Background: an optimization exercise with open tools, aiming at small area. Do not read the settings as production practice.
RTL that was checked went through simulation tests only; none was proved equivalent to the original.
The series may have gaps, and a smaller design here may also do less where the tests do not look.
For runs 6 to 9, only the layout was checked, not whether the RTL still works.

**design/flow/config.mk**
```make
export PLATFORM = sky130hd
export DESIGN_NAME = brain_m
export DESIGN_NICKNAME = brain_m
export VERILOG_FILES = /design/flow/design.v
export SDC_FILE = /design/flow/constraint.sdc
export NUM_CORES = 4
export LEC_CHECK = 0
export CAP_MARGIN = 20
export CORE_MARGIN = 2
export CORE_UTILIZATION = 40
export PLACE_DENSITY = 0.6
export SLEW_MARGIN = 20
```
**design/flow/constraint.sdc**
```tcl
create_clock -name core_clock -period 10.0 [get_ports {clk}]
set_input_delay 2.0000 -clock core_clock [delete_from_list [all_inputs] [get_ports {clk}]]
set_output_delay 2.0000 -clock core_clock [all_outputs]
set_load 0.01 [all_outputs]
```
**design/flow/design.v**
```verilog
`timescale 1ns / 1ps
module sensory_neuron( clk, rst, d, th, start, y);
	input clk, rst, start;
	input [6:0] d, th;
	output reg y;
	reg [1:0] state, nextstate;
	reg [6:0] dReg, dNext;
	reg yHold;
	always@(posedge clk)
		if (rst)
		begin
			state <= 2'b00;
			dReg <= 7'b0;
			yHold <= 1'b0;
		end
		else
		begin
			state <= nextstate;
			dReg <= dNext;
			yHold <= y;
		end
	always@(*)
	begin
		dNext = dReg;
		y = yHold;
		case (state)
			2'b00: 
				begin
				dNext = 7'b0;
				nextstate = (start)? 2'b01: 2'b00;
				y = 1'b0;
				end
			2'b01:
				begin 
				dNext = d;
				nextstate = 2'b10;
				y = 1'b0;
				end
			2'b10:
				if( dReg == th)
					nextstate = 2'b11;
				else
					nextstate = 2'b00;
			2'b11:
				begin
				y = 1'b1;
				nextstate = 2'b00;
				end
		endcase
	end
endmodule 
`timescale 1ns / 1ps
module direction_ganglion(clk, rst, distance, start, dir, colrcode, flat);
	input clk, rst, start, dir;
	input [99:0] distance;
	output reg colrcode;
	output reg [6:0] flat;
	localparam [25:0] WAIT_LIMIT = 26'd7;
	reg [3:0] state, nextstate;
	reg [25:0] cnt, cntNext;
	reg [6:0] ascnt, ascntNext, dscnt, dscntNext; 
	reg [99:0] dReg, dRegNext, prevReg, prevRegNext;
	reg colrHold;
	reg [6:0] flatHold;
	always @(posedge clk)
	if (rst)
	begin
		state <= 4'b0000;
		cnt <= 26'b0;
		ascnt <= 7'b0;
		dscnt <= 7'b0;
		dReg <= 100'b0;
		prevReg <= 100'b0;
		colrHold <= 1'b0;
		flatHold <= 7'b0;
	end
	else
	begin
		colrHold <= colrcode;
		flatHold <= flat;
		state <= nextstate;
		cnt <= cntNext;
		ascnt <= ascntNext;
		dscnt <= dscntNext;
		dReg <= dRegNext;
		prevReg <= prevRegNext;
	end
	always @(*)
	begin
		cntNext = cnt;
		ascntNext = ascnt;
		dscntNext = dscnt;
		dRegNext = dReg;
		prevRegNext = prevReg;
		colrcode = colrHold;
		flat = flatHold;
		case(state)
			4'b0000:
			begin
				cntNext = 26'b0;
				ascntNext = 7'b0;
				dscntNext = 7'b0;
				dRegNext = 100'b0;
				prevRegNext = 100'b0;
				nextstate= (start)? 4'b0001:4'b0000; 
			end
			4'b0001:
			begin
				dRegNext = distance;
				nextstate = 4'b0010;
			end
			4'b0010:
			begin
				cntNext = cnt + 1;
				if(cnt < WAIT_LIMIT)
					nextstate = 4'b0010;
				else
					nextstate = 4'b0011;
			end
			4'b0011:
			begin
				prevRegNext = dReg;
				dRegNext = distance;
				cntNext = 26'b0;
				nextstate = 4'b0100;
			end
			4'b0100:
			begin
				if	(prevReg > dReg)
					nextstate = 4'b0101;
				else if (prevReg < dReg)
					nextstate = 4'b0110;
				else
					nextstate = 4'b0010;
			end
			4'b0101:
			begin
				dscntNext = dscnt + 1;
				nextstate = (start)? 4'b0010:4'b0111;
			end
			4'b0110:
			begin
				ascntNext = ascnt + 1;
				nextstate = (start)? 4'b0010:4'b0111;
			end
			4'b0111:
				nextstate = (dir)? 4'b1000:4'b1001;
			4'b1000:
			begin
				flat = ascnt;
				colrcode = 1'b1;
				nextstate = 4'b0000;
			end
			4'b1001:
			begin
				flat = dscnt;
				colrcode = 1'b0;
				nextstate = 4'b0000;
			end
			default: 
			begin
				nextstate = 4'b0000;
				cntNext = 26'b0;
				ascntNext = 7'b0;
				dscntNext = 7'b0;
				dRegNext = 100'b0;
				prevRegNext = 100'b0;
				flat = 7'b0;
				colrcode = 1'b0;
			end
		endcase
	end
endmodule
`timescale 1ns / 1ps
module inter_neuron(clk, rst, flat, th, mode, shape_code, wAddr, wE);
	input clk, rst, mode;
	input [6:0] th, flat;
	output reg wE;
	output reg [11:0] shape_code;
	output reg [4:0] wAddr;
	reg [4:0] state, nextstate, wAddrNext;
	reg [6:0] fReg, fRegNext;
	reg [11:0] shape_codeNext;
	reg wEHold;
	always @(posedge clk)
	if (rst)
	begin
		state <= 5'b00000;
		fReg <= 7'b0;
		wAddr <= 5'b0;
		shape_code <= 12'b0;
		wEHold <= 1'b0;
	end
	else
	begin
		wEHold <= wE;
		state <= nextstate;
		fReg <= fRegNext;
		wAddr <= wAddrNext;
		shape_code <= shape_codeNext;
	end
	always @(*)
	begin
		fRegNext = fReg;
		wAddrNext = wAddr;
		shape_codeNext = shape_code;
		wE = wEHold;
		case(state)
		5'b00000:
		begin
			fRegNext = 7'b0;
			nextstate = (mode)? 5'b00000:5'b00001;
			wE = 1'b0;
		end
		5'b00001:
		begin
			fRegNext = flat;
			nextstate = 5'b00010;
			wE = 1'b0;
		end
		5'b00010:
			if (fReg == th)
				nextstate = 5'b00011;
			else
				nextstate = 5'b00000;
		5'b00011:
			case(th)
				7'b1100100: nextstate = 5'b00100;
				7'b1011111: nextstate = 5'b00101;
				7'b1011010: nextstate = 5'b00110;
				7'b1010101: nextstate = 5'b00111;
				7'b1010000: nextstate = 5'b01000;
				7'b1001011: nextstate = 5'b01001;
				7'b1000110: nextstate = 5'b01010;
				7'b1000001: nextstate = 5'b01011;
				7'b0111100: nextstate = 5'b01100;
				7'b0110111: nextstate = 5'b01101;
				7'b0110010: nextstate = 5'b01110;
				7'b0101101: nextstate = 5'b01111;
				7'b0101000: nextstate = 5'b10000;
				7'b0100011: nextstate = 5'b10001;
				7'b0011110: nextstate = 5'b10010;
				7'b0011001: nextstate = 5'b10011;
				7'b0010100: nextstate = 5'b10100;
				7'b0001111: nextstate = 5'b10101;
				7'b0001010: nextstate = 5'b10110;
				7'b0000101: nextstate = 5'b10111;
				default: nextstate = 5'b00011;
			endcase
		5'b00100:
		begin
			shape_codeNext = {fReg, 5'b00000};
			wAddrNext = 5'b00000;
			wE = 1'b1;
			nextstate = 5'b00011;
		end
		5'b00101:
		begin
			shape_codeNext = {fReg, 5'b00001};
			wAddrNext = 5'b00001;
			wE = 1'b1;
			nextstate = 5'b00011;
		end
		5'b00110:
		begin
			shape_codeNext = {fReg, 5'b00010};
			wAddrNext = 5'b00010;
			wE = 1'b1;
			nextstate = 5'b00011;
		end
		5'b00111:
		begin
			shape_codeNext = {fReg, 5'b00011};
			wAddrNext = 5'b00011;
			wE = 1'b1;
			nextstate = 5'b00011;
		end
		5'b01000:
		begin
			shape_codeNext = {fReg, 5'b00100};
			wAddrNext = 5'b00100;
			wE = 1'b1;
			nextstate = 5'b00011;
		end
		5'b01001:
		begin
			shape_codeNext = {fReg, 5'b00101};
			wAddrNext = 5'b00101;
			wE = 1'b1;
			nextstate = 5'b00011;
		end
		5'b01010:
		begin
			shape_codeNext = {fReg, 5'b00110};
			wAddrNext = 5'b00110;
			wE = 1'b1;
			nextstate = 5'b00011;
		end
		5'b01011:
		begin
			shape_codeNext = {fReg, 5'b00111};
			wAddrNext = 5'b00111;
			wE = 1'b1;
			nextstate = 5'b00011;
		end
		5'b01100:
		begin
			shape_codeNext = {fReg, 5'b01000};
			wAddrNext = 5'b01000;
			wE = 1'b1;
			nextstate = 5'b00011;
		end
		5'b01101:
		begin
			shape_codeNext = {fReg, 5'b01001};
			wAddrNext = 5'b01001;
			wE = 1'b1;
			nextstate = 5'b00011;
		end
		5'b01110:
		begin
			shape_codeNext = {fReg, 5'b01010};
			wAddrNext = 5'b01010;
			wE = 1'b1;
			nextstate = 5'b00011;
		end
		5'b01111:
		begin
			shape_codeNext = {fReg, 5'b01011};
			wAddrNext = 5'b01011;
			wE = 1'b1;
			nextstate = 5'b00011;
		end
		5'b10000:
		begin
			shape_codeNext = {fReg, 5'b01100};
			wAddrNext = 5'b01100;
			wE = 1'b1;
			nextstate = 5'b00011;
		end
		5'b10001:
		begin
			shape_codeNext = {fReg, 5'b01101};
			wAddrNext = 5'b01101;
			wE = 1'b1;
			nextstate = 5'b00011;
		end
		5'b10010:
		begin
			shape_codeNext = {fReg, 5'b01110};
			wAddrNext = 5'b01110;
			wE = 1'b1;
			nextstate = 5'b00011;
		end
		5'b10011:
		begin
			shape_codeNext = {fReg, 5'b01111};
			wAddrNext = 5'b01111;
			wE = 1'b1;
			nextstate = 5'b00011;
		end
		5'b10100:
		begin
			shape_codeNext = {fReg, 5'b10000};
			wAddrNext = 5'b10000;
			wE = 1'b1;
			nextstate = 5'b00011;
		end
		5'b10101:
		begin
			shape_codeNext = {fReg, 5'b10001};
			wAddrNext = 5'b10001;
			wE = 1'b1;
			nextstate = 5'b00011;
		end
		5'b10110:
		begin
			shape_codeNext = {fReg, 5'b10010};
			wAddrNext = 5'b10010;
			wE = 1'b1;
			nextstate = 5'b00011;
		end
		5'b10111:
		begin
			shape_codeNext = {fReg, 5'b10011};
			wAddrNext = 5'b10011;
			wE = 1'b1;
			nextstate = 5'b00011;
		end
		default: 
		begin
			nextstate = 5'b00000;
			shape_codeNext = shape_code;
			wAddrNext = wAddr;
			wE = 1'b0;
			fRegNext = fReg;
		end
	endcase
	end
endmodule
`timescale 1ns / 1ps
module memory_neuron(clk, rst, WE1, WE2, WE3, WE4, WE5, 
							WE6, WE7, WE8, WE9, WE10, WE11, 
							WE12, WE13, WE14, WE15, WE16, WE17, 
							WE18, WE19, WE20, wAddr1, wAddr2, wAddr3, 
							wAddr4, wAddr5, wAddr6, wAddr7, wAddr8, 
							wAddr9, wAddr10, wAddr11, wAddr12, wAddr13, 
							wAddr14, wAddr15, wAddr16, wAddr17, wAddr18, 
							wAddr19, wAddr20, wData1, wData2, wData3, wData4, 
							wData5, wData6, wData7, wData8, wData9, wData10, 
							wData11, wData12, wData13, wData14, wData15, wData16, 
							wData17, wData18, wData19, wData20, rAddr1, rAddr2, 
							rData1, rData2);
	input clk, rst, WE1, WE2, WE3, WE4, WE5, 
			WE6, WE7, WE8, WE9, WE10, WE11, 
			WE12, WE13, WE14, WE15, WE16, WE17, 
			WE18, WE19, WE20;
	input [4:0] wAddr1, wAddr2, wAddr3, wAddr4, wAddr5, 
					wAddr6, wAddr7, wAddr8, wAddr9, wAddr10, 
					wAddr11, wAddr12, wAddr13, wAddr14, wAddr15, 
					wAddr16, wAddr17, wAddr18, wAddr19, wAddr20, 
					rAddr1, rAddr2;
	input [11:0] wData1, wData2, wData3, wData4, wData5, wData6, 
					 wData7, wData8, wData9, wData10, wData11, wData12, 
					 wData13, wData14, wData15, wData16, wData17, wData18, 
					 wData19, wData20;
	output [11:0] rData1, rData2;
	reg [11:0] mem[31:0];
	integer i;
	always@(posedge clk)
		if(rst)
			for (i = 0; i < 32; i = i + 1)
				mem[i] <= 12'b0;
		else if(WE1)
			mem[wAddr1] <= wData1;
		else if(WE2)
			mem[wAddr2] <= wData2;
		else if(WE3)
			mem[wAddr3] <= wData3;
		else if(WE4)
			mem[wAddr4] <= wData4;
		else if(WE5)
			mem[wAddr5] <= wData5;
		else if(WE6)
			mem[wAddr6] <= wData6;
		else if(WE7)
			mem[wAddr7] <= wData7;
		else if(WE8)
			mem[wAddr8] <= wData8;
		else if(WE9)
			mem[wAddr9] <= wData9;
		else if(WE10)
			mem[wAddr10] <= wData10;
		else if(WE11)
			mem[wAddr11] <= wData11;
		else if(WE12)
			mem[wAddr12] <= wData12;
		else if(WE13)
			mem[wAddr13] <= wData13;
		else if(WE14)
			mem[wAddr14] <= wData14;
		else if(WE15)
			mem[wAddr15] <= wData15;
		else if(WE16)
			mem[wAddr16] <= wData16;
		else if(WE17)
			mem[wAddr17] <= wData17;
		else if(WE18)
			mem[wAddr18] <= wData18;
		else if(WE19)
			mem[wAddr19] <= wData19;
		else if(WE20)
			mem[wAddr20] <= wData20;
		else 
			mem[wAddr20 + 1] <= wData1;
	assign rData1 = mem[rAddr1];
	assign rData2 = mem[rAddr2];
endmodule
`timescale 1ns / 1ps
module intelligent_stimuli_comparison_unit(clk, rst, E, asc, dsc, mode, read1, read2, colr1, colr2, colr, oe, dot_m, r_Addr1, r_Addr2);
	input clk, rst, E, mode, colr1, colr2;
	input [6:0] asc, dsc;
	input [11:0] read1, read2;
	output reg colr, oe;
	output reg [4:0] dot_m, r_Addr1, r_Addr2;
	reg [4:0] state, nextstate,  r_Addr1Next,  r_Addr2Next;
	reg [7:0] ascReg, ascRegNext, dscReg, dscRegNext, 
				 remReg1, remReg1Next, remReg2, remReg2Next;
	reg [27:0] cnt, cntNext;
	reg colrHold, oeHold;
	reg [4:0] dot_mHold;
	localparam [27:0] HOLD_LIMIT = 28'd5;
	always @(posedge clk)
	if (rst)
	begin
		state <= 5'b00000;
		ascReg <= 8'b0;
		dscReg <= 8'b0;
		remReg1 <= 8'b0;
		remReg2 <= 8'b0;
		cnt <= 28'b0;
		r_Addr1 <= 5'b0;
		r_Addr2 <= 5'b0;
		colrHold <= 1'b0;
		oeHold <= 1'b0;
		dot_mHold <= 5'b0;
	end
	else
	begin
		colrHold <= colr;
		oeHold <= oe;
		dot_mHold <= dot_m;
		state <= nextstate;
		ascReg <= ascRegNext;
		dscReg <= dscRegNext;
		remReg1 <= remReg1Next;
		remReg2 <= remReg2Next;
		cnt <= cntNext;
		r_Addr1 <= r_Addr1Next;
		r_Addr2 <= r_Addr2Next;
	end
	always @(*)
	begin
		nextstate = state;
		ascRegNext = ascReg;
		dscRegNext = dscReg;
		remReg1Next = remReg1;
		remReg2Next = remReg2;
		cntNext = cnt;
		r_Addr1Next = r_Addr1;
		r_Addr2Next = r_Addr2;
		colr = colrHold;
		oe = oeHold;
		dot_m = dot_mHold;
		case(state)
			5'b00000:
			begin
				ascRegNext = 8'b0;
				dscRegNext = 8'b0;
				cntNext = 28'b0;
				remReg1Next = 8'b0;
				remReg2Next = 8'b0;
				nextstate = (mode)? 5'b00001: 5'b00000;
			end
			5'b00001:
			begin
				ascRegNext = {1'b0, asc[6:0]};  
				dscRegNext = {1'b0, dsc[6:0]};
				nextstate = (E)? 5'b00010:5'b00011;
			end
			5'b00010:
			begin
				r_Addr1Next = 5'b0;
				r_Addr2Next = 5'b0;
				nextstate = 5'b00100;
			end
			5'b00011:
			begin
				r_Addr1Next = 5'b10100;
				r_Addr2Next = 5'b10100;
				nextstate = 5'b10001;
			end
			5'b00100:
			begin
				remReg1Next = ascReg - {1'b0, read1[11:5]};
				remReg2Next = dscReg - {1'b0, read2[11:5]};
				if ( !(r_Addr1 < 5'b10100) && !(r_Addr2 < 5'b10100))
					nextstate = 5'b00000;
				else if ( !(r_Addr1 < 5'b10100) && (r_Addr2 < 5'b10100))
					nextstate = 5'b01011;
				else if (r_Addr1 < 5'b10100)
					nextstate = 5'b00101;
				else
				 nextstate = 5'b00100;
			end
			5'b00101:
			if (remReg1[7] == 1)
				nextstate = 5'b00110;
			else if (remReg1 == 8'b00000000)
				nextstate = 5'b01000;
			else if (remReg1 > 8'b00000000)
				nextstate = 5'b01001;
			else
				nextstate = 5'b00101;
			5'b00110:
			begin
				r_Addr1Next = r_Addr1 + 1;
				nextstate = 5'b00111;
			end
			5'b00111:
			if (r_Addr1 < 5'b10100)
				nextstate = 5'b00101;
			else if (!(r_Addr1 < 5'b10100))
				nextstate = 5'b01011;
			else
				nextstate = 5'b00111;
			5'b01000:
			begin
				colr = colr1;
				dot_m = read1[4:0];
				cntNext = cnt + 1;
				oe = 1'b1;
				if (cnt < HOLD_LIMIT)
					nextstate = 5'b01000;
				else if (!(cnt < HOLD_LIMIT))
					nextstate = 5'b01010;
			end
			5'b01001:
			begin
				ascRegNext = remReg1;
				nextstate = 5'b00010;
			end
			5'b01010:
			begin
				oe = 1'b0;
				cntNext = 28'b0;
				if (r_Addr1 < 5'b10100)
					nextstate = 5'b00101;
				else if (!(r_Addr1 < 5'b10100))
					nextstate = 5'b01011;
				else 
					nextstate = 5'b01010;
			end
			5'b01011:
			if (remReg2[7] == 1)
				nextstate = 5'b01100;
			else if (remReg2 == 8'b00000000)
				nextstate = 5'b01110;
			else if (remReg2 > 8'b00000000)
				nextstate = 5'b01111;
			else
				nextstate = 5'b01011;
			5'b01100:
			begin
				r_Addr2Next = r_Addr2 + 1;
				nextstate = 5'b01101;
			end
			5'b01101:
			if (r_Addr2 < 5'b10100)
				nextstate = 5'b01011;
			else if (!(r_Addr2 < 5'b10100))
				nextstate = 5'b00000;
			else
				nextstate = 5'b01101;
			5'b01110:
			begin
				colr = colr2;
				dot_m = read2[4:0];
				cntNext = cnt + 1;
				oe = 1'b1;
				if (cnt < HOLD_LIMIT)
					nextstate = 5'b01110;
				else if (!(cnt < HOLD_LIMIT))
					nextstate = 5'b10000;
				else
					nextstate = 5'b01110;
			end
			5'b01111:
			begin
				dscRegNext = remReg2;
				r_Addr2Next = 5'b00000;
				nextstate = 5'b00100;
			end
			5'b10000:
			begin
				oe = 1'b0;
				cntNext = 28'b0;
				if (r_Addr2 < 5'b10100)
					nextstate = 5'b01011;
				else if (!(r_Addr2 < 5'b10100))
					nextstate = 5'b00000;
				else
					nextstate = 5'b10000;
			end
			5'b10001:
			begin
				remReg1Next = ascReg - {1'b0, read1[11:5]};
				remReg2Next = dscReg - {1'b0, read2[11:5]};
				cntNext = 28'b0;
				oe = 1'b0;
				if ((r_Addr1 == 5'b00000) && (r_Addr2 == 5'b00000))
					nextstate = 5'b00000;
				else if ((r_Addr1 == 5'b00000) && !(r_Addr2 == 5'b00000))
					nextstate = 5'b10110;
				else if ( !(r_Addr1 == 5'b00000))
					nextstate = 5'b10010;
				else
					nextstate = 5'b10001;
			end
			5'b10010:
			if (remReg1[7] > 8'b00000000)
				nextstate = 5'b10100;
			else if (remReg1 == 8'b00000000)
				nextstate = 5'b10011;
			else
				nextstate = 5'b10010;
			5'b10011:
			begin
				colr = colr1;
				dot_m = read1[4:0];
				oe = 1'b1;
				cntNext = cnt + 1;
				if (cnt < HOLD_LIMIT)
					nextstate = 5'b10011;
				else if (!(cnt < HOLD_LIMIT))
					nextstate = 5'b10110;
				else
					nextstate = 5'b10011;
			end
			5'b10100:
			begin
				colr = colr1;
				dot_m = read1[4:0];
				oe = 1'b1;
				r_Addr1Next = r_Addr1 - 1;
				ascRegNext = remReg1;
				nextstate = 5'b10101;
			end
			5'b10101:
			begin
				cntNext = cnt + 1;
				if (cnt < HOLD_LIMIT)
					nextstate = 5'b10101;
				else if ( !(cnt < HOLD_LIMIT) && r_Addr1 != 8'b00000000)
					nextstate = 5'b10001;
				else if ( cnt < HOLD_LIMIT && r_Addr1 == 8'b00000000)
					nextstate = 5'b10110;
			end
			5'b10110:
			begin
				cntNext = 28'b0;
				oe = 1'b0;
				if (remReg2 == 8'b00000000)
					nextstate = 5'b11000;
				else if (remReg2 > 8'b00000000)
					nextstate = 5'b10111;
				else 
					nextstate = 5'b10110;
			end
			5'b10111:
			begin
				colr = colr2;
				dot_m = read2[4:0];
				oe = 1'b1;
				r_Addr2Next = r_Addr2 - 1;
				dscRegNext = remReg2;
				nextstate = 5'b10101;
			end
			5'b11000:
			begin
				colr = colr2;
				dot_m = read2[4:0];
				oe = 1'b1;
				cntNext = cnt + 1;
				if (cnt < HOLD_LIMIT)
					nextstate = 5'b11000;
				else if (!(cnt < HOLD_LIMIT))
					nextstate = 5'b00000;
				else
					nextstate = 5'b11000;
			end
			5'b11001:
			begin
				cntNext = cnt + 1;
				if (cnt < HOLD_LIMIT)
					nextstate = 5'b11001;
				else if ( !(cnt < HOLD_LIMIT) && r_Addr2 == 8'b00000000)
					nextstate = 5'b00000;
				else if ( !(cnt < HOLD_LIMIT) && r_Addr2 != 8'b00000000)
					nextstate = 5'b10110;
				else
					nextstate = 5'b11001;
			end
			default:
			begin
				ascRegNext = 8'b0;
				dscRegNext = 8'b0;
				cntNext = 28'b0;
				remReg1Next = 8'b0;
				remReg2Next = 8'b0;
				r_Addr1Next = 5'b0;
				r_Addr2Next = 5'b0;
				colr = 1'b0;
				dot_m = 5'b0;
				oe = 1'b0;
			end
		endcase
	end
endmodule
`timescale 1ns / 1ps
module brain_m(clk, rst, distance, mode, start, E, color, OE, shape);
	input clk, rst, mode, start, E;
	input [6:0] distance;
	output color, OE;
	output [4:0] shape;
	wire [99:0] W1;
	wire W2, W3, W8, W13, W14, 
		  W15, W16, W17, W18, W19, 
		  W20, W21, W22, W23, W24, 
		  W25, W26, W27, W28, W29, 
		  W30, W31;
	wire [6:0] W4, W5;
	wire [11:0] W6, W51, W52, W53, 
					W54, W55, W56, W57, 
					W58, W59, W60, W61, 
					W62, W63, W64, W65, 
					W66, W67, W68, W69, 
					W11, W12;
	wire [4:0] W7, W32, W33, W34, W35, 
				  W36, W37, W38, W39, W40, 
				  W41, W42, W43, W44, W45, 
				  W46, W47, W48, W49, W50, 
				  W9, W10;
	sensory_neuron s1(clk, rst, distance, 7'b0000010, start, W1[0]);
	sensory_neuron s2(clk, rst, distance, 7'b0000011, start, W1[1]);
	sensory_neuron s3(clk, rst, distance, 7'b0000100, start, W1[2]);
	sensory_neuron s4(clk, rst, distance, 7'b0000101, start, W1[3]);
	sensory_neuron s5(clk, rst, distance, 7'b0000110, start, W1[4]);
	sensory_neuron s6(clk, rst, distance, 7'b0000111, start, W1[5]);
	sensory_neuron s7(clk, rst, distance, 7'b0001000, start, W1[6]);
	sensory_neuron s8(clk, rst, distance, 7'b0001001, start, W1[7]);
	sensory_neuron s9(clk, rst, distance, 7'b0001010, start, W1[8]);
	sensory_neuron s10(clk, rst, distance, 7'b0001011, start, W1[9]);
	sensory_neuron s11(clk, rst, distance, 7'b0001100, start, W1[10]);
	sensory_neuron s12(clk, rst, distance, 7'b0001101, start, W1[11]);
	sensory_neuron s13(clk, rst, distance, 7'b0001110, start, W1[12]);
	sensory_neuron s14(clk, rst, distance, 7'b0001111, start, W1[13]);
	sensory_neuron s15(clk, rst, distance, 7'b0010000, start, W1[14]);
	sensory_neuron s16(clk, rst, distance, 7'b0010001, start, W1[15]);
	sensory_neuron s17(clk, rst, distance, 7'b0010010, start, W1[16]);
	sensory_neuron s18(clk, rst, distance, 7'b0010011, start, W1[17]);
	sensory_neuron s19(clk, rst, distance, 7'b0010100, start, W1[18]);
	sensory_neuron s20(clk, rst, distance, 7'b0010101, start, W1[19]);
	sensory_neuron s21(clk, rst, distance, 7'b0010110, start, W1[20]);
	sensory_neuron s22(clk, rst, distance, 7'b0010111, start, W1[21]);
	sensory_neuron s23(clk, rst, distance, 7'b0011000, start, W1[22]);
	sensory_neuron s24(clk, rst, distance, 7'b0011001, start, W1[23]);
	sensory_neuron s25(clk, rst, distance, 7'b0011010, start, W1[24]);
	sensory_neuron s26(clk, rst, distance, 7'b0011011, start, W1[25]);
	sensory_neuron s27(clk, rst, distance, 7'b0011100, start, W1[26]);
	sensory_neuron s28(clk, rst, distance, 7'b0011101, start, W1[27]);
	sensory_neuron s29(clk, rst, distance, 7'b0011110, start, W1[28]);
	sensory_neuron s30(clk, rst, distance, 7'b0011111, start, W1[29]);
	sensory_neuron s31(clk, rst, distance, 7'b0100000, start, W1[30]);
	sensory_neuron s32(clk, rst, distance, 7'b0100001, start, W1[31]);
	sensory_neuron s33(clk, rst, distance, 7'b0100010, start, W1[32]);
	sensory_neuron s34(clk, rst, distance, 7'b0100011, start, W1[33]);
	sensory_neuron s35(clk, rst, distance, 7'b0100100, start, W1[34]);
	sensory_neuron s36(clk, rst, distance, 7'b0100101, start, W1[35]);
	sensory_neuron s37(clk, rst, distance, 7'b0100110, start, W1[36]);
	sensory_neuron s38(clk, rst, distance, 7'b0100111, start, W1[37]);
	sensory_neuron s39(clk, rst, distance, 7'b0101000, start, W1[38]);
	sensory_neuron s40(clk, rst, distance, 7'b0101001, start, W1[39]);
	sensory_neuron s41(clk, rst, distance, 7'b0101010, start, W1[40]);
	sensory_neuron s42(clk, rst, distance, 7'b0101011, start, W1[41]);
	sensory_neuron s43(clk, rst, distance, 7'b0101100, start, W1[42]);
	sensory_neuron s44(clk, rst, distance, 7'b0101101, start, W1[43]);
	sensory_neuron s45(clk, rst, distance, 7'b0101110, start, W1[44]);
	sensory_neuron s46(clk, rst, distance, 7'b0101111, start, W1[45]);
	sensory_neuron s47(clk, rst, distance, 7'b0110000, start, W1[46]);
	sensory_neuron s48(clk, rst, distance, 7'b0110001, start, W1[47]);
	sensory_neuron s49(clk, rst, distance, 7'b0110010, start, W1[48]);
	sensory_neuron s50(clk, rst, distance, 7'b0110011, start, W1[49]);
	sensory_neuron s51(clk, rst, distance, 7'b0110100, start, W1[50]);
	sensory_neuron s52(clk, rst, distance, 7'b0110101, start, W1[51]);
	sensory_neuron s53(clk, rst, distance, 7'b0110110, start, W1[52]);
	sensory_neuron s54(clk, rst, distance, 7'b0110111, start, W1[53]);
	sensory_neuron s55(clk, rst, distance, 7'b0111000, start, W1[54]);
	sensory_neuron s56(clk, rst, distance, 7'b0111001, start, W1[55]);
	sensory_neuron s57(clk, rst, distance, 7'b0111010, start, W1[56]);
	sensory_neuron s58(clk, rst, distance, 7'b0111011, start, W1[57]);
	sensory_neuron s59(clk, rst, distance, 7'b0111100, start, W1[58]);
	sensory_neuron s60(clk, rst, distance, 7'b0111101, start, W1[59]);
	sensory_neuron s61(clk, rst, distance, 7'b0111110, start, W1[60]);
	sensory_neuron s62(clk, rst, distance, 7'b0111111, start, W1[61]);
	sensory_neuron s63(clk, rst, distance, 7'b1000000, start, W1[62]);
	sensory_neuron s64(clk, rst, distance, 7'b1000001, start, W1[63]);
	sensory_neuron s65(clk, rst, distance, 7'b1000010, start, W1[64]);
	sensory_neuron s66(clk, rst, distance, 7'b1000011, start, W1[65]);
	sensory_neuron s67(clk, rst, distance, 7'b1000100, start, W1[66]);
	sensory_neuron s68(clk, rst, distance, 7'b1000101, start, W1[67]);
	sensory_neuron s69(clk, rst, distance, 7'b1000110, start, W1[68]);
	sensory_neuron s70(clk, rst, distance, 7'b1000111, start, W1[69]);
	sensory_neuron s71(clk, rst, distance, 7'b1001000, start, W1[70]);
	sensory_neuron s72(clk, rst, distance, 7'b1001001, start, W1[71]);
	sensory_neuron s73(clk, rst, distance, 7'b1001010, start, W1[72]);
	sensory_neuron s74(clk, rst, distance, 7'b1001011, start, W1[73]);
	sensory_neuron s75(clk, rst, distance, 7'b1001100, start, W1[74]);
	sensory_neuron s76(clk, rst, distance, 7'b1001101, start, W1[75]);
	sensory_neuron s77(clk, rst, distance, 7'b1001110, start, W1[76]);
	sensory_neuron s78(clk, rst, distance, 7'b1001111, start, W1[77]);
	sensory_neuron s79(clk, rst, distance, 7'b1010000, start, W1[78]);
	sensory_neuron s80(clk, rst, distance, 7'b1010001, start, W1[79]);
	sensory_neuron s81(clk, rst, distance, 7'b1010010, start, W1[80]);
	sensory_neuron s82(clk, rst, distance, 7'b1010011, start, W1[81]);
	sensory_neuron s83(clk, rst, distance, 7'b1010100, start, W1[82]);
	sensory_neuron s84(clk, rst, distance, 7'b1010101, start, W1[83]);
	sensory_neuron s85(clk, rst, distance, 7'b1010110, start, W1[84]);
	sensory_neuron s86(clk, rst, distance, 7'b1010111, start, W1[85]);
	sensory_neuron s87(clk, rst, distance, 7'b1011000, start, W1[86]);
	sensory_neuron s88(clk, rst, distance, 7'b1011001, start, W1[87]);
	sensory_neuron s89(clk, rst, distance, 7'b1011010, start, W1[88]);
	sensory_neuron s90(clk, rst, distance, 7'b1011011, start, W1[89]);
	sensory_neuron s91(clk, rst, distance, 7'b1011100, start, W1[90]);
	sensory_neuron s92(clk, rst, distance, 7'b1011101, start, W1[91]);
	sensory_neuron s93(clk, rst, distance, 7'b1011110, start, W1[92]);
	sensory_neuron s94(clk, rst, distance, 7'b1011111, start, W1[93]);
	sensory_neuron s95(clk, rst, distance, 7'b1100000, start, W1[94]);
	sensory_neuron s96(clk, rst, distance, 7'b1100001, start, W1[95]);
	sensory_neuron s97(clk, rst, distance, 7'b1100010, start, W1[96]);
	sensory_neuron s98(clk, rst, distance, 7'b1100011, start, W1[97]);
	sensory_neuron s99(clk, rst, distance, 7'b1100100, start, W1[98]);
	sensory_neuron s100(clk, rst, distance, 7'b1100101, start, W1[99]);
	direction_ganglion d1(clk, rst, W1, start, 1'b1, W2, W4);
	direction_ganglion d2(clk, rst, W1, start, 1'b0, W3, W5);
	inter_neuron in1(clk, rst, W5, 7'b1100100, mode, W6, W7, W8);
	inter_neuron in2(clk, rst, W5, 7'b1011111, mode, W51, W32, W13);
	inter_neuron in3(clk, rst, W5, 7'b1011010, mode, W52, W33, W14);
	inter_neuron in4(clk, rst, W5, 7'b1010101, mode, W53, W34, W15);
	inter_neuron in5(clk, rst, W5, 7'b1010000, mode, W54, W35, W16);
	inter_neuron in6(clk, rst, W5, 7'b1001011, mode, W55, W36, W17);
	inter_neuron in7(clk, rst, W5, 7'b1000110, mode, W56, W37, W18);
	inter_neuron in8(clk, rst, W5, 7'b1000001, mode, W57, W38, W19);
	inter_neuron in9(clk, rst, W5, 7'b0111100, mode, W58, W39, W20);
	inter_neuron in10(clk, rst, W5, 7'b0110111, mode, W59, W40, W21);
	inter_neuron in11(clk, rst, W5, 7'b0110010, mode, W60, W41, W22);
	inter_neuron in12(clk, rst, W5, 7'b0101101, mode, W61, W42, W23);
	inter_neuron in13(clk, rst, W5, 7'b0101000, mode, W62, W43, W24);
	inter_neuron in14(clk, rst, W5, 7'b0100011, mode, W63, W44, W25);
	inter_neuron in15(clk, rst, W5, 7'b0011110, mode, W64, W45, W26);
	inter_neuron in16(clk, rst, W5, 7'b0011001, mode, W65, W46, W27);
	inter_neuron in17(clk, rst, W5, 7'b0010100, mode, W66, W47, W28);
	inter_neuron in18(clk, rst, W5, 7'b0001111, mode, W67, W48, W29);
	inter_neuron in19(clk, rst, W5, 7'b0001010, mode, W68, W49, W30);
	inter_neuron in20(clk, rst, W5, 7'b0000101, mode, W69, W50, W31);
	memory_neuron m(clk, rst, W8, W13, W14, W15, W16, W17, W18, W19, 
						W20, W21, W22, W23, W24, W25, W26, W27, W28, 
						W29, W30, W31, W7, W32, W33, W34, W35, W36, 
						W37, W38, W39, W40, W41, W42, W43, W44, W45, 
						W46, W47, W48, W49, W50, W6, W51, W52, W53, 
						W54, W55, W56, W57, W58, W59, W60, W61, W62, 
						W63, W64, W65, W66, W67, W68, W69, W9, W10, 
						W11, W12);
	intelligent_stimuli_comparison_unit iscu(clk, rst, E, W4, W5, mode, W11, W12, W2, W3, color, OE, shape, W9, W10);
endmodule
```
**design/flow/run.sh**
```bash
#!/bin/bash
# synth_recipe.tcl (not shown) runs the flow's synth.tcl, then flattens the netlist and writes it again
# the make line also repeats each setting of config.mk as NAME=value (left out here)
make -C /OpenROAD-flow-scripts/flow DESIGN_CONFIG=/design/flow/config.mk WORK_HOME=/design/flow/orfs CLKGATE_MAP_FILE= SYNTH_SCRIPT=/design/flow/synth_recipe.tcl finish
```
Fig. 1: run 1, routed metal, one colour a layer
Only two layers are drawn.
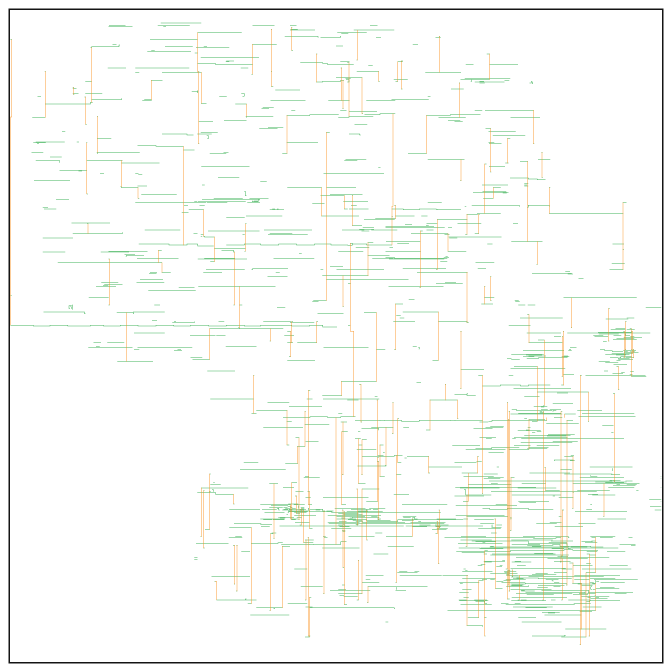
M4 -> orange  # wire length 6850 µm
M3 -> green  # wire length 15500 µm

Fig. 2: run 1, pin map
Scale bar: 200 µm. Pins as bars across the die edge, other pins in grey.
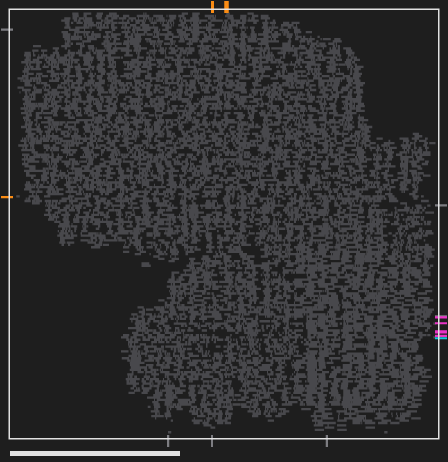
shape -> magenta  # pins 5, direction output, edge right
distance -> orange  # pins 7, direction input, edge 6 top, 1 left
E -> cyan  # pins 1, direction input, edge right

==> impl_metrics.env, run 1 <==
export IMPL_cp_endpoint="shape[0]"
export IMPL_clkCellAreaFrac_pct=7.99
export IMPL_final_common_cell="dfxtp_1"
export IMPL_design_seq_count=2396
export IMPL_synthCells=9920
export IMPL_synthTopCellsByArea="dfxtp_1 (40%), edfxtp_1 (12%), nor2_1 (6.8%)"
export IMPL_syn_area_per_cell_um2=10.1
export IMPL_cts_setup_buffers=0
export IMPL_synthArstFlopShare_pct=0
export IMPL_wl_per_cell_um=19.6
export IMPL_r2r_slack_ns=4.13
export IMPL_buffer_area_share_pct=0.824
export IMPL_top_usage_layer="met2"
export IMPL_synth_largest_area_cell="dfxtp_1"
export IMPL_fin_crit_sh_pct=65.5
export IMPL_use_met3_pct=3.41
export IMPL_hold_ws_ns=0.474
export IMPL_largest_register_ffs=384
export IMPL_final_area_um2=111000
export IMPL_setup_tns_ns=0
export IMPL_synthMuxAreaShare_pct=7.55
export IMPL_worstSetupPathType="flip-flop to output pin"
export IMPL_placement_rows=183
export IMPL_multi_input_gates=6370
export IMPL_status="finished clean"
export IMPL_crit_path_end_kind="output pin"
export IMPL_ys_ff_latch=2396
export IMPL_drive_above_1_share_pct=8.76
export IMPL_pre_cts_slack_ns=3.04
export IMPL_gp_congestion=0.913
export IMPL_rsz0062_at_grt="false"
export IMPL_cp_depth=6
export IMPL_start_util_pct=40.2
export IMPL_grt_pass1_wl_um=404000
export IMPL_clk_pin_slew_ns=0.06
export IMPL_synth_warning_count=5
export IMPL_clockBufferDepth=4
export IMPL_crit_buf_inv=2
export IMPL_multi_input_comb_area_um2=43700
export IMPL_overflow=0
export IMPL_grt_total_usage_pct=19.8
export IMPL_powerComb_w=0.00215
export IMPL_path_delay_family="multiplexers"
export IMPL_synth_top_family_by_area="compound AO/OA/AOI/OAI gates"
Fig. 3: run 1, zoomed window
Window x 237 to 267, y 337 to 367 µm. Cells in grey, sequential cells in the stronger grey; small squares are vias.
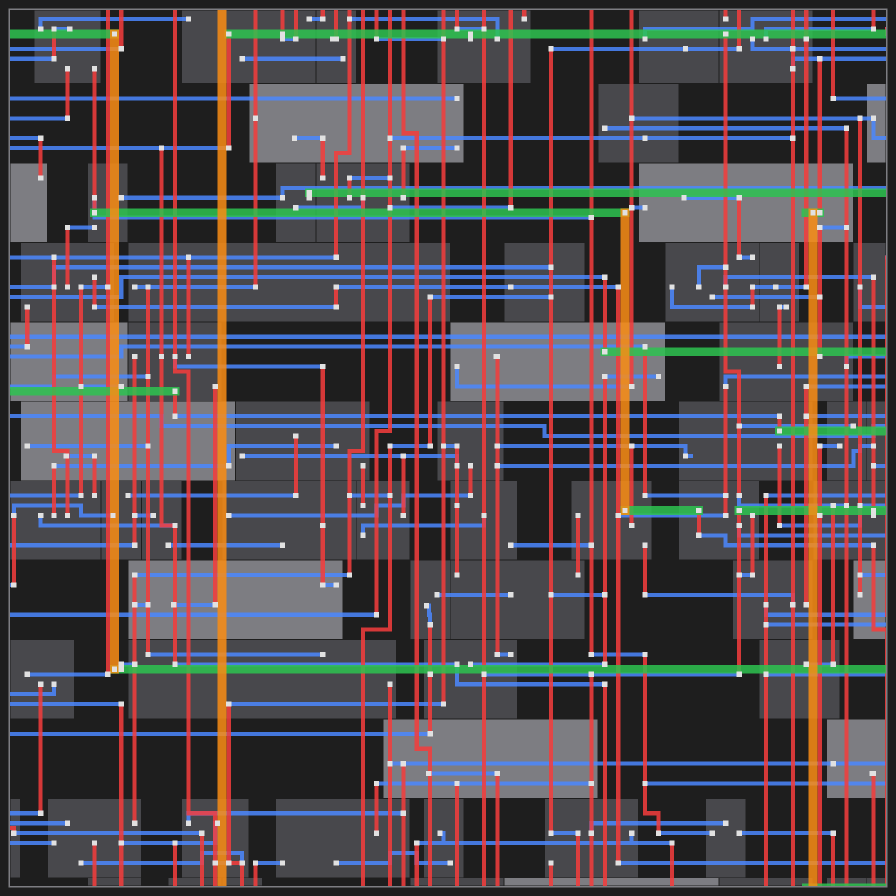
M4 -> orange
M3 -> green
M1 -> blue
M2 -> red
sequential cells in the window = 7
most frequent = inv_1 (7), ha_1 (7), dfxtp_1 (7)
cells with their middle in the window = 50
netlist names of flops here include = d1.prevReg (4)

Fig. 4: run 1, M1 wires
Scale bar: 200 µm. Supply wires on this layer in grey.
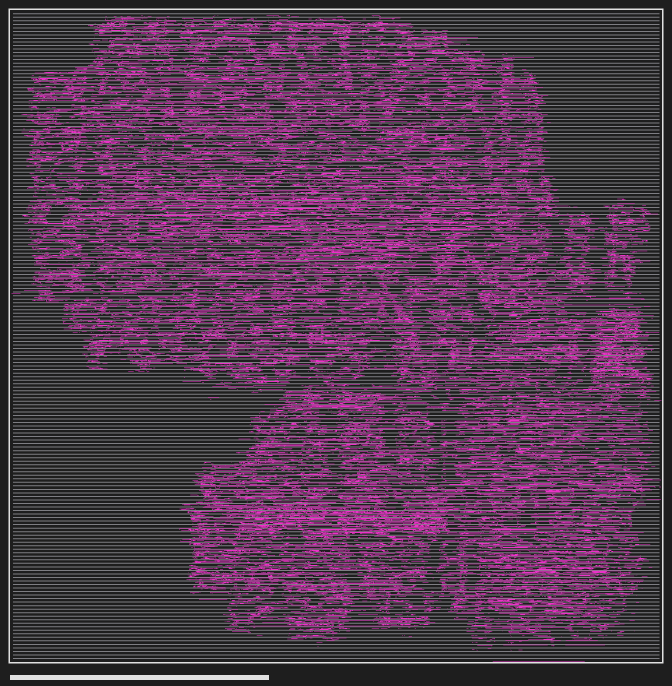
share of all routed wire = 45%
main direction = horizontal
wire length on this layer = 115 mm

--- run 2 (changed files replaced; the others as in run 1) ---
==> design/flow/design.v <==
module sensory_neuron(clk, rst, distance, start, wnext);
	input clk, rst, start;
	input [6:0] distance;
	output [6:0] wnext;
	reg [6:0] d1;
	reg [99:0] na, nb;
	wire [99:0] m;
	genvar k;
	generate
		for (k = 0; k < 100; k = k + 1) begin : g_match
			assign m[k] = ~rst & (d1 == k + 2);
		end
	endgenerate
	always @(posedge clk) begin
		d1 <= distance;
		na <= nb & ((~na & {100{~rst}}) | m);
		nb <= ~na & ((nb & {100{~rst}}) | {100{start & ~rst}});
	end
	wire fire = |(na & nb & m);
	assign wnext = fire ? d1 : 7'd0;
endmodule
module direction_ganglion(clk, rst, wnext, start, asc_flat, dsc_flat, colr1);
	input clk, rst, start;
	input [6:0] wnext;
	output reg [6:0] asc_flat, dsc_flat;
	output reg colr1;
	localparam [3:0] G0 = 4'd0, G1 = 4'd1, G3 = 4'd2, G4 = 4'd3,
	                 G5 = 4'd4, G6 = 4'd5, G7 = 4'd6, G8 = 4'd7;
	reg [3:0] st;
	reg [6:0] ascnt, dscnt, dR;
	reg gt, lt;
	always @(posedge clk) begin
		if (rst) begin
			st <= G0;
			asc_flat <= 7'd0;
			dsc_flat <= 7'd0;
			colr1 <= 1'b0;
		end else begin
			if (st[3])
				st <= (st == 4'b1111) ? G3 : st + 4'd1;
			else case (st)
				G0: st <= start ? G1 : G0;
				G1: st <= 4'b1000;
				G3: st <= G4;
				G4: st <= gt ? G5 : lt ? G6 : 4'b1000;
				G5, G6: st <= start ? 4'b1000 : G7;
				G7: st <= G8;
				default: st <= G0;
			endcase
			if (st == G7) begin
				asc_flat <= ascnt;
				dsc_flat <= dscnt;
				colr1 <= 1'b1;
			end
		end
		if ((st == G0 && start) || st == 4'b1111)
			dR <= wnext;
		if (st == 4'b1111) begin
			gt <= dR > wnext;
			lt <= dR < wnext;
		end
		if (st == G0) begin
			ascnt <= 7'd0;
			dscnt <= 7'd0;
		end
		if (st == G5)
			dscnt <= dscnt + 7'd1;
		if (st == G6)
			ascnt <= ascnt + 7'd1;
	end
endmodule
module inter_neuron(clk, rst, mode, flat, v);
	input clk, rst, mode;
	input [6:0] flat;
	output reg [19:0] v;
	reg [1:0] us;
	reg [6:0] fReg;
	reg [1:0] pc;
	reg [4:0] pidx;
	reg hit;
	reg [4:0] hidx;
	integer i;
	always @(*) begin
		hit = 1'b0;
		hidx = 5'd0;
		for (i = 0; i < 20; i = i + 1)
			if (fReg == 7'd100 - 7'd5 * i) begin
				hit = 1'b1;
				hidx = i;
			end
	end
	wire event_ = (us == 2'd2) & hit;
	reg [19:0] lower;
	always @(*) begin
		lower[0] = 1'b0;
		for (i = 1; i < 20; i = i + 1)
			lower[i] = lower[i-1] | v[i-1];
	end
	always @(posedge clk) begin
		if (rst) begin
			us <= 2'd0;
			pc <= 2'd0;
			v <= 20'd0;
		end else begin
			case (us)
				2'd0: us <= mode ? 2'd0 : 2'd1;
				2'd1: us <= 2'd2;
				default: us <= 2'd0;
			endcase
			if (event_)
				pc <= 2'd1;
			else if (pc != 2'd0)
				pc <= pc + 2'd1;
			if (pc == 2'd3)
				for (i = 0; i < 20; i = i + 1)
					if (pidx == i && !lower[i])
						v[i] <= 1'b1;
		end
		if (us == 2'd1)
			fReg <= flat;
		if (event_)
			pidx <= hidx;
	end
endmodule
module memory_neuron(v, rAddr1, rAddr2, th1, dot1, th2, dot2);
	input [19:0] v;
	input [4:0] rAddr1, rAddr2;
	output [6:0] th1, th2;
	output [4:0] dot1, dot2;
	wire h1 = (rAddr1 < 5'd20) && v[rAddr1];
	wire h2 = (rAddr2 < 5'd20) && v[rAddr2];
	assign th1 = h1 ? 7'd100 - 7'd5 * rAddr1 : 7'd0;
	assign th2 = h2 ? 7'd100 - 7'd5 * rAddr2 : 7'd0;
	assign dot1 = h1 ? rAddr1 : 5'd0;
	assign dot2 = h2 ? rAddr2 : 5'd0;
endmodule
module intelligent_stimuli_comparison_unit(clk, rst, E, asc, dsc, mode, th1, dot1, th2, dot2,
	colr1, colr, oe, dot_m, r_Addr1, r_Addr2);
	input clk, rst, E, mode, colr1;
	input [6:0] asc, dsc, th1, th2;
	input [4:0] dot1, dot2;
	output reg colr, oe;
	output reg [4:0] dot_m;
	output reg [4:0] r_Addr1, r_Addr2;
	localparam [4:0] S0 = 5'd0, S1 = 5'd1, S2 = 5'd2, S3 = 5'd3, S4 = 5'd4, S5 = 5'd5,
	                 S6 = 5'd6, S7 = 5'd7, S8 = 5'd8, S9 = 5'd9, S10 = 5'd10, S11 = 5'd11,
	                 S12 = 5'd12, S13 = 5'd13, S14 = 5'd14, S15 = 5'd15, S16 = 5'd16,
	                 S17 = 5'd17, S18 = 5'd18, S19 = 5'd19, S20 = 5'd20, S21 = 5'd21,
	                 S22 = 5'd22, S23 = 5'd23, S24 = 5'd24;
	reg [4:0] state, nextstate;
	reg [7:0] ascReg, dscReg, remReg1, remReg2;
	reg [2:0] cnt;
	reg colrHold, oeHold;
	reg [4:0] dot_mHold;
	wire a1lo = r_Addr1 < 5'd20;
	wire a2lo = r_Addr2 < 5'd20;
	wire cdone = cnt[2] & cnt[0];	 
	wire counting = (state == S8) | (state == S14) | (state == S19) | (state == S21) | (state == S24);
	always @(*) begin
		nextstate = state;
		colr = colrHold;
		oe = oeHold;
		dot_m = dot_mHold;
		case (state)
			S0: nextstate = mode ? S1 : S0;
			S1: nextstate = E ? S2 : S3;
			S2: nextstate = S4;
			S3: nextstate = S17;
			S4: nextstate = a1lo ? S5 : a2lo ? S11 : S0;
			S5: nextstate = remReg1[7] ? S6 : (remReg1 == 8'd0) ? S8 : S9;
			S6: nextstate = S7;
			S7: nextstate = a1lo ? S5 : S11;
			S8: begin
				colr = colr1; dot_m = dot1; oe = 1'b1;
				nextstate = cdone ? S10 : S8;
			end
			S9: nextstate = S2;
			S10: begin
				oe = 1'b0;
				nextstate = a1lo ? S5 : S11;
			end
			S11: nextstate = remReg2[7] ? S12 : (remReg2 == 8'd0) ? S14 : S15;
			S12: nextstate = S13;
			S13: nextstate = a2lo ? S11 : S0;
			S14: begin
				colr = 1'b0; dot_m = dot2; oe = 1'b1;
				nextstate = cdone ? S16 : S14;
			end
			S15: nextstate = S4;
			S16: begin
				oe = 1'b0;
				nextstate = a2lo ? S11 : S0;
			end
			S17: begin
				oe = 1'b0;
				nextstate = (r_Addr1 != 5'd0) ? S18 : (r_Addr2 != 5'd0) ? S22 : S0;
			end
			S18: nextstate = remReg1[7] ? S20 : (remReg1 == 8'd0) ? S19 : S18;
			S19: begin
				colr = colr1; dot_m = dot1; oe = 1'b1;
				nextstate = cdone ? S22 : S19;
			end
			S20: begin
				colr = colr1; dot_m = dot1; oe = 1'b1;
				nextstate = S21;
			end
			S21: nextstate = (cdone && r_Addr1 != 5'd0) ? S17 : S21;
			S22: begin
				oe = 1'b0;
				nextstate = (remReg2 == 8'd0) ? S24 : S23;
			end
			S23: begin
				colr = 1'b0; dot_m = dot2; oe = 1'b1;
				nextstate = S21;
			end
			S24: begin
				colr = 1'b0; dot_m = dot2; oe = 1'b1;
				nextstate = cdone ? S0 : S24;
			end
			default: nextstate = state;
		endcase
	end
	always @(posedge clk) begin
		if (rst) begin
			state <= S0;
			colrHold <= 1'b0;
			oeHold <= 1'b0;
			dot_mHold <= 5'd0;
		end else begin
			state <= nextstate;
			colrHold <= colr;
			oeHold <= oe;
			dot_mHold <= dot_m;
		end
		cnt <= counting ? cnt + 3'd1 : 3'd0;
		if (state == S1) begin
			ascReg <= {1'b0, asc};
			dscReg <= {1'b0, dsc};
		end
		if (state == S9 || state == S20)
			ascReg <= remReg1;
		if (state == S15 || state == S23)
			dscReg <= remReg2;
		if (state == S4 || state == S17) begin
			remReg1 <= ascReg - {1'b0, th1};
			remReg2 <= dscReg - {1'b0, th2};
		end
		if (state == S2)
			{r_Addr1, r_Addr2} <= 10'd0;
		if (state == S3)
			{r_Addr1, r_Addr2} <= {5'd20, 5'd20};
		if (state == S6)
			r_Addr1 <= r_Addr1 + 5'd1;
		if (state == S20)
			r_Addr1 <= r_Addr1 - 5'd1;
		if (state == S12)
			r_Addr2 <= r_Addr2 + 5'd1;
		if (state == S15)
			r_Addr2 <= 5'd0;
		if (state == S23)
			r_Addr2 <= r_Addr2 - 5'd1;
	end
endmodule
module brain_m(clk, rst, distance, mode, start, E, color, OE, shape);
	input clk, rst, mode, start, E;
	input [6:0] distance;
	output color, OE;
	output [4:0] shape;
	wire [6:0] wnext, asc_flat, dsc_flat, th1, th2;
	wire [4:0] dot1, dot2, rAddr1, rAddr2;
	wire colr1;
	wire [19:0] v;
	sensory_neuron s(clk, rst, distance, start, wnext);
	direction_ganglion d(clk, rst, wnext, start, asc_flat, dsc_flat, colr1);
	inter_neuron in(clk, rst, mode, dsc_flat, v);
	memory_neuron m(v, rAddr1, rAddr2, th1, dot1, th2, dot2);
	intelligent_stimuli_comparison_unit iscu(clk, rst, E, asc_flat, dsc_flat, mode, th1, dot1, th2, dot2,
		colr1, color, OE, shape, rAddr1, rAddr2);
endmodule
==> design/flow/config.mk <==
export PLATFORM = sky130hd
export DESIGN_NAME = brain_m
export DESIGN_NICKNAME = brain_m
export VERILOG_FILES = /design/flow/design.v
export SDC_FILE = /design/flow/constraint.sdc
export NUM_CORES = 4
export LEC_CHECK = 0
export CAP_MARGIN = 20
export CORE_MARGIN = 2
export CORE_UTILIZATION = 60
export CTS_BUF_LIST = sky130_fd_sc_hd__clkbuf_2 sky130_fd_sc_hd__clkbuf_4 sky130_fd_sc_hd__clkbuf_8
export CTS_CLUSTER_DIAMETER = 60
export CTS_CLUSTER_SIZE = 20
export PLACE_DENSITY = 0.7
export SLEW_MARGIN = 20
Fig. 5: run 2, pin map
Scale bar: 50 µm. Pins as bars across the die edge, other pins in grey.
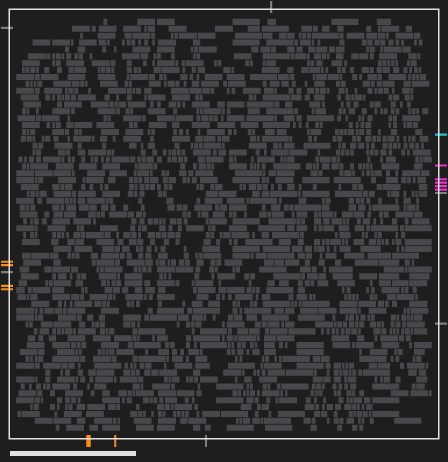
E -> cyan  # pins 1, direction input, edge right
distance -> orange  # pins 7, direction input, edge 4 left, 3 bottom
shape -> magenta  # pins 5, direction output, edge right
all pins by edge = 8 right, 6 left, 4 bottom, 1 top

==> impl_metrics.env, run 2 <==
export IMPL_cts_setup_buffers=0
export IMPL_layout_common_cells="dfxtp_1 (265), nor2_1 (217), nand2_1 (192)"
export IMPL_n_antenna_cell=0
export IMPL_worstHoldPathType="flip-flop to flip-flop"
export IMPL_hold_ws_ns=0.443
export IMPL_cts_inserted_buffers=27
export IMPL_synth_warning_count=4
export IMPL_buffer_area_share_pct=1.58
export IMPL_synthMuxAreaShare_pct=2.88
export IMPL_start_util_pct=61.0
export IMPL_firstDrtPassIters=5
export IMPL_multi_input_gates=1330
export IMPL_gr_usage_met1_pct=33.7
export IMPL_cp_depth=8
export IMPL_crit_buf_inv=2
export IMPL_grt_pass1_wl_um=63400
export IMPL_design_seq_count=342
export IMPL_cp_endpoint="shape[3]"
export IMPL_powerComb_w=0.000976
export IMPL_synth_top_family_by_area="simple AND/OR/NAND/NOR gates"
export IMPL_setup_tns_ns=0
export IMPL_ys_ff_latch=342
export IMPL_top_usage_layer="met2"
export IMPL_layout_nets=1852
export IMPL_status="finished clean"
export IMPL_rsz0062_at_grt="false"
export IMPL_grt_total_usage_pct=27.0
export IMPL_syn_area_per_cell_um2=8.84
export IMPL_synthTopCellsByArea="dfxtp_1 (32%), edfxtp_1 (14%), nor2_1 (5.0%)"
export IMPL_gp_congestion=0.902
export IMPL_r2r_slack_ns=5.28
export IMPL_placement_rows=60
export IMPL_power_density_nw_per_um2=211
export IMPL_final_common_cell="dfxtp_1"
export IMPL_synthCells=1853
export IMPL_clkCellAreaFrac_pct=3.89
export IMPL_clockBufferDepth=3
export IMPL_path_delay_family="multiplexers"
export IMPL_multi_input_comb_area_um2=8050
export IMPL_relSlewSlack_pct=38.9
export IMPL_wl_per_cell_um=18.0
export IMPL_crit_path_end_kind="output pin"
export IMPL_use_met3_pct=3.66
export IMPL_drive_above_1_share_pct=5.71
export IMPL_synthFlopType="dfxtp_1"
export IMPL_pre_cts_slack_ns=3.77
export IMPL_clk_pin_slew_ns=0.12
export IMPL_cap_violations=0
export IMPL_overflow=0
export IMPL_core_area_um2=26900
export IMPL_worstSetupPathType="flip-flop to output pin"
export IMPL_cp_cell_sequence="mux4_2 > or2_0 > mux4_2 > a21boi_4 > and2_4 > a222oi_1 > inv_1 > clkdlybuf4s50_1"
export IMPL_fin_crit_sh_pct=58.5
export IMPL_synth_largest_area_cell="dfxtp_1"
Fig. 6: run 2, routed metal, one colour a layer
Only two layers are drawn.
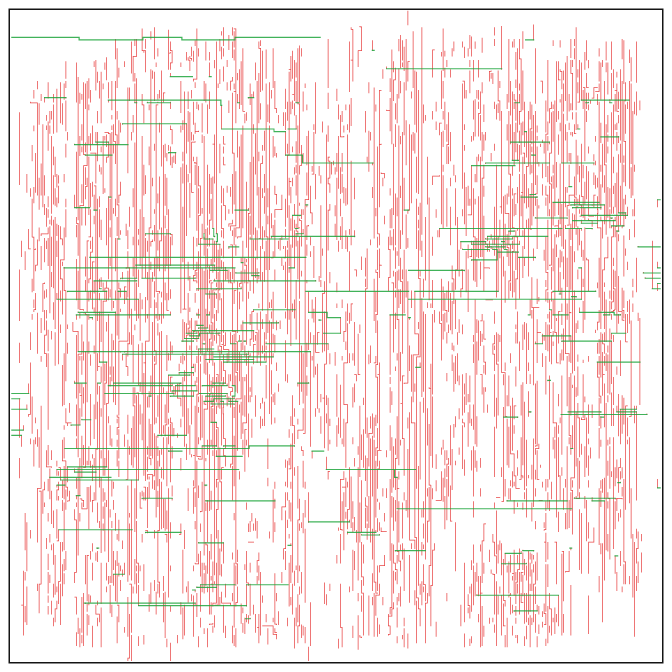
M3 -> green  # wire length 1990 µm
M2 -> red  # wire length 18800 µm

==> run 3, diff against run 2 <==
==> design/flow/config.mk (replaced) <==
export PLATFORM = sky130hd
export DESIGN_NAME = brain_m
export DESIGN_NICKNAME = brain_m
export VERILOG_FILES = /design/flow/design.v
export SDC_FILE = /design/flow/constraint.sdc
export NUM_CORES = 4
export LEC_CHECK = 0
export ABC_AREA = 1
export CAP_MARGIN = 20
export CORE_MARGIN = 2
export CORE_UTILIZATION = 60
export CTS_BUF_LIST = sky130_fd_sc_hd__clkbuf_4
export PLACE_DENSITY = 0.7
export SLEW_MARGIN = 20
Fig. 7: run 3, routed metal, one colour a layer
Only two layers are drawn.
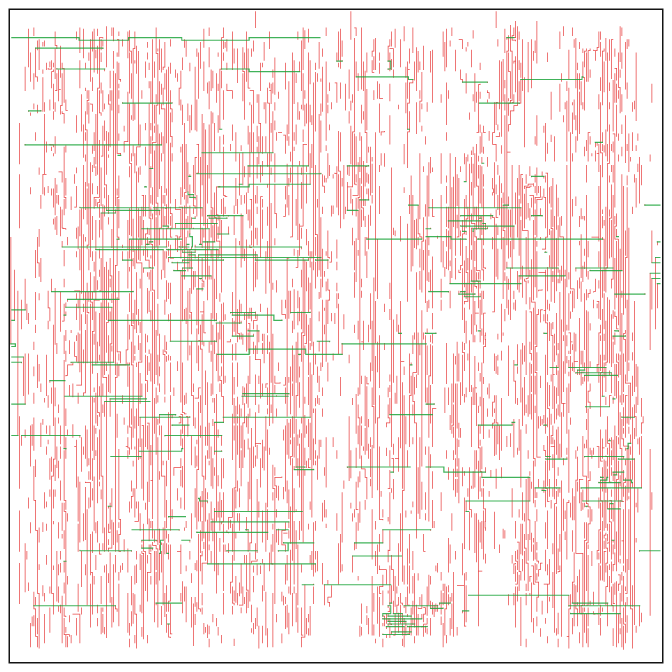
M2 -> red  # wire length 19500 µm
M3 -> green  # wire length 1900 µm

==> impl_metrics.env, run 3 <==
export IMPL_cp_endpoint="shape[0]"
export IMPL_worstSetupPathType="flip-flop to output pin"
export IMPL_relSlewSlack_pct=41.4
export IMPL_final_common_cell="nand2_1"
export IMPL_path_delay_family="simple AND/OR/NAND/NOR gates"
export IMPL_synth_top_family_by_area="simple AND/OR/NAND/NOR gates"
export IMPL_drive_above_1_share_pct=10.9
export IMPL_setup_tns_ns=0
export IMPL_crit_path_end_kind="output pin"
export IMPL_worstHoldPathType="flip-flop to flip-flop"
export IMPL_use_met3_pct=4.29
export IMPL_design_seq_count=342
export IMPL_cap_violations=0
export IMPL_synthFlopType="dfxtp_1"
export IMPL_powerComb_w=0.000851
export IMPL_buffer_area_share_pct=1.12
export IMPL_cp_cell_sequence="inv_2 > a21oi_1 > o21ai_0 > nand3_1 > o21ai_0 > nand2_1 > nand3_1 > nor2_1 > nand2_1 > nand3_1 > clkdlybuf4s50_1"
export IMPL_cts_setup_buffers=0
export IMPL_core_area_um2=26900
export IMPL_ys_ff_latch=342
export IMPL_power_density_nw_per_um2=210
export IMPL_synth_largest_area_cell="dfxtp_1"
export IMPL_synthTopCellsByArea="dfxtp_1 (32%), edfxtp_1 (14%), nand2_1 (7.8%)"
export IMPL_gr_usage_met1_pct=32.5
export IMPL_placement_rows=60
export IMPL_start_util_pct=61.0
export IMPL_n_antenna_cell=1
export IMPL_crit_buf_inv=2
export IMPL_clk_pin_slew_ns=0.07
export IMPL_multi_input_gates=1429
export IMPL_synth_warning_count=4
export IMPL_synthCells=2161
export IMPL_clockBufferDepth=3
export IMPL_wl_per_cell_um=15.1
export IMPL_synthArstFlopShare_pct=0
export IMPL_status="finished clean"
export IMPL_top_usage_layer="met2"
export IMPL_rsz0062_at_grt="false"
export IMPL_layout_nets=2284
export IMPL_syn_area_per_cell_um2=7.59
export IMPL_overflow=0
export IMPL_cp_depth=11
export IMPL_firstDrtPassIters=5
Fig. 8: run 3, M1 wires
Scale bar: 50 µm. Supply wires on this layer in grey.
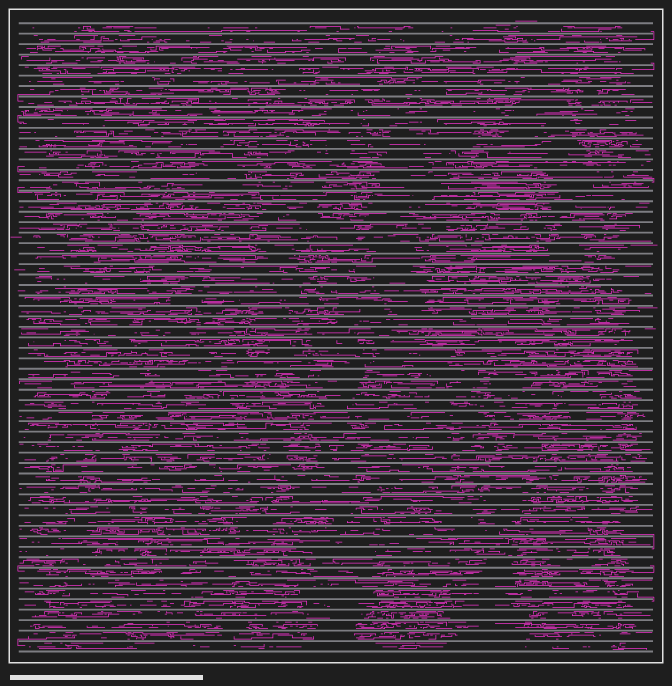
nets with wire on the layer = 2206
share of all routed wire = 42%
longest straight run = 40.5 µm

==> run 4, diff against run 3 <==
==> design/flow/config.mk (replaced) <==
export PLATFORM = sky130hd
export DESIGN_NAME = brain_m
export DESIGN_NICKNAME = brain_m
export VERILOG_FILES = /design/flow/design.v
export SDC_FILE = /design/flow/constraint.sdc
export NUM_CORES = 4
export LEC_CHECK = 0
export CAP_MARGIN = 20
export CORE_MARGIN = 2
export CORE_UTILIZATION = 40
export PLACE_DENSITY = 0.6
export SLEW_MARGIN = 20
Fig. 9: run 4, zoomed window
Window x 88 to 118, y 129 to 159 µm. Cells in grey, sequential cells in the stronger grey; small squares are vias.
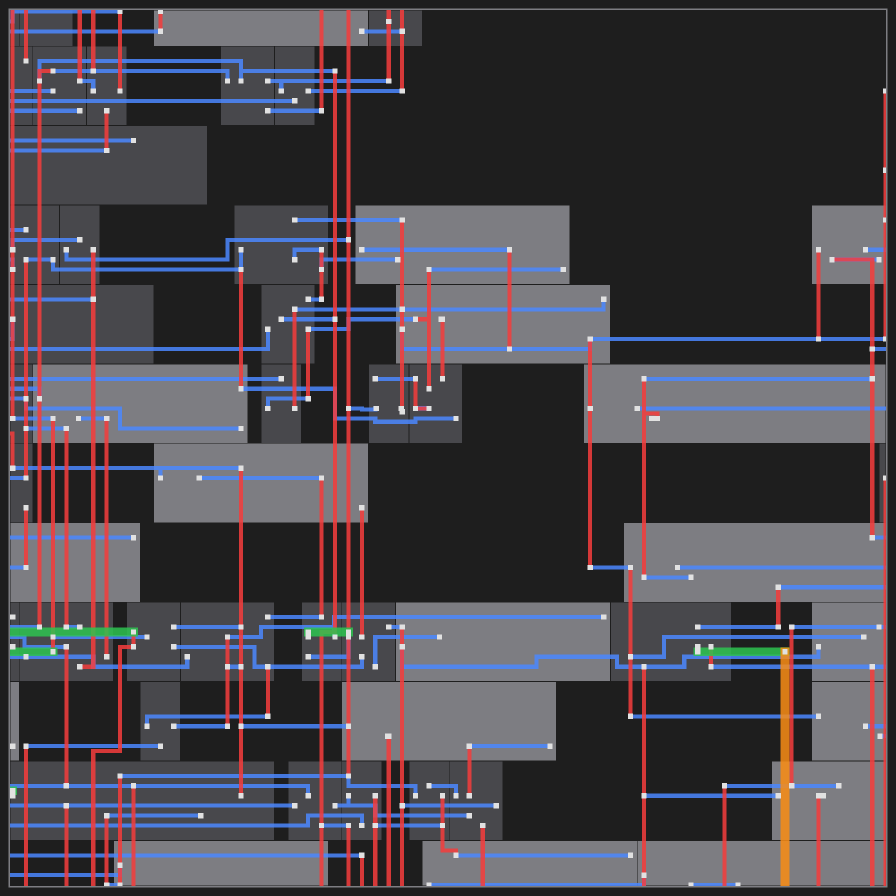
M2 -> red
M4 -> orange
M3 -> green
M1 -> blue
cells with their middle in the window = 37
sequential cells in the window = 12
netlist names of flops here include = s.na (5), s.nb (4), iscu.remReg1 (2)
most frequent = dfxtp_1 (9), nand2_1 (5), o21ai_0 (5)

==> impl_metrics.env, run 4 <==
export IMPL_placement_rows=74
export IMPL_synthMuxAreaShare_pct=2.88
export IMPL_final_area_um2=18000
export IMPL_path_delay_family="multiplexers"
export IMPL_start_util_pct=40.3
export IMPL_cts_setup_buffers=0
export IMPL_pre_cts_slack_ns=4.42
export IMPL_worstHoldPathType="flip-flop to flip-flop"
export IMPL_synth_top_family_by_area="simple AND/OR/NAND/NOR gates"
export IMPL_setup_tns_ns=0
export IMPL_synth_largest_area_cell="dfxtp_1"
export IMPL_cp_depth=8
export IMPL_fin_crit_sh_pct=57.9
export IMPL_wl_per_cell_um=17.2
export IMPL_layout_common_cells="dfxtp_1 (265), nor2_1 (217), nand2_1 (192)"
export IMPL_multi_input_gates=1330
export IMPL_clockBufferDepth=3
export IMPL_ys_ff_latch=342
export IMPL_overflow=0
export IMPL_synthTopCellsByArea="dfxtp_1 (32%), edfxtp_1 (14%), nor2_1 (5.0%)"
export IMPL_r2r_slack_ns=5.42
export IMPL_status="finished clean"
export IMPL_cts_inserted_buffers=37
export IMPL_multi_input_comb_area_um2=8050
export IMPL_hold_ws_ns=0.430
export IMPL_grt_pass1_wl_um=65700
export IMPL_firstDrtPassIters=6
export IMPL_power_density_nw_per_um2=228
export IMPL_synthArstFlopShare_pct=0
export IMPL_design_seq_count=342
export IMPL_drive_above_1_share_pct=6.03
export IMPL_synthFlopType="dfxtp_1"
export IMPL_syn_area_per_cell_um2=8.84
export IMPL_top_usage_layer="met2"
export IMPL_clk_pin_slew_ns=0.06
export IMPL_buffer_area_share_pct=1.41
export IMPL_synth_warning_count=4
Fig. 10: run 4, pin map
Scale bar: 50 µm. Pins as bars across the die edge, other pins in grey.
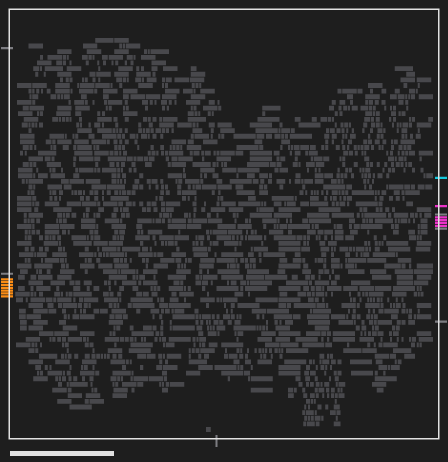
distance -> orange  # pins 7, direction input, edge left
E -> cyan  # pins 1, direction input, edge right
shape -> magenta  # pins 5, direction output, edge right
all pins by edge = 9 right, 9 left, 1 bottom

--- run 5 (changed files replaced; the others as in run 4) ---
==> design/flow/design.v <==
module sensory_neuron(clk, rst, distance, start, wnext);
	input clk, rst, start;
	input [6:0] distance;
	output [6:0] wnext;
	reg [6:0] d1;
	reg [99:0] na, nb;
	wire [99:0] m;
	genvar k;
	generate
		for (k = 0; k < 100; k = k + 1) begin : g_match
			assign m[k] = ~rst & (d1 == k + 2);
		end
	endgenerate
	always @(posedge clk) begin
		d1 <= distance;
		na <= nb & ((~na & {100{~rst}}) | m);
		nb <= ~na & ((nb & {100{~rst}}) | {100{start & ~rst}});
	end
	wire fire = |(na & nb & m);
	assign wnext = fire ? d1 : 7'd0;
endmodule
module direction_ganglion(clk, rst, wnext, start, asc_flat, dsc_flat, colr1);
	input clk, rst, start;
	input [6:0] wnext;
	output reg [6:0] asc_flat, dsc_flat;
	output reg colr1;
	localparam [3:0] G0 = 4'd0, G1 = 4'd1, G3 = 4'd2, G4 = 4'd3,
	                 G5 = 4'd4, G6 = 4'd5, G7 = 4'd6, G8 = 4'd7;
	reg [3:0] st;
	reg [6:0] ascnt, dscnt, dR;
	reg gt, lt;
	always @(posedge clk) begin
		if (rst) begin
			st <= G0;
			asc_flat <= 7'd0;
			dsc_flat <= 7'd0;
			colr1 <= 1'b0;
		end else begin
			if (st[3])
				st <= (st == 4'b1111) ? G3 : st + 4'd1;
			else case (st)
				G0: st <= start ? G1 : G0;
				G1: st <= 4'b1000;
				G3: st <= G4;
				G4: st <= gt ? G5 : lt ? G6 : 4'b1000;
				G5, G6: st <= start ? 4'b1000 : G7;
				G7: st <= G8;
				default: st <= G0;
			endcase
			if (st == G7) begin
				asc_flat <= ascnt;
				dsc_flat <= dscnt;
				colr1 <= 1'b1;
			end
		end
		if ((st == G0 && start) || st == 4'b1111)
			dR <= wnext;
		if (st == 4'b1111) begin
			gt <= dR > wnext;
			lt <= dR < wnext;
		end
		if (st == G0) begin
			ascnt <= 7'd0;
			dscnt <= 7'd0;
		end
		if (st == G5)
			dscnt <= dscnt + 7'd1;
		if (st == G6)
			ascnt <= ascnt + 7'd1;
	end
endmodule
module inter_neuron(clk, rst, mode, flat, v);
	input clk, rst, mode;
	input [6:0] flat;
	output reg [19:0] v;
	reg [1:0] us;
	reg [6:0] fReg;
	reg [1:0] pc;
	reg [4:0] pidx;
	reg hit;
	reg [4:0] hidx;
	integer i;
	always @(*) begin
		hit = 1'b0;
		hidx = 5'd0;
		for (i = 0; i < 20; i = i + 1)
			if (fReg == 7'd100 - 7'd5 * i) begin
				hit = 1'b1;
				hidx = i;
			end
	end
	wire event_ = (us == 2'd2) & hit;
	reg [19:0] lower;
	always @(*) begin
		lower[0] = 1'b0;
		for (i = 1; i < 20; i = i + 1)
			lower[i] = lower[i-1] | v[i-1];
	end
	always @(posedge clk) begin
		if (rst) begin
			us <= 2'd0;
			pc <= 2'd0;
			v <= 20'd0;
		end else begin
			case (us)
				2'd0: us <= mode ? 2'd0 : 2'd1;
				2'd1: us <= 2'd2;
				default: us <= 2'd0;
			endcase
			if (event_)
				pc <= 2'd1;
			else if (pc != 2'd0)
				pc <= pc + 2'd1;
			if (pc == 2'd3)
				for (i = 0; i < 20; i = i + 1)
					if (pidx == i && !lower[i])
						v[i] <= 1'b1;
		end
		if (us == 2'd1)
			fReg <= flat;
		if (event_)
			pidx <= hidx;
	end
endmodule
module memory_neuron(v, rAddr, hit, th, dot);
	input [19:0] v;
	input [4:0] rAddr;
	output hit;
	output [6:0] th;
	output [4:0] dot;
	assign hit = (rAddr < 5'd20) && v[rAddr];
	assign th = 7'd100 - 7'd5 * rAddr;
	assign dot = hit ? rAddr : 5'd0;
endmodule
module intelligent_stimuli_comparison_unit(clk, rst, E, asc, dsc, mode, hit, th, dot,
	colr1, colr, oe, dot_m, c);
	input clk, rst, E, mode, colr1, hit;
	input [6:0] asc, dsc, th;
	input [4:0] dot;
	output reg colr, oe;
	output reg [4:0] dot_m;
	output reg [4:0] c;
	localparam [4:0] S0 = 5'd0, S1 = 5'd1, S2 = 5'd2, S3 = 5'd3, S4a = 5'd4, S5 = 5'd5,
	                 S6 = 5'd6, S7 = 5'd7, S8 = 5'd8, S9 = 5'd9, S10 = 5'd10, S11 = 5'd11,
	                 S12 = 5'd12, S13 = 5'd13, S14 = 5'd14, S15 = 5'd15, S16 = 5'd16,
	                 S17 = 5'd17, S18 = 5'd18, S19 = 5'd19, S4b = 5'd20, S21 = 5'd21,
	                 S22 = 5'd22, S23 = 5'd23, S24 = 5'd24;
	reg [4:0] state, nextstate;
	reg [6:0] ascReg;
	reg [7:0] dscReg;
	reg vL;
	reg [2:0] cnt;
	reg colrHold, oeHold;
	reg [4:0] dot_mHold;
	wire cdone = cnt[2] & cnt[0];	 
	wire counting = (state == S8) | (state == S14) | (state == S19) | (state == S21) | (state == S24);
	wire [7:0] rem1 = {1'b0, ascReg} - (vL ? 8'd100 : 8'd0);
	wire [7:0] rem2 = dscReg - (vL ? 8'd100 : 8'd0);
	wire [7:0] remd = dscReg - {1'b0, vL ? th : 7'd0};
	always @(*) begin
		nextstate = state;
		colr = colrHold;
		oe = oeHold;
		dot_m = dot_mHold;
		case (state)
			S0: nextstate = mode ? S1 : S0;
			S1: nextstate = E ? S2 : S3;
			S2: nextstate = S4a;
			S4a: nextstate = S5;
			S5: nextstate = rem1[7] ? S6 : (rem1 == 8'd0) ? S8 : S9;
			S6: nextstate = S7;
			S7: nextstate = (c < 5'd20) ? S5 : S11;
			S8: begin
				colr = colr1; dot_m = 5'd0; oe = 1'b1;
				nextstate = cdone ? S10 : S8;
			end
			S9: nextstate = S2;
			S10: begin
				oe = 1'b0;
				nextstate = S5;
			end
			S11: nextstate = rem2[7] ? S12 : (rem2 == 8'd0) ? S14 : S15;
			S12: nextstate = S13;
			S13: nextstate = (c < 5'd20) ? S11 : S0;
			S14: begin
				colr = 1'b0; dot_m = 5'd0; oe = 1'b1;
				nextstate = cdone ? S16 : S14;
			end
			S15: nextstate = S4b;
			S4b: nextstate = S11;
			S16: begin
				oe = 1'b0;
				nextstate = S11;
			end
			S3: nextstate = S17;
			S17: begin
				oe = 1'b0;
				nextstate = S18;
			end
			S18: nextstate = (ascReg == 7'd0) ? S19 : S18;
			S19: begin
				colr = colr1; dot_m = 5'd0; oe = 1'b1;
				nextstate = cdone ? S22 : S19;
			end
			S21: nextstate = cdone ? S17 : S21;
			S22: begin
				oe = 1'b0;
				nextstate = (remd == 8'd0) ? S24 : S23;
			end
			S23: begin
				colr = 1'b0; dot_m = dot; oe = 1'b1;
				nextstate = S21;
			end
			S24: begin
				colr = 1'b0; dot_m = dot; oe = 1'b1;
				nextstate = cdone ? S0 : S24;
			end
			default: nextstate = state;
		endcase
	end
	always @(posedge clk) begin
		if (rst) begin
			state <= S0;
			colrHold <= 1'b0;
			oeHold <= 1'b0;
			dot_mHold <= 5'd0;
		end else begin
			state <= nextstate;
			colrHold <= colr;
			oeHold <= oe;
			dot_mHold <= dot_m;
		end
		cnt <= counting ? cnt + 3'd1 : 3'd0;
		if (state == S1) begin
			ascReg <= asc;
			dscReg <= {1'b0, dsc};
		end
		if (state == S9)
			ascReg <= rem1[6:0];
		if (state == S15)
			dscReg <= rem2;
		if (state == S23)
			dscReg <= remd;
		if (state == S4a || state == S4b || state == S17)
			vL <= hit;
		if (state == S2 || state == S15 || (state == S7 && !(c < 5'd20)))
			c <= 5'd0;
		if (state == S3)
			c <= 5'd20;
		if (state == S6 || state == S12)
			c <= c + 5'd1;
		if (state == S23)
			c <= c - 5'd1;
	end
endmodule
module brain_m(clk, rst, distance, mode, start, E, color, OE, shape);
	input clk, rst, mode, start, E;
	input [6:0] distance;
	output color, OE;
	output [4:0] shape;
	wire [6:0] wnext, asc_flat, dsc_flat, th;
	wire [4:0] dot, rAddr;
	wire colr1, hit;
	wire [19:0] v;
	sensory_neuron s(clk, rst, distance, start, wnext);
	direction_ganglion d(clk, rst, wnext, start, asc_flat, dsc_flat, colr1);
	inter_neuron in(clk, rst, mode, dsc_flat, v);
	memory_neuron m(v, rAddr, hit, th, dot);
	intelligent_stimuli_comparison_unit iscu(clk, rst, E, asc_flat, dsc_flat, mode, hit, th, dot,
		colr1, color, OE, shape, rAddr);
endmodule
==> design/flow/config.mk <==
export PLATFORM = sky130hd
export DESIGN_NAME = brain_m
export DESIGN_NICKNAME = brain_m
export VERILOG_FILES = /design/flow/design.v
export SDC_FILE = /design/flow/constraint.sdc
export NUM_CORES = 4
export LEC_CHECK = 0
export CAP_MARGIN = 20
export CORE_MARGIN = 2
export CORE_UTILIZATION = 60
export CTS_BUF_LIST = sky130_fd_sc_hd__clkbuf_2 sky130_fd_sc_hd__clkbuf_4 sky130_fd_sc_hd__clkbuf_8
export CTS_CLUSTER_DIAMETER = 60
export CTS_CLUSTER_SIZE = 20
export PLACE_DENSITY = 0.7
export SLEW_MARGIN = 20
Fig. 11: run 5, M1 wires
Scale bar: 50 µm. Supply wires on this layer in grey.
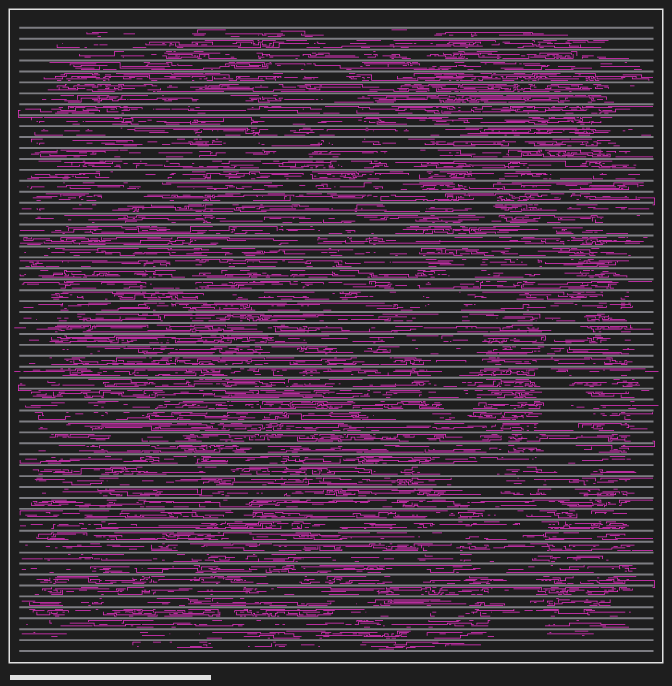
longest straight run = 48.3 µm
share of all routed wire = 46%
wire length on this layer = 16700 µm

==> impl_metrics.env, run 5 <==
export IMPL_synthFlopType="dfxtp_1"
export IMPL_synthCells=1732
export IMPL_crit_buf_inv=2
export IMPL_use_met3_pct=3.78
export IMPL_final_area_um2=15900
export IMPL_status="finished clean"
export IMPL_synthMuxAreaShare_pct=1.27
export IMPL_synth_largest_area_cell="dfxtp_1"
export IMPL_cts_setup_buffers=0
export IMPL_placement_rows=57
export IMPL_crit_path_end_kind="output pin"
export IMPL_setup_viol=0
export IMPL_top_usage_layer="met2"
export IMPL_multi_input_gates=1257
export IMPL_pre_cts_slack_ns=3.75
export IMPL_overflow=0
export IMPL_hold_ws_ns=0.432
export IMPL_cap_violations=0
export IMPL_clkCellAreaFrac_pct=4.33
export IMPL_clk_pin_slew_ns=0.12
export IMPL_buffer_area_share_pct=1.69
export IMPL_drive_above_1_share_pct=5.99
export IMPL_avgViaCountPerCell=6.16
export IMPL_wl_per_cell_um=18.1
export IMPL_synth_area_um2=15000
export IMPL_cp_endpoint="OE"
export IMPL_cp_depth=7
export IMPL_dpl_cell_area_um2=15200
export IMPL_design_seq_count=321
export IMPL_irDropWorstVdd_uv=209
export IMPL_layout_common_cells="dfxtp_1 (265), nor2_1 (224), nand2_1 (168)"
export IMPL_portBuffers=18
export IMPL_relSlewSlack_pct=30.5
export IMPL_multi_input_comb_area_um2=7430
export IMPL_ys_ff_latch=321
export IMPL_synth_top_area_share_pct=35.3
export IMPL_r2r_slack_ns=5.57
export IMPL_gp_congestion=0.979
export IMPL_power_density_nw_per_um2=217
export IMPL_synth_top_family_by_area="simple AND/OR/NAND/NOR gates"
export IMPL_cp_cell_sequence="clkinv_1 > nor2_1 > nand2_1 > o21ai_0 > a21oi_1 > a221oi_1 > clkdlybuf4s50_1"
export IMPL_fin_crit_sh_pct=57.9
export IMPL_gr_usage_met1_pct=39.2
export IMPL_final_common_cell="dfxtp_1"
export IMPL_firstDrtPassIters=5
export IMPL_path_delay_family="buffers and inverters"
export IMPL_worstHoldPathType="flip-flop to flip-flop"
export IMPL_yosysSeqAreaShare_pct=46.5
export IMPL_grt_pass1_wl_um=60600
export IMPL_start_util_pct=61.4
export IMPL_synthArstFlopShare_pct=0
export IMPL_synth_warning_count=4
export IMPL_core_area_um2=24500
export IMPL_synthTopCellsByArea="dfxtp_1 (35%), edfxtp_1 (11%), nor2_1 (5.6%)"
export IMPL_setup_tns_ns=0
export IMPL_syn_area_per_cell_um2=8.67
export IMPL_grt_total_usage_pct=28.0
export IMPL_rsz0062_at_grt="false"
export IMPL_worstSetupPathType="flip-flop to output pin"
Fig. 12: run 5, pin map
Scale bar: 50 µm. Pins as bars across the die edge, other pins in grey.
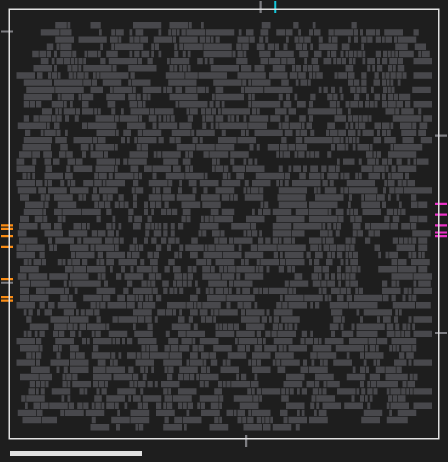
shape -> magenta  # pins 5, direction output, edge right
E -> cyan  # pins 1, direction input, edge top
distance -> orange  # pins 7, direction input, edge left

==> run 6, diff against run 5 <==
--- a/design/flow/design.v
+++ b/design/flow/design.v
@@ -5,3 +5,7 @@
 	reg [6:0] d1;
-	reg [99:0] na, nb;
+	reg [99:0] Xn, Yn;
+	reg F, E1;
+	wire nr = ~rst;
+	wire st = start & nr;
+	wire g = F & E1;
 	wire [99:0] m;
@@ -9,12 +13,14 @@
 	generate
-		for (k = 0; k < 100; k = k + 1) begin : g_match
-			assign m[k] = ~rst & (d1 == k + 2);
+		for (k = 0; k < 100; k = k + 1) begin : g_m
+			assign m[k] = nr & ~g & (d1 == k + 2);
 		end
 	endgenerate
+	wire fire = |(~Xn & ~Yn & m);
 	always @(posedge clk) begin
 		d1 <= distance;
-		na <= nb & ((~na & {100{~rst}}) | m);
-		nb <= ~na & ((nb & {100{~rst}}) | {100{start & ~rst}});
-	end
-	wire fire = |(na & nb & m);
+		E1 <= (distance == d1);
+		F <= fire;
+		Xn <= ~((Xn & {100{st}}) | (~Xn & ((Yn & {100{nr}}) | (~Yn & m))));
+		Yn <= Xn;
+	end
 	assign wnext = fire ? d1 : 7'd0;
@@ -76,19 +82,22 @@
 	reg [1:0] us;
-	reg [6:0] fReg;
+	reg hhit;
+	reg [4:0] hidx;
 	reg [1:0] pc;
 	reg [4:0] pidx;
-	reg hit;
-	reg [4:0] hidx;
+	reg dhit;
+	reg [4:0] didx;
+	always @(*) begin
+		dhit = 1'b1;
+		case (flat)
+			7'd100: didx = 5'd0;  7'd95: didx = 5'd1;  7'd90: didx = 5'd2;  7'd85: didx = 5'd3;
+			7'd80: didx = 5'd4;   7'd75: didx = 5'd5;  7'd70: didx = 5'd6;  7'd65: didx = 5'd7;
+			7'd60: didx = 5'd8;   7'd55: didx = 5'd9;  7'd50: didx = 5'd10; 7'd45: didx = 5'd11;
+			7'd40: didx = 5'd12;  7'd35: didx = 5'd13; 7'd30: didx = 5'd14; 7'd25: didx = 5'd15;
+			7'd20: didx = 5'd16;  7'd15: didx = 5'd17; 7'd10: didx = 5'd18; 7'd5: didx = 5'd19;
+			default: begin dhit = 1'b0; didx = 5'd0; end
+		endcase
+	end
+	wire event_ = us[1] & hhit;
+	reg [19:0] lower;
 	integer i;
-	always @(*) begin
-		hit = 1'b0;
-		hidx = 5'd0;
-		for (i = 0; i < 20; i = i + 1)
-			if (fReg == 7'd100 - 7'd5 * i) begin
-				hit = 1'b1;
-				hidx = i;
-			end
-	end
-	wire event_ = (us == 2'd2) & hit;
-	reg [19:0] lower;
 	always @(*) begin
@@ -118,4 +127,4 @@
 		end
-		if (us == 2'd1)
-			fReg <= flat;
+		hhit <= dhit;
+		hidx <= didx;
 		if (event_)
@@ -128,6 +137,15 @@
 	output hit;
-	output [6:0] th;
+	output reg [6:0] th;
 	output [4:0] dot;
-	assign hit = (rAddr < 5'd20) && v[rAddr];
-	assign th = 7'd100 - 7'd5 * rAddr;
+	wire [31:0] vx = {12'd0, v};
+	assign hit = vx[rAddr];
+	always @(*)
+		case (rAddr)
+			5'd0: th = 7'd100;  5'd1: th = 7'd95;  5'd2: th = 7'd90;  5'd3: th = 7'd85;
+			5'd4: th = 7'd80;   5'd5: th = 7'd75;  5'd6: th = 7'd70;  5'd7: th = 7'd65;
+			5'd8: th = 7'd60;   5'd9: th = 7'd55;  5'd10: th = 7'd50; 5'd11: th = 7'd45;
+			5'd12: th = 7'd40;  5'd13: th = 7'd35; 5'd14: th = 7'd30; 5'd15: th = 7'd25;
+			5'd16: th = 7'd20;  5'd17: th = 7'd15; 5'd18: th = 7'd10; 5'd19: th = 7'd5;
+			default: th = 7'd0;
+		endcase
 	assign dot = hit ? rAddr : 5'd0;
@@ -154,3 +172,3 @@
 	reg [4:0] dot_mHold;
-	wire cdone = cnt[2] & cnt[0];	 
+	wire cdone = cnt[2] & ~cnt[1];	 
 	wire counting = (state == S8) | (state == S14) | (state == S19) | (state == S21) | (state == S24);
@@ -232,3 +250,3 @@
 		end
-		cnt <= counting ? cnt + 3'd1 : 3'd0;
+		cnt <= counting ? {cnt[1:0], ~cnt[2]} : 3'd0;
 		if (state == S1) begin
--- a/design/flow/config.mk
+++ b/design/flow/config.mk
@@ -7,3 +7,3 @@
 export LEC_CHECK = 0
-export CAP_MARGIN = 20
+export CAP_MARGIN = 0
 export CORE_MARGIN = 2
@@ -14,2 +14,2 @@
 export PLACE_DENSITY = 0.7
-export SLEW_MARGIN = 20
+export SLEW_MARGIN = 0
Fig. 13: run 6, routed metal, one colour a layer
Only two layers are drawn.
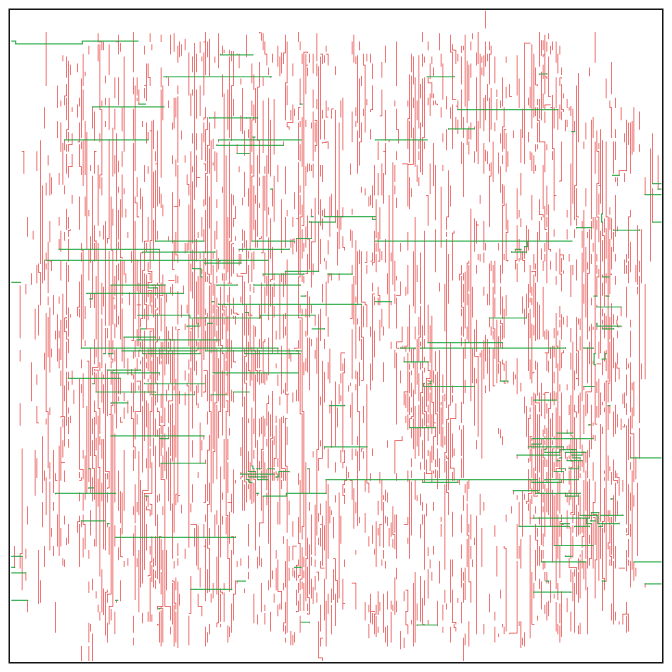
M2 -> red  # wire length 16000 µm
M3 -> green  # wire length 1480 µm

==> impl_metrics.env, run 6 <==
export IMPL_fin_crit_sh_pct=55.7
export IMPL_design_seq_count=329
export IMPL_grt_pass1_wl_um=55600
export IMPL_grt_total_usage_pct=25.7
export IMPL_placement_rows=57
export IMPL_synthTopCellsByArea="dfxtp_1 (38%), edfxtp_1 (9.9%), mux2i_1 (7.6%)"
export IMPL_yosysSeqAreaShare_pct=47.4
export IMPL_n_antenna_cell=0
export IMPL_worstSetupPathType="input port to flip-flop"
export IMPL_crit_path_end_kind="flip-flop"
export IMPL_cp_endpoint="d.gt"
export IMPL_setup_tns_ns=0
export IMPL_firstDrtPassIters=6
export IMPL_multi_input_gates=1034
export IMPL_clk_pin_slew_ns=0.12
export IMPL_status="finished clean"
export IMPL_clkCellAreaFrac_pct=3.98
export IMPL_r2r_slack_ns=5.59
export IMPL_cp_cell_sequence="buf_4 > buf_4 > a211oi_1 > nand3_1 > nor4_1 > or4_1 > nor4_1 > nand3b_1 > o21ai_0 > ha_1 > a21o_1 > a21oi_1 > o21ai_0 > nor2_1 > nor2_1"
export IMPL_synth_largest_area_cell="dfxtp_1"
export IMPL_power_density_nw_per_um2=206
export IMPL_syn_area_per_cell_um2=9.92
export IMPL_synth_area_um2=14900
export IMPL_synthCells=1505
export IMPL_synthArstFlopShare_pct=0
export IMPL_worstHoldPathType="flip-flop to flip-flop"
export IMPL_gr_usage_met1_pct=34.0
export IMPL_setup_viol=0
export IMPL_crit_buf_inv=2
export IMPL_use_met3_pct=2.68
export IMPL_buffer_area_share_pct=1.72
export IMPL_top_usage_layer="met2"
export IMPL_pre_cts_slack_ns=3.85
export IMPL_multi_input_comb_area_um2=7290
export IMPL_final_common_cell="dfxtp_1"
export IMPL_wl_per_cell_um=18.8
export IMPL_synth_top_area_share_pct=37.5
export IMPL_overflow=0
export IMPL_synth_warning_count=5
export IMPL_p_seq_share_pct=51.3
export IMPL_rsz0062_at_grt="false"
export IMPL_ys_ff_latch=329
export IMPL_powerComb_w=0.000757
export IMPL_finalHoldViolCount=0
export IMPL_portBuffers=18
export IMPL_cp_depth=15
export IMPL_relSlewSlack_pct=37.9
export IMPL_start_util_pct=61.2
export IMPL_irDropWorstVdd_uv=129
export IMPL_core_area_um2=24400
export IMPL_dpl_cell_area_um2=15200
Fig. 14: run 6, M1 wires
Scale bar: 50 µm. Supply wires on this layer in grey.
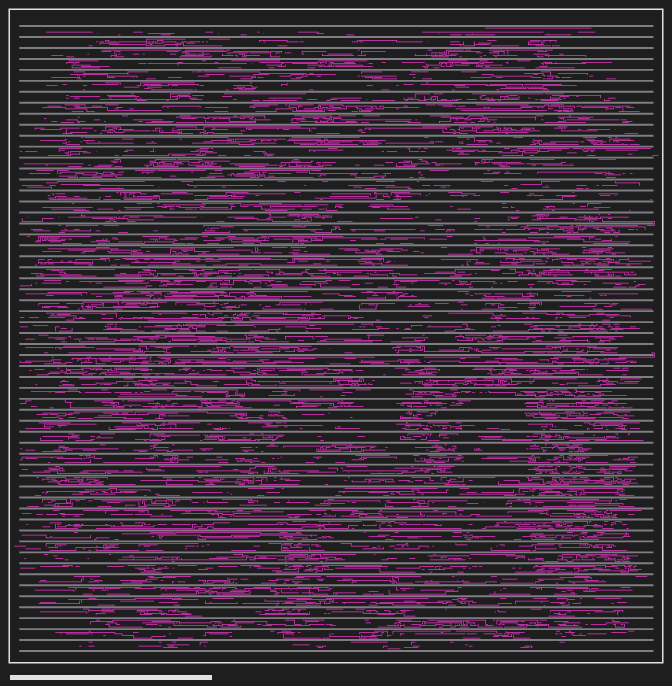
nets with wire on the layer = 1437
share of all routed wire = 45%
longest straight run = 53.8 µm
wire length on this layer = 15200 µm

==> run 7, diff against run 6 <==
==> design/flow/flow/run.sh (new file) <==
#!/bin/bash
# Layout flow: the standard flow (standard.sh) with two changes.
# 1. Synthesis is the standard flow's synthesis script with the ABC step given an
#    area-oriented script (flow/area.abc) and without the adder-cell mapping.
#    Registers, their names and their cell types are those of the standard
#    synthesis; only the combinational mapping differs.
# 2. Clock tree synthesis does not add dummy clock loads.
# Each tool's full output stays in the ORFS logs folder (orfs/logs/...); the
# make output of each step is written to a log file here.
set -euo pipefail
HERE=$(pwd)
MAKECMD=$(grep '^make ' standard.sh)
MAKECMD=$(echo "$MAKECMD" | sed -E "s#SYNTH_SCRIPT=[^ ]+#SYNTH_SCRIPT=$HERE/flow/area_synth.tcl ADDER_MAP_FILE=#; s#\"\\\$\{@:-finish\}\"#synth#")
echo "$MAKECMD" > synth_cmd.log
export MY_ABC_SCRIPT=$HERE/flow/area.abc
eval "$MAKECMD" > synth_make.log 2>&1
export CTS_ARGS="-sink_clustering_enable -repair_clock_nets -sink_clustering_size 20 -sink_clustering_max_diameter 60 -buf_list {sky130_fd_sc_hd__clkbuf_2 sky130_fd_sc_hd__clkbuf_4 sky130_fd_sc_hd__clkbuf_8} -dont_use_dummy_load"
bash standard.sh > standard_make.log 2>&1
==> design/flow/flow/area.abc (new file) <==
strash
dch -f
amap
strash
dch -f
amap
topo
stime -c
==> design/flow/flow/area_synth.tcl (new file) <==
proc synth {args} { yosys synth -nofsm -noshare {*}$args }
proc abc {args} {
  set i [lsearch -exact $args -script]
  if {$i >= 0} { lset args [expr {$i + 1}] $::env(MY_ABC_SCRIPT) }
  yosys abc {*}$args
}
source $::env(SCRIPTS_DIR)/synth.tcl
# left out here: clear keep_hierarchy, flatten, clean up, hide names made inside functions, write 1_2_yosys.v
==> design/flow/standard.sh (new file) <==
#!/bin/bash
# synth_recipe.tcl (not shown) runs the flow's synth.tcl, then flattens the netlist and writes it again
# the make line also repeats each setting of config.mk as NAME=value (left out here)
make -C /OpenROAD-flow-scripts/flow DESIGN_CONFIG=/design/flow/config.mk WORK_HOME=/design/flow/orfs CLKGATE_MAP_FILE= SYNTH_SCRIPT=/design/flow/synth_recipe.tcl "${@:-finish}"
removed: design/flow/run.sh
Fig. 15: run 7, routed metal, one colour a layer
Only two layers are drawn.
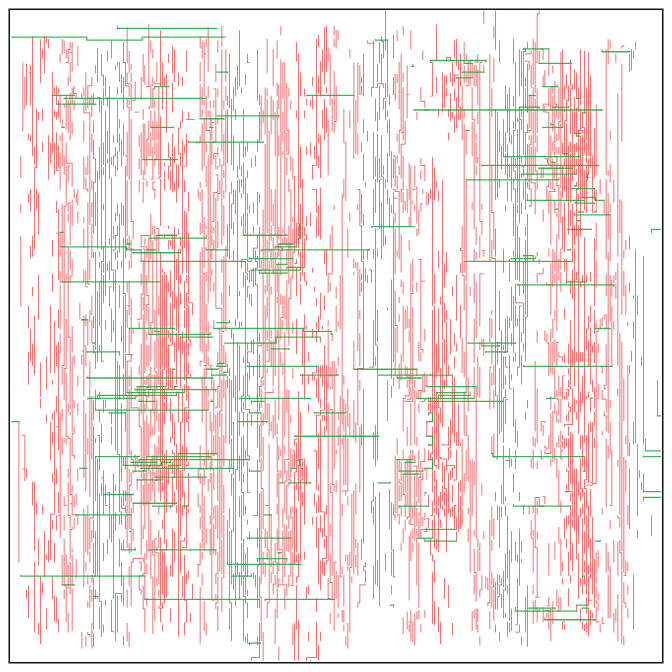
M2 -> red  # wire length 16300 µm
M3 -> green  # wire length 1620 µm

==> impl_metrics.env, run 7 <==
export IMPL_synthArstFlopShare_pct=0
export IMPL_cap_violations=0
export IMPL_finalHoldViolCount=0
export IMPL_path_delay_family="simple AND/OR/NAND/NOR gates"
export IMPL_top_usage_layer="met2"
export IMPL_wl_per_cell_um=17.4
export IMPL_drive_above_1_share_pct=2.66
export IMPL_final_common_cell="nor2_1"
export IMPL_cts_setup_buffers=0
export IMPL_multi_input_gates=1147
export IMPL_overflow=0
export IMPL_final_area_um2=14200
export IMPL_fin_crit_sh_pct=62.5
export IMPL_core_area_um2=21700
export IMPL_status="finished clean"
export IMPL_r2r_slack_ns=5.18
export IMPL_setup_tns_ns=0
export IMPL_setup_viol=0
export IMPL_layout_common_cells="nor2_1 (396), dfxtp_1 (280), a21oi_1 (209)"
export IMPL_yosysSeqAreaShare_pct=53.7
export IMPL_p_seq_share_pct=57.3
export IMPL_grt_total_usage_pct=27.7
export IMPL_dpl_cell_area_um2=13800
export IMPL_cp_endpoint="d.gt"
export IMPL_synthTopCellsByArea="dfxtp_1 (43%), nor2_1 (11%), edfxtp_1 (11%)"
export IMPL_ys_ff_latch=329
export IMPL_power_density_nw_per_um2=210
export IMPL_placement_rows=54
export IMPL_hold_ws_ns=0.331
export IMPL_clockBufferDepth=3
export IMPL_synth_largest_area_cell="dfxtp_1"
export IMPL_clkCellAreaFrac_pct=2.62
export IMPL_relSlewSlack_pct=23.3
Fig. 16: run 7, pin map
Scale bar: 50 µm. Pins as bars across the die edge, other pins in grey.
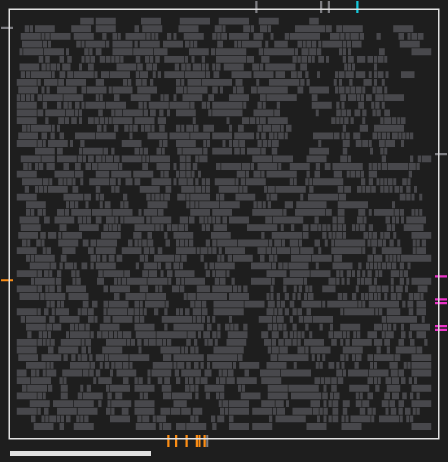
distance -> orange  # pins 7, direction input, edge 6 bottom, 1 left
E -> cyan  # pins 1, direction input, edge top
shape -> magenta  # pins 5, direction output, edge right

==> run 8, diff against run 7 <==
--- a/design/flow/flow/run.sh
+++ b/design/flow/flow/run.sh
@@ -6,3 +6,4 @@
 #    synthesis; only the combinational mapping differs.
-# 2. Clock tree synthesis does not add dummy clock loads.
+# 2. Ports are buffered with sky130_fd_sc_hd__buf_1.
+# 3. Clock tree synthesis does not add dummy clock loads.
 # Each tool's full output stays in the ORFS logs folder (orfs/logs/...); the
@@ -16,3 +17,4 @@
 eval "$MAKECMD" > synth_make.log 2>&1
-export CTS_ARGS="-sink_clustering_enable -repair_clock_nets -sink_clustering_size 20 -sink_clustering_max_diameter 60 -buf_list {sky130_fd_sc_hd__clkbuf_2 sky130_fd_sc_hd__clkbuf_4 sky130_fd_sc_hd__clkbuf_8} -dont_use_dummy_load"
+export BUFFER_PORTS_ARGS="-buffer_cell sky130_fd_sc_hd__buf_1"
+export CTS_ARGS="-sink_clustering_enable -repair_clock_nets -sink_clustering_size 18 -sink_clustering_max_diameter 50 -buf_list {sky130_fd_sc_hd__clkbuf_2 sky130_fd_sc_hd__clkbuf_4 sky130_fd_sc_hd__clkbuf_8} -dont_use_dummy_load"
 bash standard.sh > standard_make.log 2>&1
Fig. 17: run 8, pin map
Scale bar: 50 µm. Pins as bars across the die edge, other pins in grey.
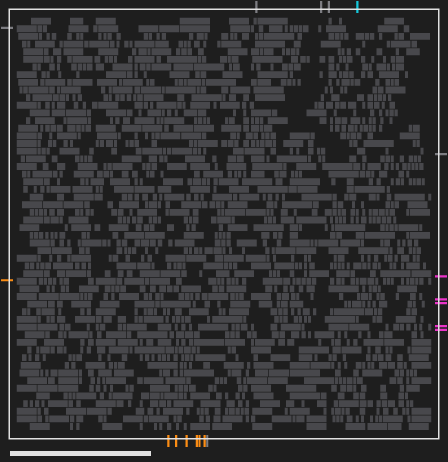
distance -> orange  # pins 7, direction input, edge 6 bottom, 1 left
shape -> magenta  # pins 5, direction output, edge right
E -> cyan  # pins 1, direction input, edge top

==> impl_metrics.env, run 8 <==
export IMPL_gp_congestion=0.947
export IMPL_worstHoldPathType="flip-flop to flip-flop"
export IMPL_placement_rows=54
export IMPL_status="finished clean"
export IMPL_portBuffers=18
export IMPL_cts_setup_buffers=0
export IMPL_final_area_um2=14200
export IMPL_layout_common_cells="nor2_1 (396), dfxtp_1 (280), a21oi_1 (209)"
export IMPL_r2r_slack_ns=5.54
export IMPL_cp_cell_sequence="clkbuf_2 > buf_4 > clkinv_2 > nand4_1 > or3_1 > nor4_1 > a2111oi_0 > nand4_1 > nor3_1 > nand3_1 > clkinv_1 > nor2_1 > clkinv_1 > nand2_1 > o21ai_0 > clkinv_1 > o311ai_0 > nor3_1 > o31a_1 > nor3_1 > a31oi_1"
export IMPL_grt_total_usage_pct=27.5
export IMPL_wl_per_cell_um=16.9
export IMPL_rsz0062_at_grt="false"
export IMPL_buffer_area_share_pct=1.12
export IMPL_synthCells=1559
export IMPL_hold_ws_ns=0.354
export IMPL_crit_path_end_kind="flip-flop"
export IMPL_n_antenna_cell=0
export IMPL_power_density_nw_per_um2=215
export IMPL_worstSetupPathType="input port to flip-flop"
export IMPL_synth_top_area_share_pct=42.5
export IMPL_ys_ff_latch=329
export IMPL_overflow=0
export IMPL_cp_depth=21
export IMPL_clockBufferDepth=3
export IMPL_synth_warning_count=5
export IMPL_crit_buf_inv=6
export IMPL_design_seq_count=329
export IMPL_finalHoldViolCount=0
export IMPL_relSlewSlack_pct=44.5
export IMPL_synth_largest_area_cell="dfxtp_1"
export IMPL_clk_pin_slew_ns=0.09
export IMPL_cts_inserted_buffers=34
export IMPL_multi_input_gates=1147
export IMPL_synthFlopType="dfxtp_1"
export IMPL_p_seq_share_pct=56.1
export IMPL_yosysSeqAreaShare_pct=53.7
export IMPL_cp_endpoint="d.gt"
export IMPL_gr_usage_met1_pct=33.9
export IMPL_synthTopCellsByArea="dfxtp_1 (43%), nor2_1 (11%), edfxtp_1 (11%)"
export IMPL_clkCellAreaFrac_pct=3.30
export IMPL_layout_nets=1637
export IMPL_cap_violations=0
export IMPL_path_delay_family="simple AND/OR/NAND/NOR gates"
Fig. 18: run 8, zoomed window
Window x 61 to 91, y 92 to 122 µm. Cells in grey, sequential cells in the stronger grey; small squares are vias.
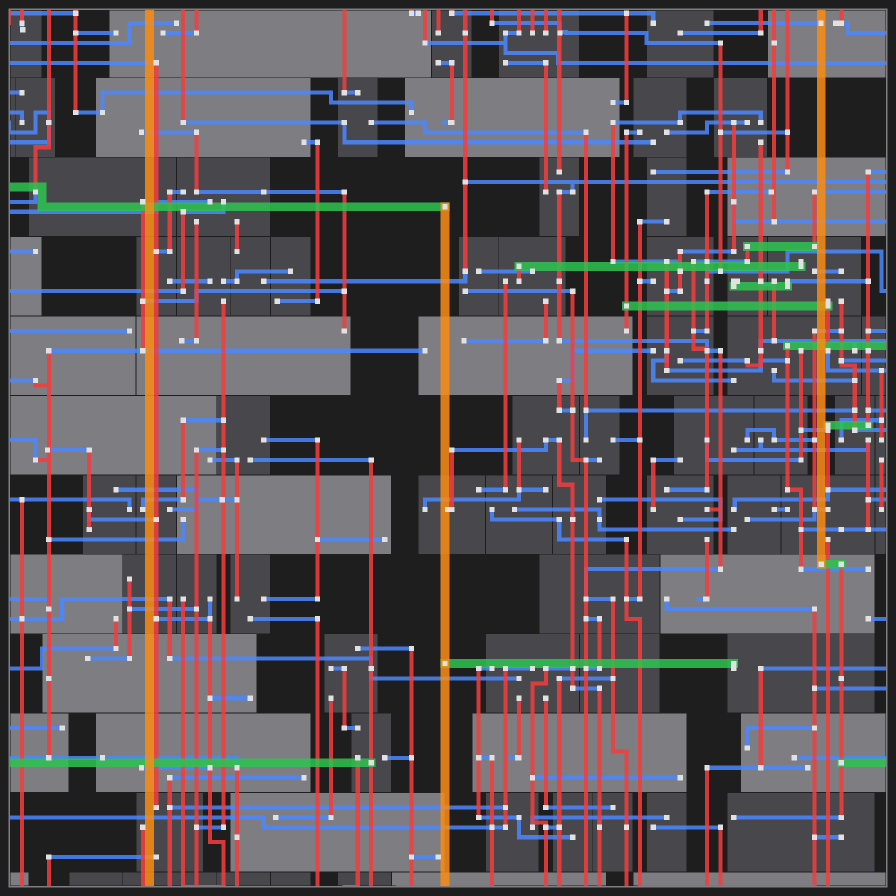
M4 -> orange
M2 -> red
M3 -> green
M1 -> blue
netlist names of flops here include = s.Xn (6), s.Yn (4), d.st (3)
cells with their middle in the window = 69
sequential cells in the window = 15
most frequent = dfxtp_1 (14), nor2_1 (11), clkinv_1 (8)

==> run 9, diff against run 8 <==
--- a/design/flow/design.v
+++ b/design/flow/design.v
@@ -5,22 +5,31 @@
 	reg [6:0] d1;
-	reg [99:0] Xn, Yn;
-	reg F, E1;
+	reg [99:0] an, nb;
 	wire nr = ~rst;
 	wire st = start & nr;
-	wire g = F & E1;
-	wire [99:0] m;
+	wire [7:0] plo;
+	wire [15:0] phi;
 	genvar k;
 	generate
-		for (k = 0; k < 100; k = k + 1) begin : g_m
-			assign m[k] = nr & ~g & (d1 == k + 2);
+		for (k = 0; k < 8; k = k + 1) begin : g_lo
+			assign plo[k] = nr & (d1[2:0] == k);
+		end
+		for (k = 0; k < 16; k = k + 1) begin : g_hi
+			assign phi[k] = (d1[6:3] == k);
 		end
 	endgenerate
-	wire fire = |(~Xn & ~Yn & m);
+	wire [99:0] m, an_next, nb_next, fire_next;
+	generate
+		for (k = 0; k < 100; k = k + 1) begin : g_n
+			assign m[k] = plo[(k + 2) % 8] & phi[(k + 2) / 8];
+			assign an_next[k] = ~((nb[k] & m[k]) | (nb[k] & an[k] & nr));
+			assign nb_next[k] = an[k] & nr & (nb[k] | start);
+			assign fire_next[k] = ~an_next[k] & ~nb_next[k];
+		end
+	endgenerate
 	always @(posedge clk) begin
 		d1 <= distance;
-		E1 <= (distance == d1);
-		F <= fire;
-		Xn <= ~((Xn & {100{st}}) | (~Xn & ((Yn & {100{nr}}) | (~Yn & m))));
-		Yn <= Xn;
-	end
+		an <= an_next;
+		nb <= nb_next;
+	end
+	wire fire = |fire_next;
 	assign wnext = fire ? d1 : 7'd0;
Fig. 19: run 9, zoomed window
Window x 61 to 91, y 92 to 122 µm. Cells in grey, sequential cells in the stronger grey; small squares are vias.
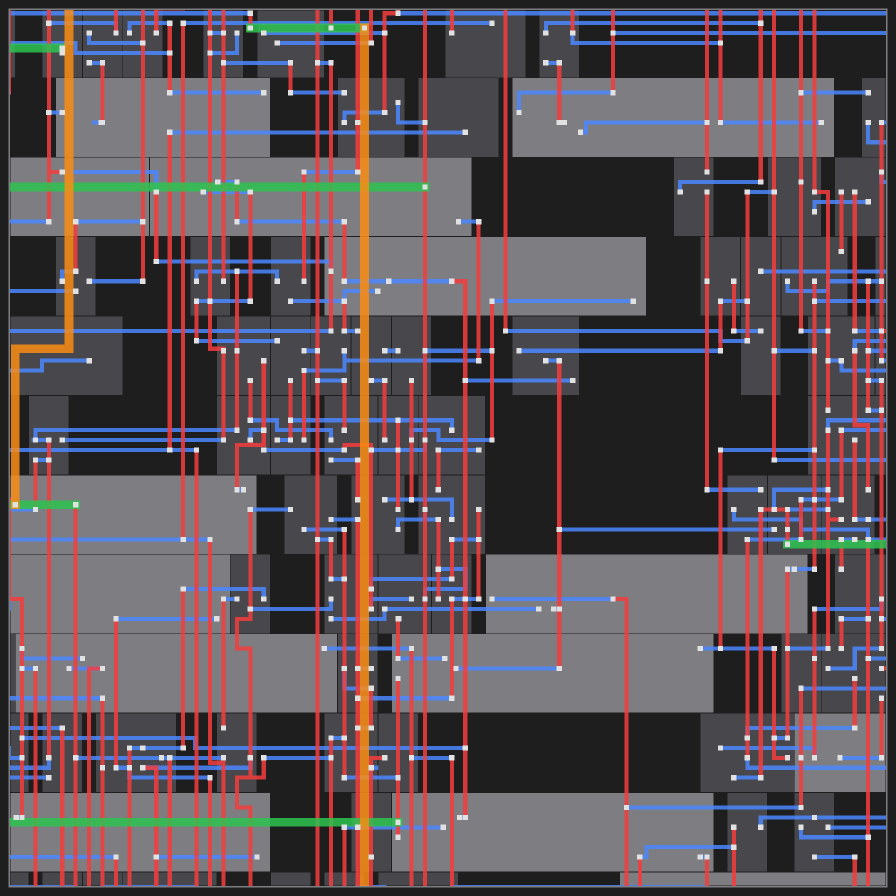
M2 -> red
M3 -> green
M4 -> orange
M1 -> blue
netlist names of flops here include = d.dR (7)
sequential cells in the window = 12
cells with their middle in the window = 70
most frequent = nor2_1 (15), edfxtp_1 (10)

==> impl_metrics.env, run 9 <==
export IMPL_synthFlopType="dfxtp_1"
export IMPL_cp_cell_sequence="clkbuf_2 > buf_4 > clkinv_2 > buf_4 > nand2_1 > clkinv_1 > o21ai_0 > nor2_1 > nor4_1 > o221ai_1 > nor4_1 > nand4b_1 > nor3_1 > nor2_1 > clkinv_1 > a22oi_1 > o221ai_1 > nor3_1 > nand2_1 > a31oi_1 > nor3_1 > a21oi_1"
export IMPL_avgViaCountPerCell=5.59
export IMPL_buffer_area_share_pct=0.936
export IMPL_synthMuxAreaShare_pct=0
export IMPL_cp_endpoint="d.gt"
export IMPL_syn_area_per_cell_um2=7.85
export IMPL_synthCells=1689
export IMPL_synthArstFlopShare_pct=0
export IMPL_relSlewSlack_pct=24.0
export IMPL_final_area_um2=14200
export IMPL_irDropWorstVdd_uv=144
export IMPL_synth_largest_area_cell="dfxtp_1"
export IMPL_design_seq_count=327
export IMPL_synth_top_area_share_pct=42.0
export IMPL_synth_area_um2=13300
export IMPL_use_met3_pct=3.44
export IMPL_setup_viol=0
export IMPL_r2r_slack_ns=5.23
export IMPL_clkCellAreaFrac_pct=3.01
export IMPL_placement_rows=54
export IMPL_overflow=0
export IMPL_powerComb_w=0.000544
export IMPL_path_delay_family="simple AND/OR/NAND/NOR gates"
export IMPL_portBuffers=18
export IMPL_cts_setup_buffers=0
export IMPL_worstHoldPathType="flip-flop to flip-flop"
export IMPL_worstSetupPathType="input port to flip-flop"
export IMPL_top_usage_layer="met2"
export IMPL_gr_usage_met1_pct=33.1
export IMPL_grt_total_usage_pct=25.3
export IMPL_power_density_nw_per_um2=195
export IMPL_finalHoldViolCount=0
export IMPL_p_seq_share_pct=55.7
export IMPL_crit_buf_inv=6
export IMPL_hold_ws_ns=0.399
export IMPL_fin_crit_sh_pct=68.4
export IMPL_core_area_um2=21800
export IMPL_grt_pass1_wl_um=49600
export IMPL_setup_tns_ns=0
export IMPL_drive_above_1_share_pct=2.41
export IMPL_layout_nets=1760
export IMPL_final_common_cell="nor2_1"
export IMPL_crit_path_end_kind="flip-flop"
export IMPL_clk_pin_slew_ns=0.08
export IMPL_cap_violations=0
export IMPL_layout_common_cells="nor2_1 (503), dfxtp_1 (278), clkinv_1 (194)"
export IMPL_multi_input_comb_area_um2=5500
export IMPL_rsz0062_at_grt="false"
export IMPL_firstDrtPassIters=6
export IMPL_synth_warning_count=5
export IMPL_clockBufferDepth=3
export IMPL_status="finished clean"
export IMPL_dpl_cell_area_um2=13700
Fig. 20: run 9, routed metal, one colour a layer
Only two layers are drawn.
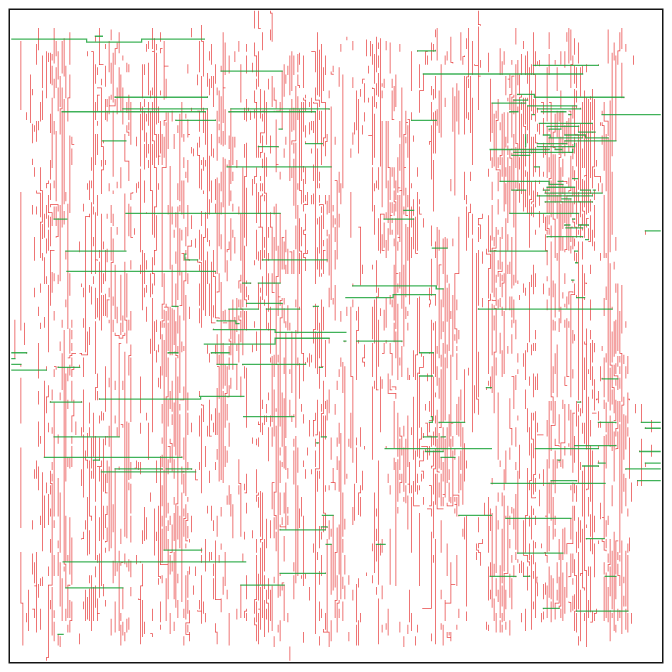
M2 -> red  # wire length 14300 µm
M3 -> green  # wire length 1420 µm

==> run 10, diff against run 9 <==
--- a/design/flow/design.v
+++ b/design/flow/design.v
@@ -5,5 +5,8 @@
 	reg [6:0] d1;
-	reg [99:0] an, nb;
+	reg [99:0] Xn, Yn;
+	reg F, E1;
 	wire nr = ~rst;
 	wire st = start & nr;
+	wire g = F & E1;
+	wire [99:0] m;
 	wire [7:0] plo;
@@ -13,3 +16,3 @@
 		for (k = 0; k < 8; k = k + 1) begin : g_lo
-			assign plo[k] = nr & (d1[2:0] == k);
+			assign plo[k] = nr & ~g & (d1[2:0] == k);
 		end
@@ -18,18 +21,14 @@
 		end
+		for (k = 0; k < 100; k = k + 1) begin : g_m
+			assign m[k] = plo[(k + 2) % 8] & phi[(k + 2) / 8];
+		end
 	endgenerate
-	wire [99:0] m, an_next, nb_next, fire_next;
-	generate
-		for (k = 0; k < 100; k = k + 1) begin : g_n
-			assign m[k] = plo[(k + 2) % 8] & phi[(k + 2) / 8];
-			assign an_next[k] = ~((nb[k] & m[k]) | (nb[k] & an[k] & nr));
-			assign nb_next[k] = an[k] & nr & (nb[k] | start);
-			assign fire_next[k] = ~an_next[k] & ~nb_next[k];
-		end
-	endgenerate
+	wire fire = |(~Xn & ~Yn & m);
 	always @(posedge clk) begin
 		d1 <= distance;
-		an <= an_next;
-		nb <= nb_next;
-	end
-	wire fire = |fire_next;
+		E1 <= (distance == d1);
+		F <= fire;
+		Xn <= ~((Xn & {100{st}}) | (~Xn & ((Yn & {100{nr}}) | (~Yn & m))));
+		Yn <= Xn;
+	end
 	assign wnext = fire ? d1 : 7'd0;
@@ -146,3 +145,3 @@
 	output hit;
-	output reg [6:0] th;
+	output [6:0] th;
 	output [4:0] dot;
@@ -150,11 +149,3 @@
 	assign hit = vx[rAddr];
-	always @(*)
-		case (rAddr)
-			5'd0: th = 7'd100;  5'd1: th = 7'd95;  5'd2: th = 7'd90;  5'd3: th = 7'd85;
-			5'd4: th = 7'd80;   5'd5: th = 7'd75;  5'd6: th = 7'd70;  5'd7: th = 7'd65;
-			5'd8: th = 7'd60;   5'd9: th = 7'd55;  5'd10: th = 7'd50; 5'd11: th = 7'd45;
-			5'd12: th = 7'd40;  5'd13: th = 7'd35; 5'd14: th = 7'd30; 5'd15: th = 7'd25;
-			5'd16: th = 7'd20;  5'd17: th = 7'd15; 5'd18: th = 7'd10; 5'd19: th = 7'd5;
-			default: th = 7'd0;
-		endcase
+	assign th = 7'd100 - {rAddr, 2'b00} - {2'b00, rAddr};
 	assign dot = hit ? rAddr : 5'd0;
@@ -173,3 +164,3 @@
 	                 S17 = 5'd17, S18 = 5'd18, S19 = 5'd19, S4b = 5'd20, S21 = 5'd21,
-	                 S22 = 5'd22, S23 = 5'd23, S24 = 5'd24;
+	                 S22 = 5'd22, S23 = 5'd23, S24 = 5'd24, S11n = 5'd25;
 	reg [4:0] state, nextstate;
@@ -184,4 +175,3 @@
 	wire [7:0] rem1 = {1'b0, ascReg} - (vL ? 8'd100 : 8'd0);
-	wire [7:0] rem2 = dscReg - (vL ? 8'd100 : 8'd0);
-	wire [7:0] remd = dscReg - {1'b0, vL ? th : 7'd0};
+	wire [7:0] rem2 = dscReg - {1'b0, vL ? th : 7'd0};
 	always @(*) begin
@@ -210,3 +200,4 @@
 			S12: nextstate = S13;
-			S13: nextstate = (c < 5'd20) ? S11 : S0;
+			S13: nextstate = (c < 5'd20) ? S11n : S0;
+			S11n: nextstate = S12;	 
 			S14: begin
@@ -234,3 +225,3 @@
 				oe = 1'b0;
-				nextstate = (remd == 8'd0) ? S24 : S23;
+				nextstate = (rem2 == 8'd0) ? S24 : S23;
 			end
@@ -266,6 +257,4 @@
 			ascReg <= rem1[6:0];
-		if (state == S15)
+		if (state == S15 || state == S23)
 			dscReg <= rem2;
-		if (state == S23)
-			dscReg <= remd;
 		if (state == S4a || state == S4b || state == S17)
Fig. 21: run 10, routed metal, one colour a layer
Only two layers are drawn.
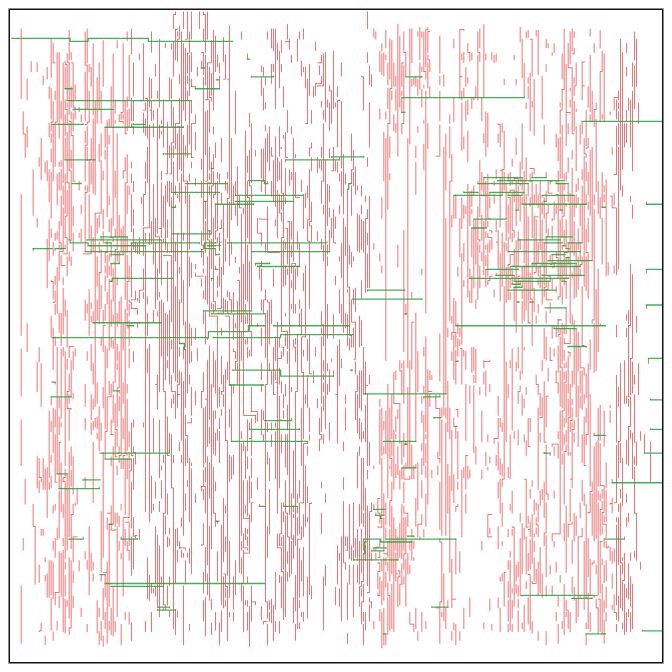
M2 -> red  # wire length 14700 µm
M3 -> green  # wire length 1280 µm

==> impl_metrics.env, run 10 <==
export IMPL_status="finished clean"
export IMPL_multi_input_gates=984
export IMPL_synth_largest_area_cell="dfxtp_1"
export IMPL_clkCellAreaFrac_pct=3.03
export IMPL_fin_crit_sh_pct=72.5
export IMPL_multi_input_comb_area_um2=5350
export IMPL_synth_area_um2=12700
export IMPL_cap_violations=0
export IMPL_portBuffers=18
export IMPL_layout_common_cells="dfxtp_1 (273), nor2_1 (218), clkinv_1 (120)"
export IMPL_start_util_pct=60.9
export IMPL_worstHoldPathType="flip-flop to flip-flop"
export IMPL_n_antenna_cell=0
export IMPL_path_delay_family="simple AND/OR/NAND/NOR gates"
export IMPL_placement_rows=53
export IMPL_grt_pass1_wl_um=48900
export IMPL_worstSetupPathType="input port to flip-flop"
export IMPL_clk_pin_slew_ns=0.09
export IMPL_relSlewSlack_pct=25.1
export IMPL_synthFlopType="dfxtp_1"
export IMPL_yosysSeqAreaShare_pct=54.5
export IMPL_cp_depth=19
export IMPL_finalHoldViolCount=0
export IMPL_p_seq_share_pct=58.2
export IMPL_core_area_um2=20900
export IMPL_hold_ws_ns=0.352
export IMPL_pre_cts_slack_ns=2.21
export IMPL_layout_nets=1495
export IMPL_use_met3_pct=2.99
export IMPL_avgViaCountPerCell=6.14
export IMPL_crit_buf_inv=2
export IMPL_syn_area_per_cell_um2=8.91
export IMPL_synthMuxAreaShare_pct=0
Fig. 22: run 10, pin map
Scale bar: 50 µm. Pins as bars across the die edge, other pins in grey.
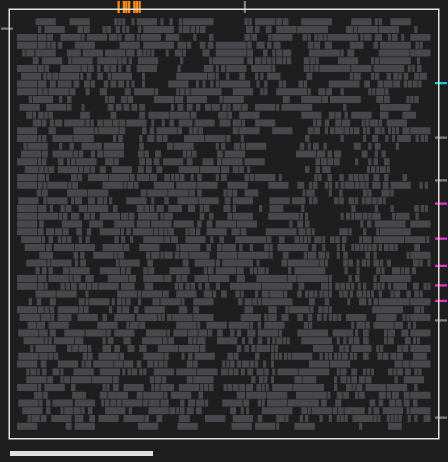
distance -> orange  # pins 7, direction input, edge top
E -> cyan  # pins 1, direction input, edge right
shape -> magenta  # pins 5, direction output, edge right
all pins by edge = 10 right, 8 top, 1 left

==> run 11, diff against run 10 <==
--- a/design/flow/design.v
+++ b/design/flow/design.v
@@ -35,6 +35,7 @@
 endmodule
-module direction_ganglion(clk, rst, wnext, start, asc_flat, dsc_flat, colr1);
+module direction_ganglion(clk, rst, wnext, start, acat_flat, dsc_flat, colr1);
 	input clk, rst, start;
 	input [6:0] wnext;
-	output reg [6:0] asc_flat, dsc_flat;
+	output reg [1:0] acat_flat;
+	output reg [6:0] dsc_flat;
 	output reg colr1;
@@ -48,3 +49,3 @@
 			st <= G0;
-			asc_flat <= 7'd0;
+			acat_flat <= 2'd0;
 			dsc_flat <= 7'd0;
@@ -64,3 +65,3 @@
 			if (st == G7) begin
-				asc_flat <= ascnt;
+				acat_flat <= (ascnt == 7'd0) ? 2'd0 : (ascnt < 7'd100) ? 2'd1 : (ascnt == 7'd100) ? 2'd2 : 2'd3;
 				dsc_flat <= dscnt;
@@ -152,6 +153,7 @@
 endmodule
-module intelligent_stimuli_comparison_unit(clk, rst, E, asc, dsc, mode, hit, th, dot,
+module intelligent_stimuli_comparison_unit(clk, rst, E, acat_in, dsc, mode, hit, th, dot,
 	colr1, colr, oe, dot_m, c);
 	input clk, rst, E, mode, colr1, hit;
-	input [6:0] asc, dsc, th;
+	input [1:0] acat_in;
+	input [6:0] dsc, th;
 	input [4:0] dot;
@@ -166,3 +168,3 @@
 	reg [4:0] state, nextstate;
-	reg [6:0] ascReg;
+	reg [1:0] acat;
 	reg [7:0] dscReg;
@@ -174,3 +176,4 @@
 	wire counting = (state == S8) | (state == S14) | (state == S19) | (state == S21) | (state == S24);
-	wire [7:0] rem1 = {1'b0, ascReg} - (vL ? 8'd100 : 8'd0);
+	wire rem1_neg = vL & ~acat[1];
+	wire rem1_zero = vL ? (acat == 2'd2) : (acat == 2'd0);
 	wire [7:0] rem2 = dscReg - {1'b0, vL ? th : 7'd0};
@@ -186,3 +189,3 @@
 			S4a: nextstate = S5;
-			S5: nextstate = rem1[7] ? S6 : (rem1 == 8'd0) ? S8 : S9;
+			S5: nextstate = rem1_neg ? S6 : rem1_zero ? S8 : S9;
 			S6: nextstate = S7;
@@ -217,3 +220,3 @@
 			end
-			S18: nextstate = (ascReg == 7'd0) ? S19 : S18;
+			S18: nextstate = (acat == 2'd0) ? S19 : S18;
 			S19: begin
@@ -252,7 +255,7 @@
 		if (state == S1) begin
-			ascReg <= asc;
+			acat <= acat_in;
 			dscReg <= {1'b0, dsc};
 		end
-		if (state == S9)
-			ascReg <= rem1[6:0];
+		if (state == S9 && vL)
+			acat <= 2'd1;
 		if (state == S15 || state == S23)
@@ -276,3 +279,4 @@
 	output [4:0] shape;
-	wire [6:0] wnext, asc_flat, dsc_flat, th;
+	wire [6:0] wnext, dsc_flat, th;
+	wire [1:0] acat_flat;
 	wire [4:0] dot, rAddr;
@@ -281,6 +285,6 @@
 	sensory_neuron s(clk, rst, distance, start, wnext);
-	direction_ganglion d(clk, rst, wnext, start, asc_flat, dsc_flat, colr1);
+	direction_ganglion d(clk, rst, wnext, start, acat_flat, dsc_flat, colr1);
 	inter_neuron in(clk, rst, mode, dsc_flat, v);
 	memory_neuron m(v, rAddr, hit, th, dot);
-	intelligent_stimuli_comparison_unit iscu(clk, rst, E, asc_flat, dsc_flat, mode, hit, th, dot,
+	intelligent_stimuli_comparison_unit iscu(clk, rst, E, acat_flat, dsc_flat, mode, hit, th, dot,
 		colr1, color, OE, shape, rAddr);
--- a/design/flow/flow/run.sh
+++ b/design/flow/flow/run.sh
@@ -18,3 +18,3 @@
 export BUFFER_PORTS_ARGS="-buffer_cell sky130_fd_sc_hd__buf_1"
-export CTS_ARGS="-sink_clustering_enable -repair_clock_nets -sink_clustering_size 18 -sink_clustering_max_diameter 50 -buf_list {sky130_fd_sc_hd__clkbuf_2 sky130_fd_sc_hd__clkbuf_4 sky130_fd_sc_hd__clkbuf_8} -dont_use_dummy_load"
+export CTS_ARGS="-sink_clustering_enable -repair_clock_nets -sink_clustering_size 20 -sink_clustering_max_diameter 55 -buf_list {sky130_fd_sc_hd__clkbuf_2 sky130_fd_sc_hd__clkbuf_4 sky130_fd_sc_hd__clkbuf_8} -dont_use_dummy_load"
 bash standard.sh > standard_make.log 2>&1
==> design/flow/flow/area.abc (replaced) <==
strash
ifraig
dc2
dc2
dch -f
amap
strash
ifraig
dc2
dc2
dch -f
amap
topo
stime -c
Fig. 23: run 11, zoomed window
Window x 58 to 88, y 87 to 117 µm. Cells in grey, sequential cells in the stronger grey; small squares are vias.
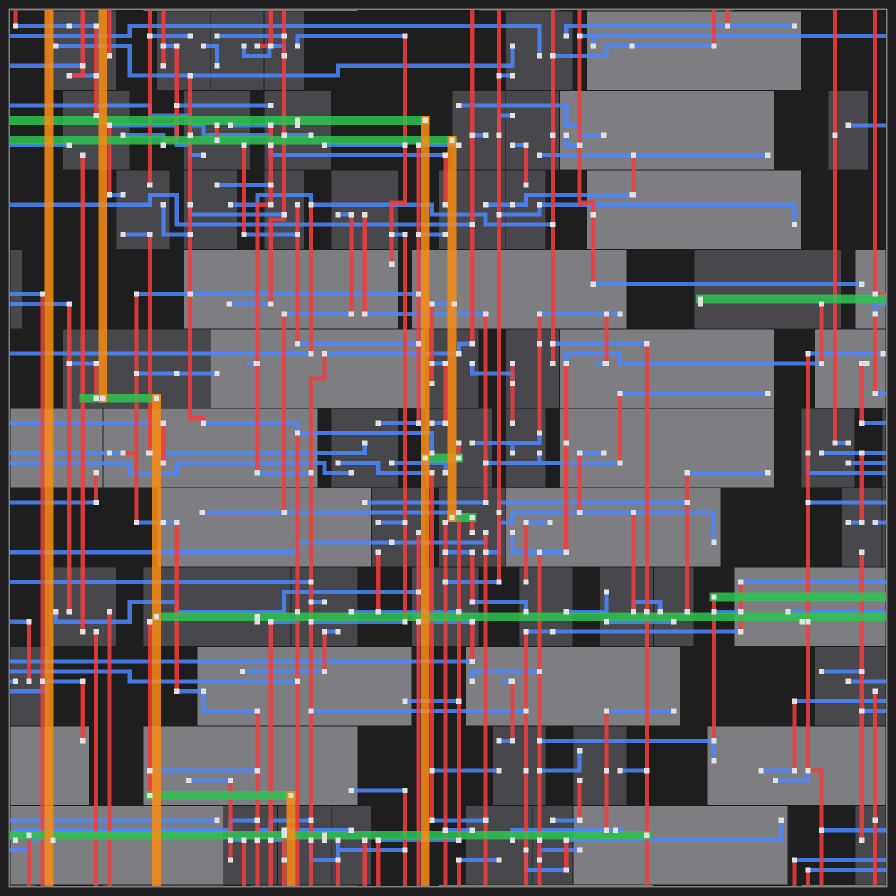
M3 -> green
M4 -> orange
M1 -> blue
M2 -> red
netlist names of flops here include = s.Yn (9), s.Xn (7)
cells with their middle in the window = 62
sequential cells in the window = 17
most frequent = dfxtp_1 (16), a21oi_1 (14), nor4_1 (11)

==> impl_metrics.env, run 11 <==
export IMPL_cts_setup_buffers=0
export IMPL_synth_compound_area_share_pct=15.7
export IMPL_regArea_um2=6670
export IMPL_layout_common_cells="dfxtp_1 (270), nor2_1 (258), a21oi_1 (206)"
export IMPL_synth_top_family_by_area="simple AND/OR/NAND/NOR gates"
export IMPL_design_seq_count=312
export IMPL_setup_viol=0
export IMPL_multi_input_comb_area_um2=4990
export IMPL_power_density_nw_per_um2=199
export IMPL_synth_xor_area_share_pct=0.0731
export IMPL_overflow=0
export IMPL_worstHoldPathType="flip-flop to flip-flop"
export IMPL_clk_pin_slew_ns=0.11
export IMPL_avgViaCountPerCell=6.01
export IMPL_top_usage_layer="met2"
export IMPL_powerComb_w=0.000450
export IMPL_multi_input_gates=979
export IMPL_rsz0062_at_grt="false"
export IMPL_status="finished clean"
export IMPL_cts_inserted_buffers=26
export IMPL_worstSetupPathType="input port to flip-flop"
export IMPL_clockBufferDepth=3
export IMPL_core_area_um2=19500
export IMPL_cp_depth=17
export IMPL_final_area_um2=12800
export IMPL_grt_pass1_wl_um=46500
export IMPL_cp_cell_sequence="clkbuf_2 > buf_4 > clkinv_2 > nand3_1 > or3_1 > nor4_1 > nor4_1 > nand4_1 > nor4b_1 > nand2_1 > clkinv_1 > nor2_1 > a22oi_1 > nor2_1 > o21a_1 > nor2_1 > o22ai_1"
export IMPL_crit_buf_inv=4
export IMPL_hold_ws_ns=0.318
export IMPL_synth_area_um2=12000
export IMPL_yosysSeqAreaShare_pct=55.6
export IMPL_drive_above_1_share_pct=2.38
export IMPL_synth_largest_area_cell="dfxtp_1"
export IMPL_p_seq_share_pct=58.5
export IMPL_synthFlopType="dfxtp_1"
export IMPL_gp_congestion=0.919
export IMPL_use_met3_pct=4.01
export IMPL_synthMuxAreaShare_pct=0
export IMPL_synth_warning_count=4
export IMPL_clkCellAreaFrac_pct=2.80
export IMPL_portBuffers=18
export IMPL_r2r_slack_ns=5.78
export IMPL_synthTopCellsByArea="dfxtp_1 (45%), edfxtp_1 (11%), a21oi_1 (8.6%)"
export IMPL_post_cts_resized=0
export IMPL_cap_violations=0
export IMPL_crit_path_end_kind="flip-flop"
export IMPL_finalHoldViolCount=0
export IMPL_wl_per_cell_um=16.7
export IMPL_firstDrtPassIters=5
export IMPL_placement_rows=51
export IMPL_path_delay_family="simple AND/OR/NAND/NOR gates"
export IMPL_ys_ff_latch=312
export IMPL_relSlewSlack_pct=23.0
export IMPL_dpl_cell_area_um2=12400
export IMPL_synth_top_area_share_pct=45.1
export IMPL_irDropWorstVdd_uv=148
export IMPL_start_util_pct=61.4
export IMPL_gr_usage_met1_pct=34.3
export IMPL_cp_endpoint="d.lt"
export IMPL_pre_cts_slack_ns=3.44
Fig. 24: run 11, M1 wires
Scale bar: 50 µm. Supply wires on this layer in grey.
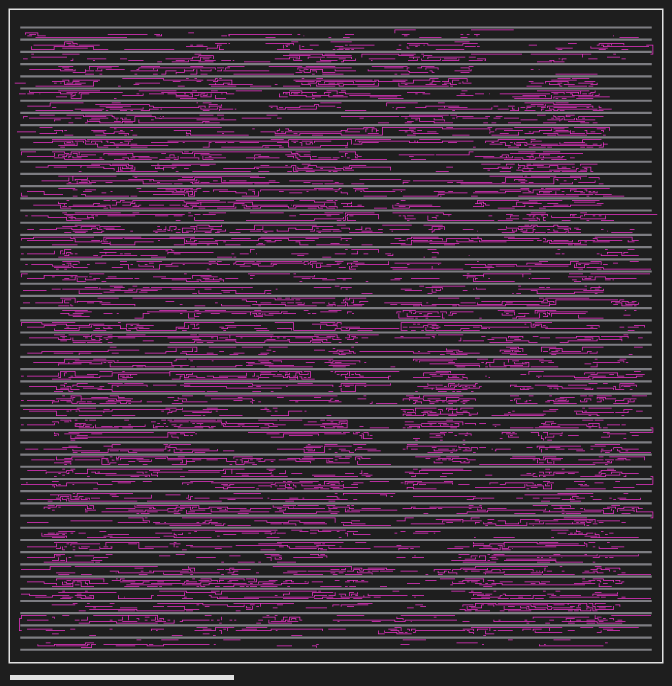
share of all routed wire = 43%
nets with wire on the layer = 1389
main direction = horizontal
longest straight run = 34.0 µm
wire length on this layer = 12300 µm

-- afterwards: timing with drivers on the ports --
In the flow no input, the clock included, has a driving cell. The finished layouts below were timed again as built, in two steps. Step 1: set_driving_cell puts a clkbuf_16 on clk and a buf_2 on each other input, an assumption about the parent block. Step 2 also shifts input and output timing later by t, the mid clock arrival at the registers, as if the neighbouring blocks saw the same clock. Slacks: no drivers / after step 1 / after step 2; pairs: no drivers / after step 1.
run | t (ns) | setup WS [ns] | latest minus earliest clock arrival (ns) | worst data-port slew with drivers (ns) | pins driven straight from the clock port
run 1 | 0.982 | 3.455 / 3.367 / 2.928 | 0.099 / 0.099 | 0.05 | 1
run 2 | 0.621 | 4.148 / 4.107 / 3.707 | 0.021 / 0.021 | 0.04 | 1
run 3 | 0.748 | 4.388 / 4.341 / 4.204 | 0.095 / 0.095 | 0.04 | 1
run 4 | 0.586 | 4.211 / 4.160 / 4.373 | 0.029 / 0.030 | 0.04 | 1
run 5 | 0.643 | 4.212 / 4.168 / 3.652 | 0.033 / 0.033 | 0.04 | 1
run 6 | 0.625 | 4.430 / 4.445 / 3.820 | 0.034 / 0.034 | 0.03 | 1
run 7 | 0.610 | 3.750 / 3.773 / 3.163 | 0.102 / 0.102 | 0.04 | 1
run 8 | 0.565 | 3.297 / 3.315 / 2.750 | 0.073 / 0.073 | 0.05 | 1
run 9 | 0.624 | 3.165 / 3.188 / 2.564 | 0.082 / 0.082 | 0.05 | 1
run 10 | 0.610 | 2.747 / 2.768 / 2.158 | 0.076 / 0.076 | 0.04 | 1
run 11 | 0.595 | 3.984 / 4.006 / 3.411 | 0.066 / 0.066 | 0.05 | 1
After both steps setup and hold are still met in every run listed. For run 6, which loses most, drivers alone change the setup slack by +0.015 ns; drivers and shift together by -0.610 ns.
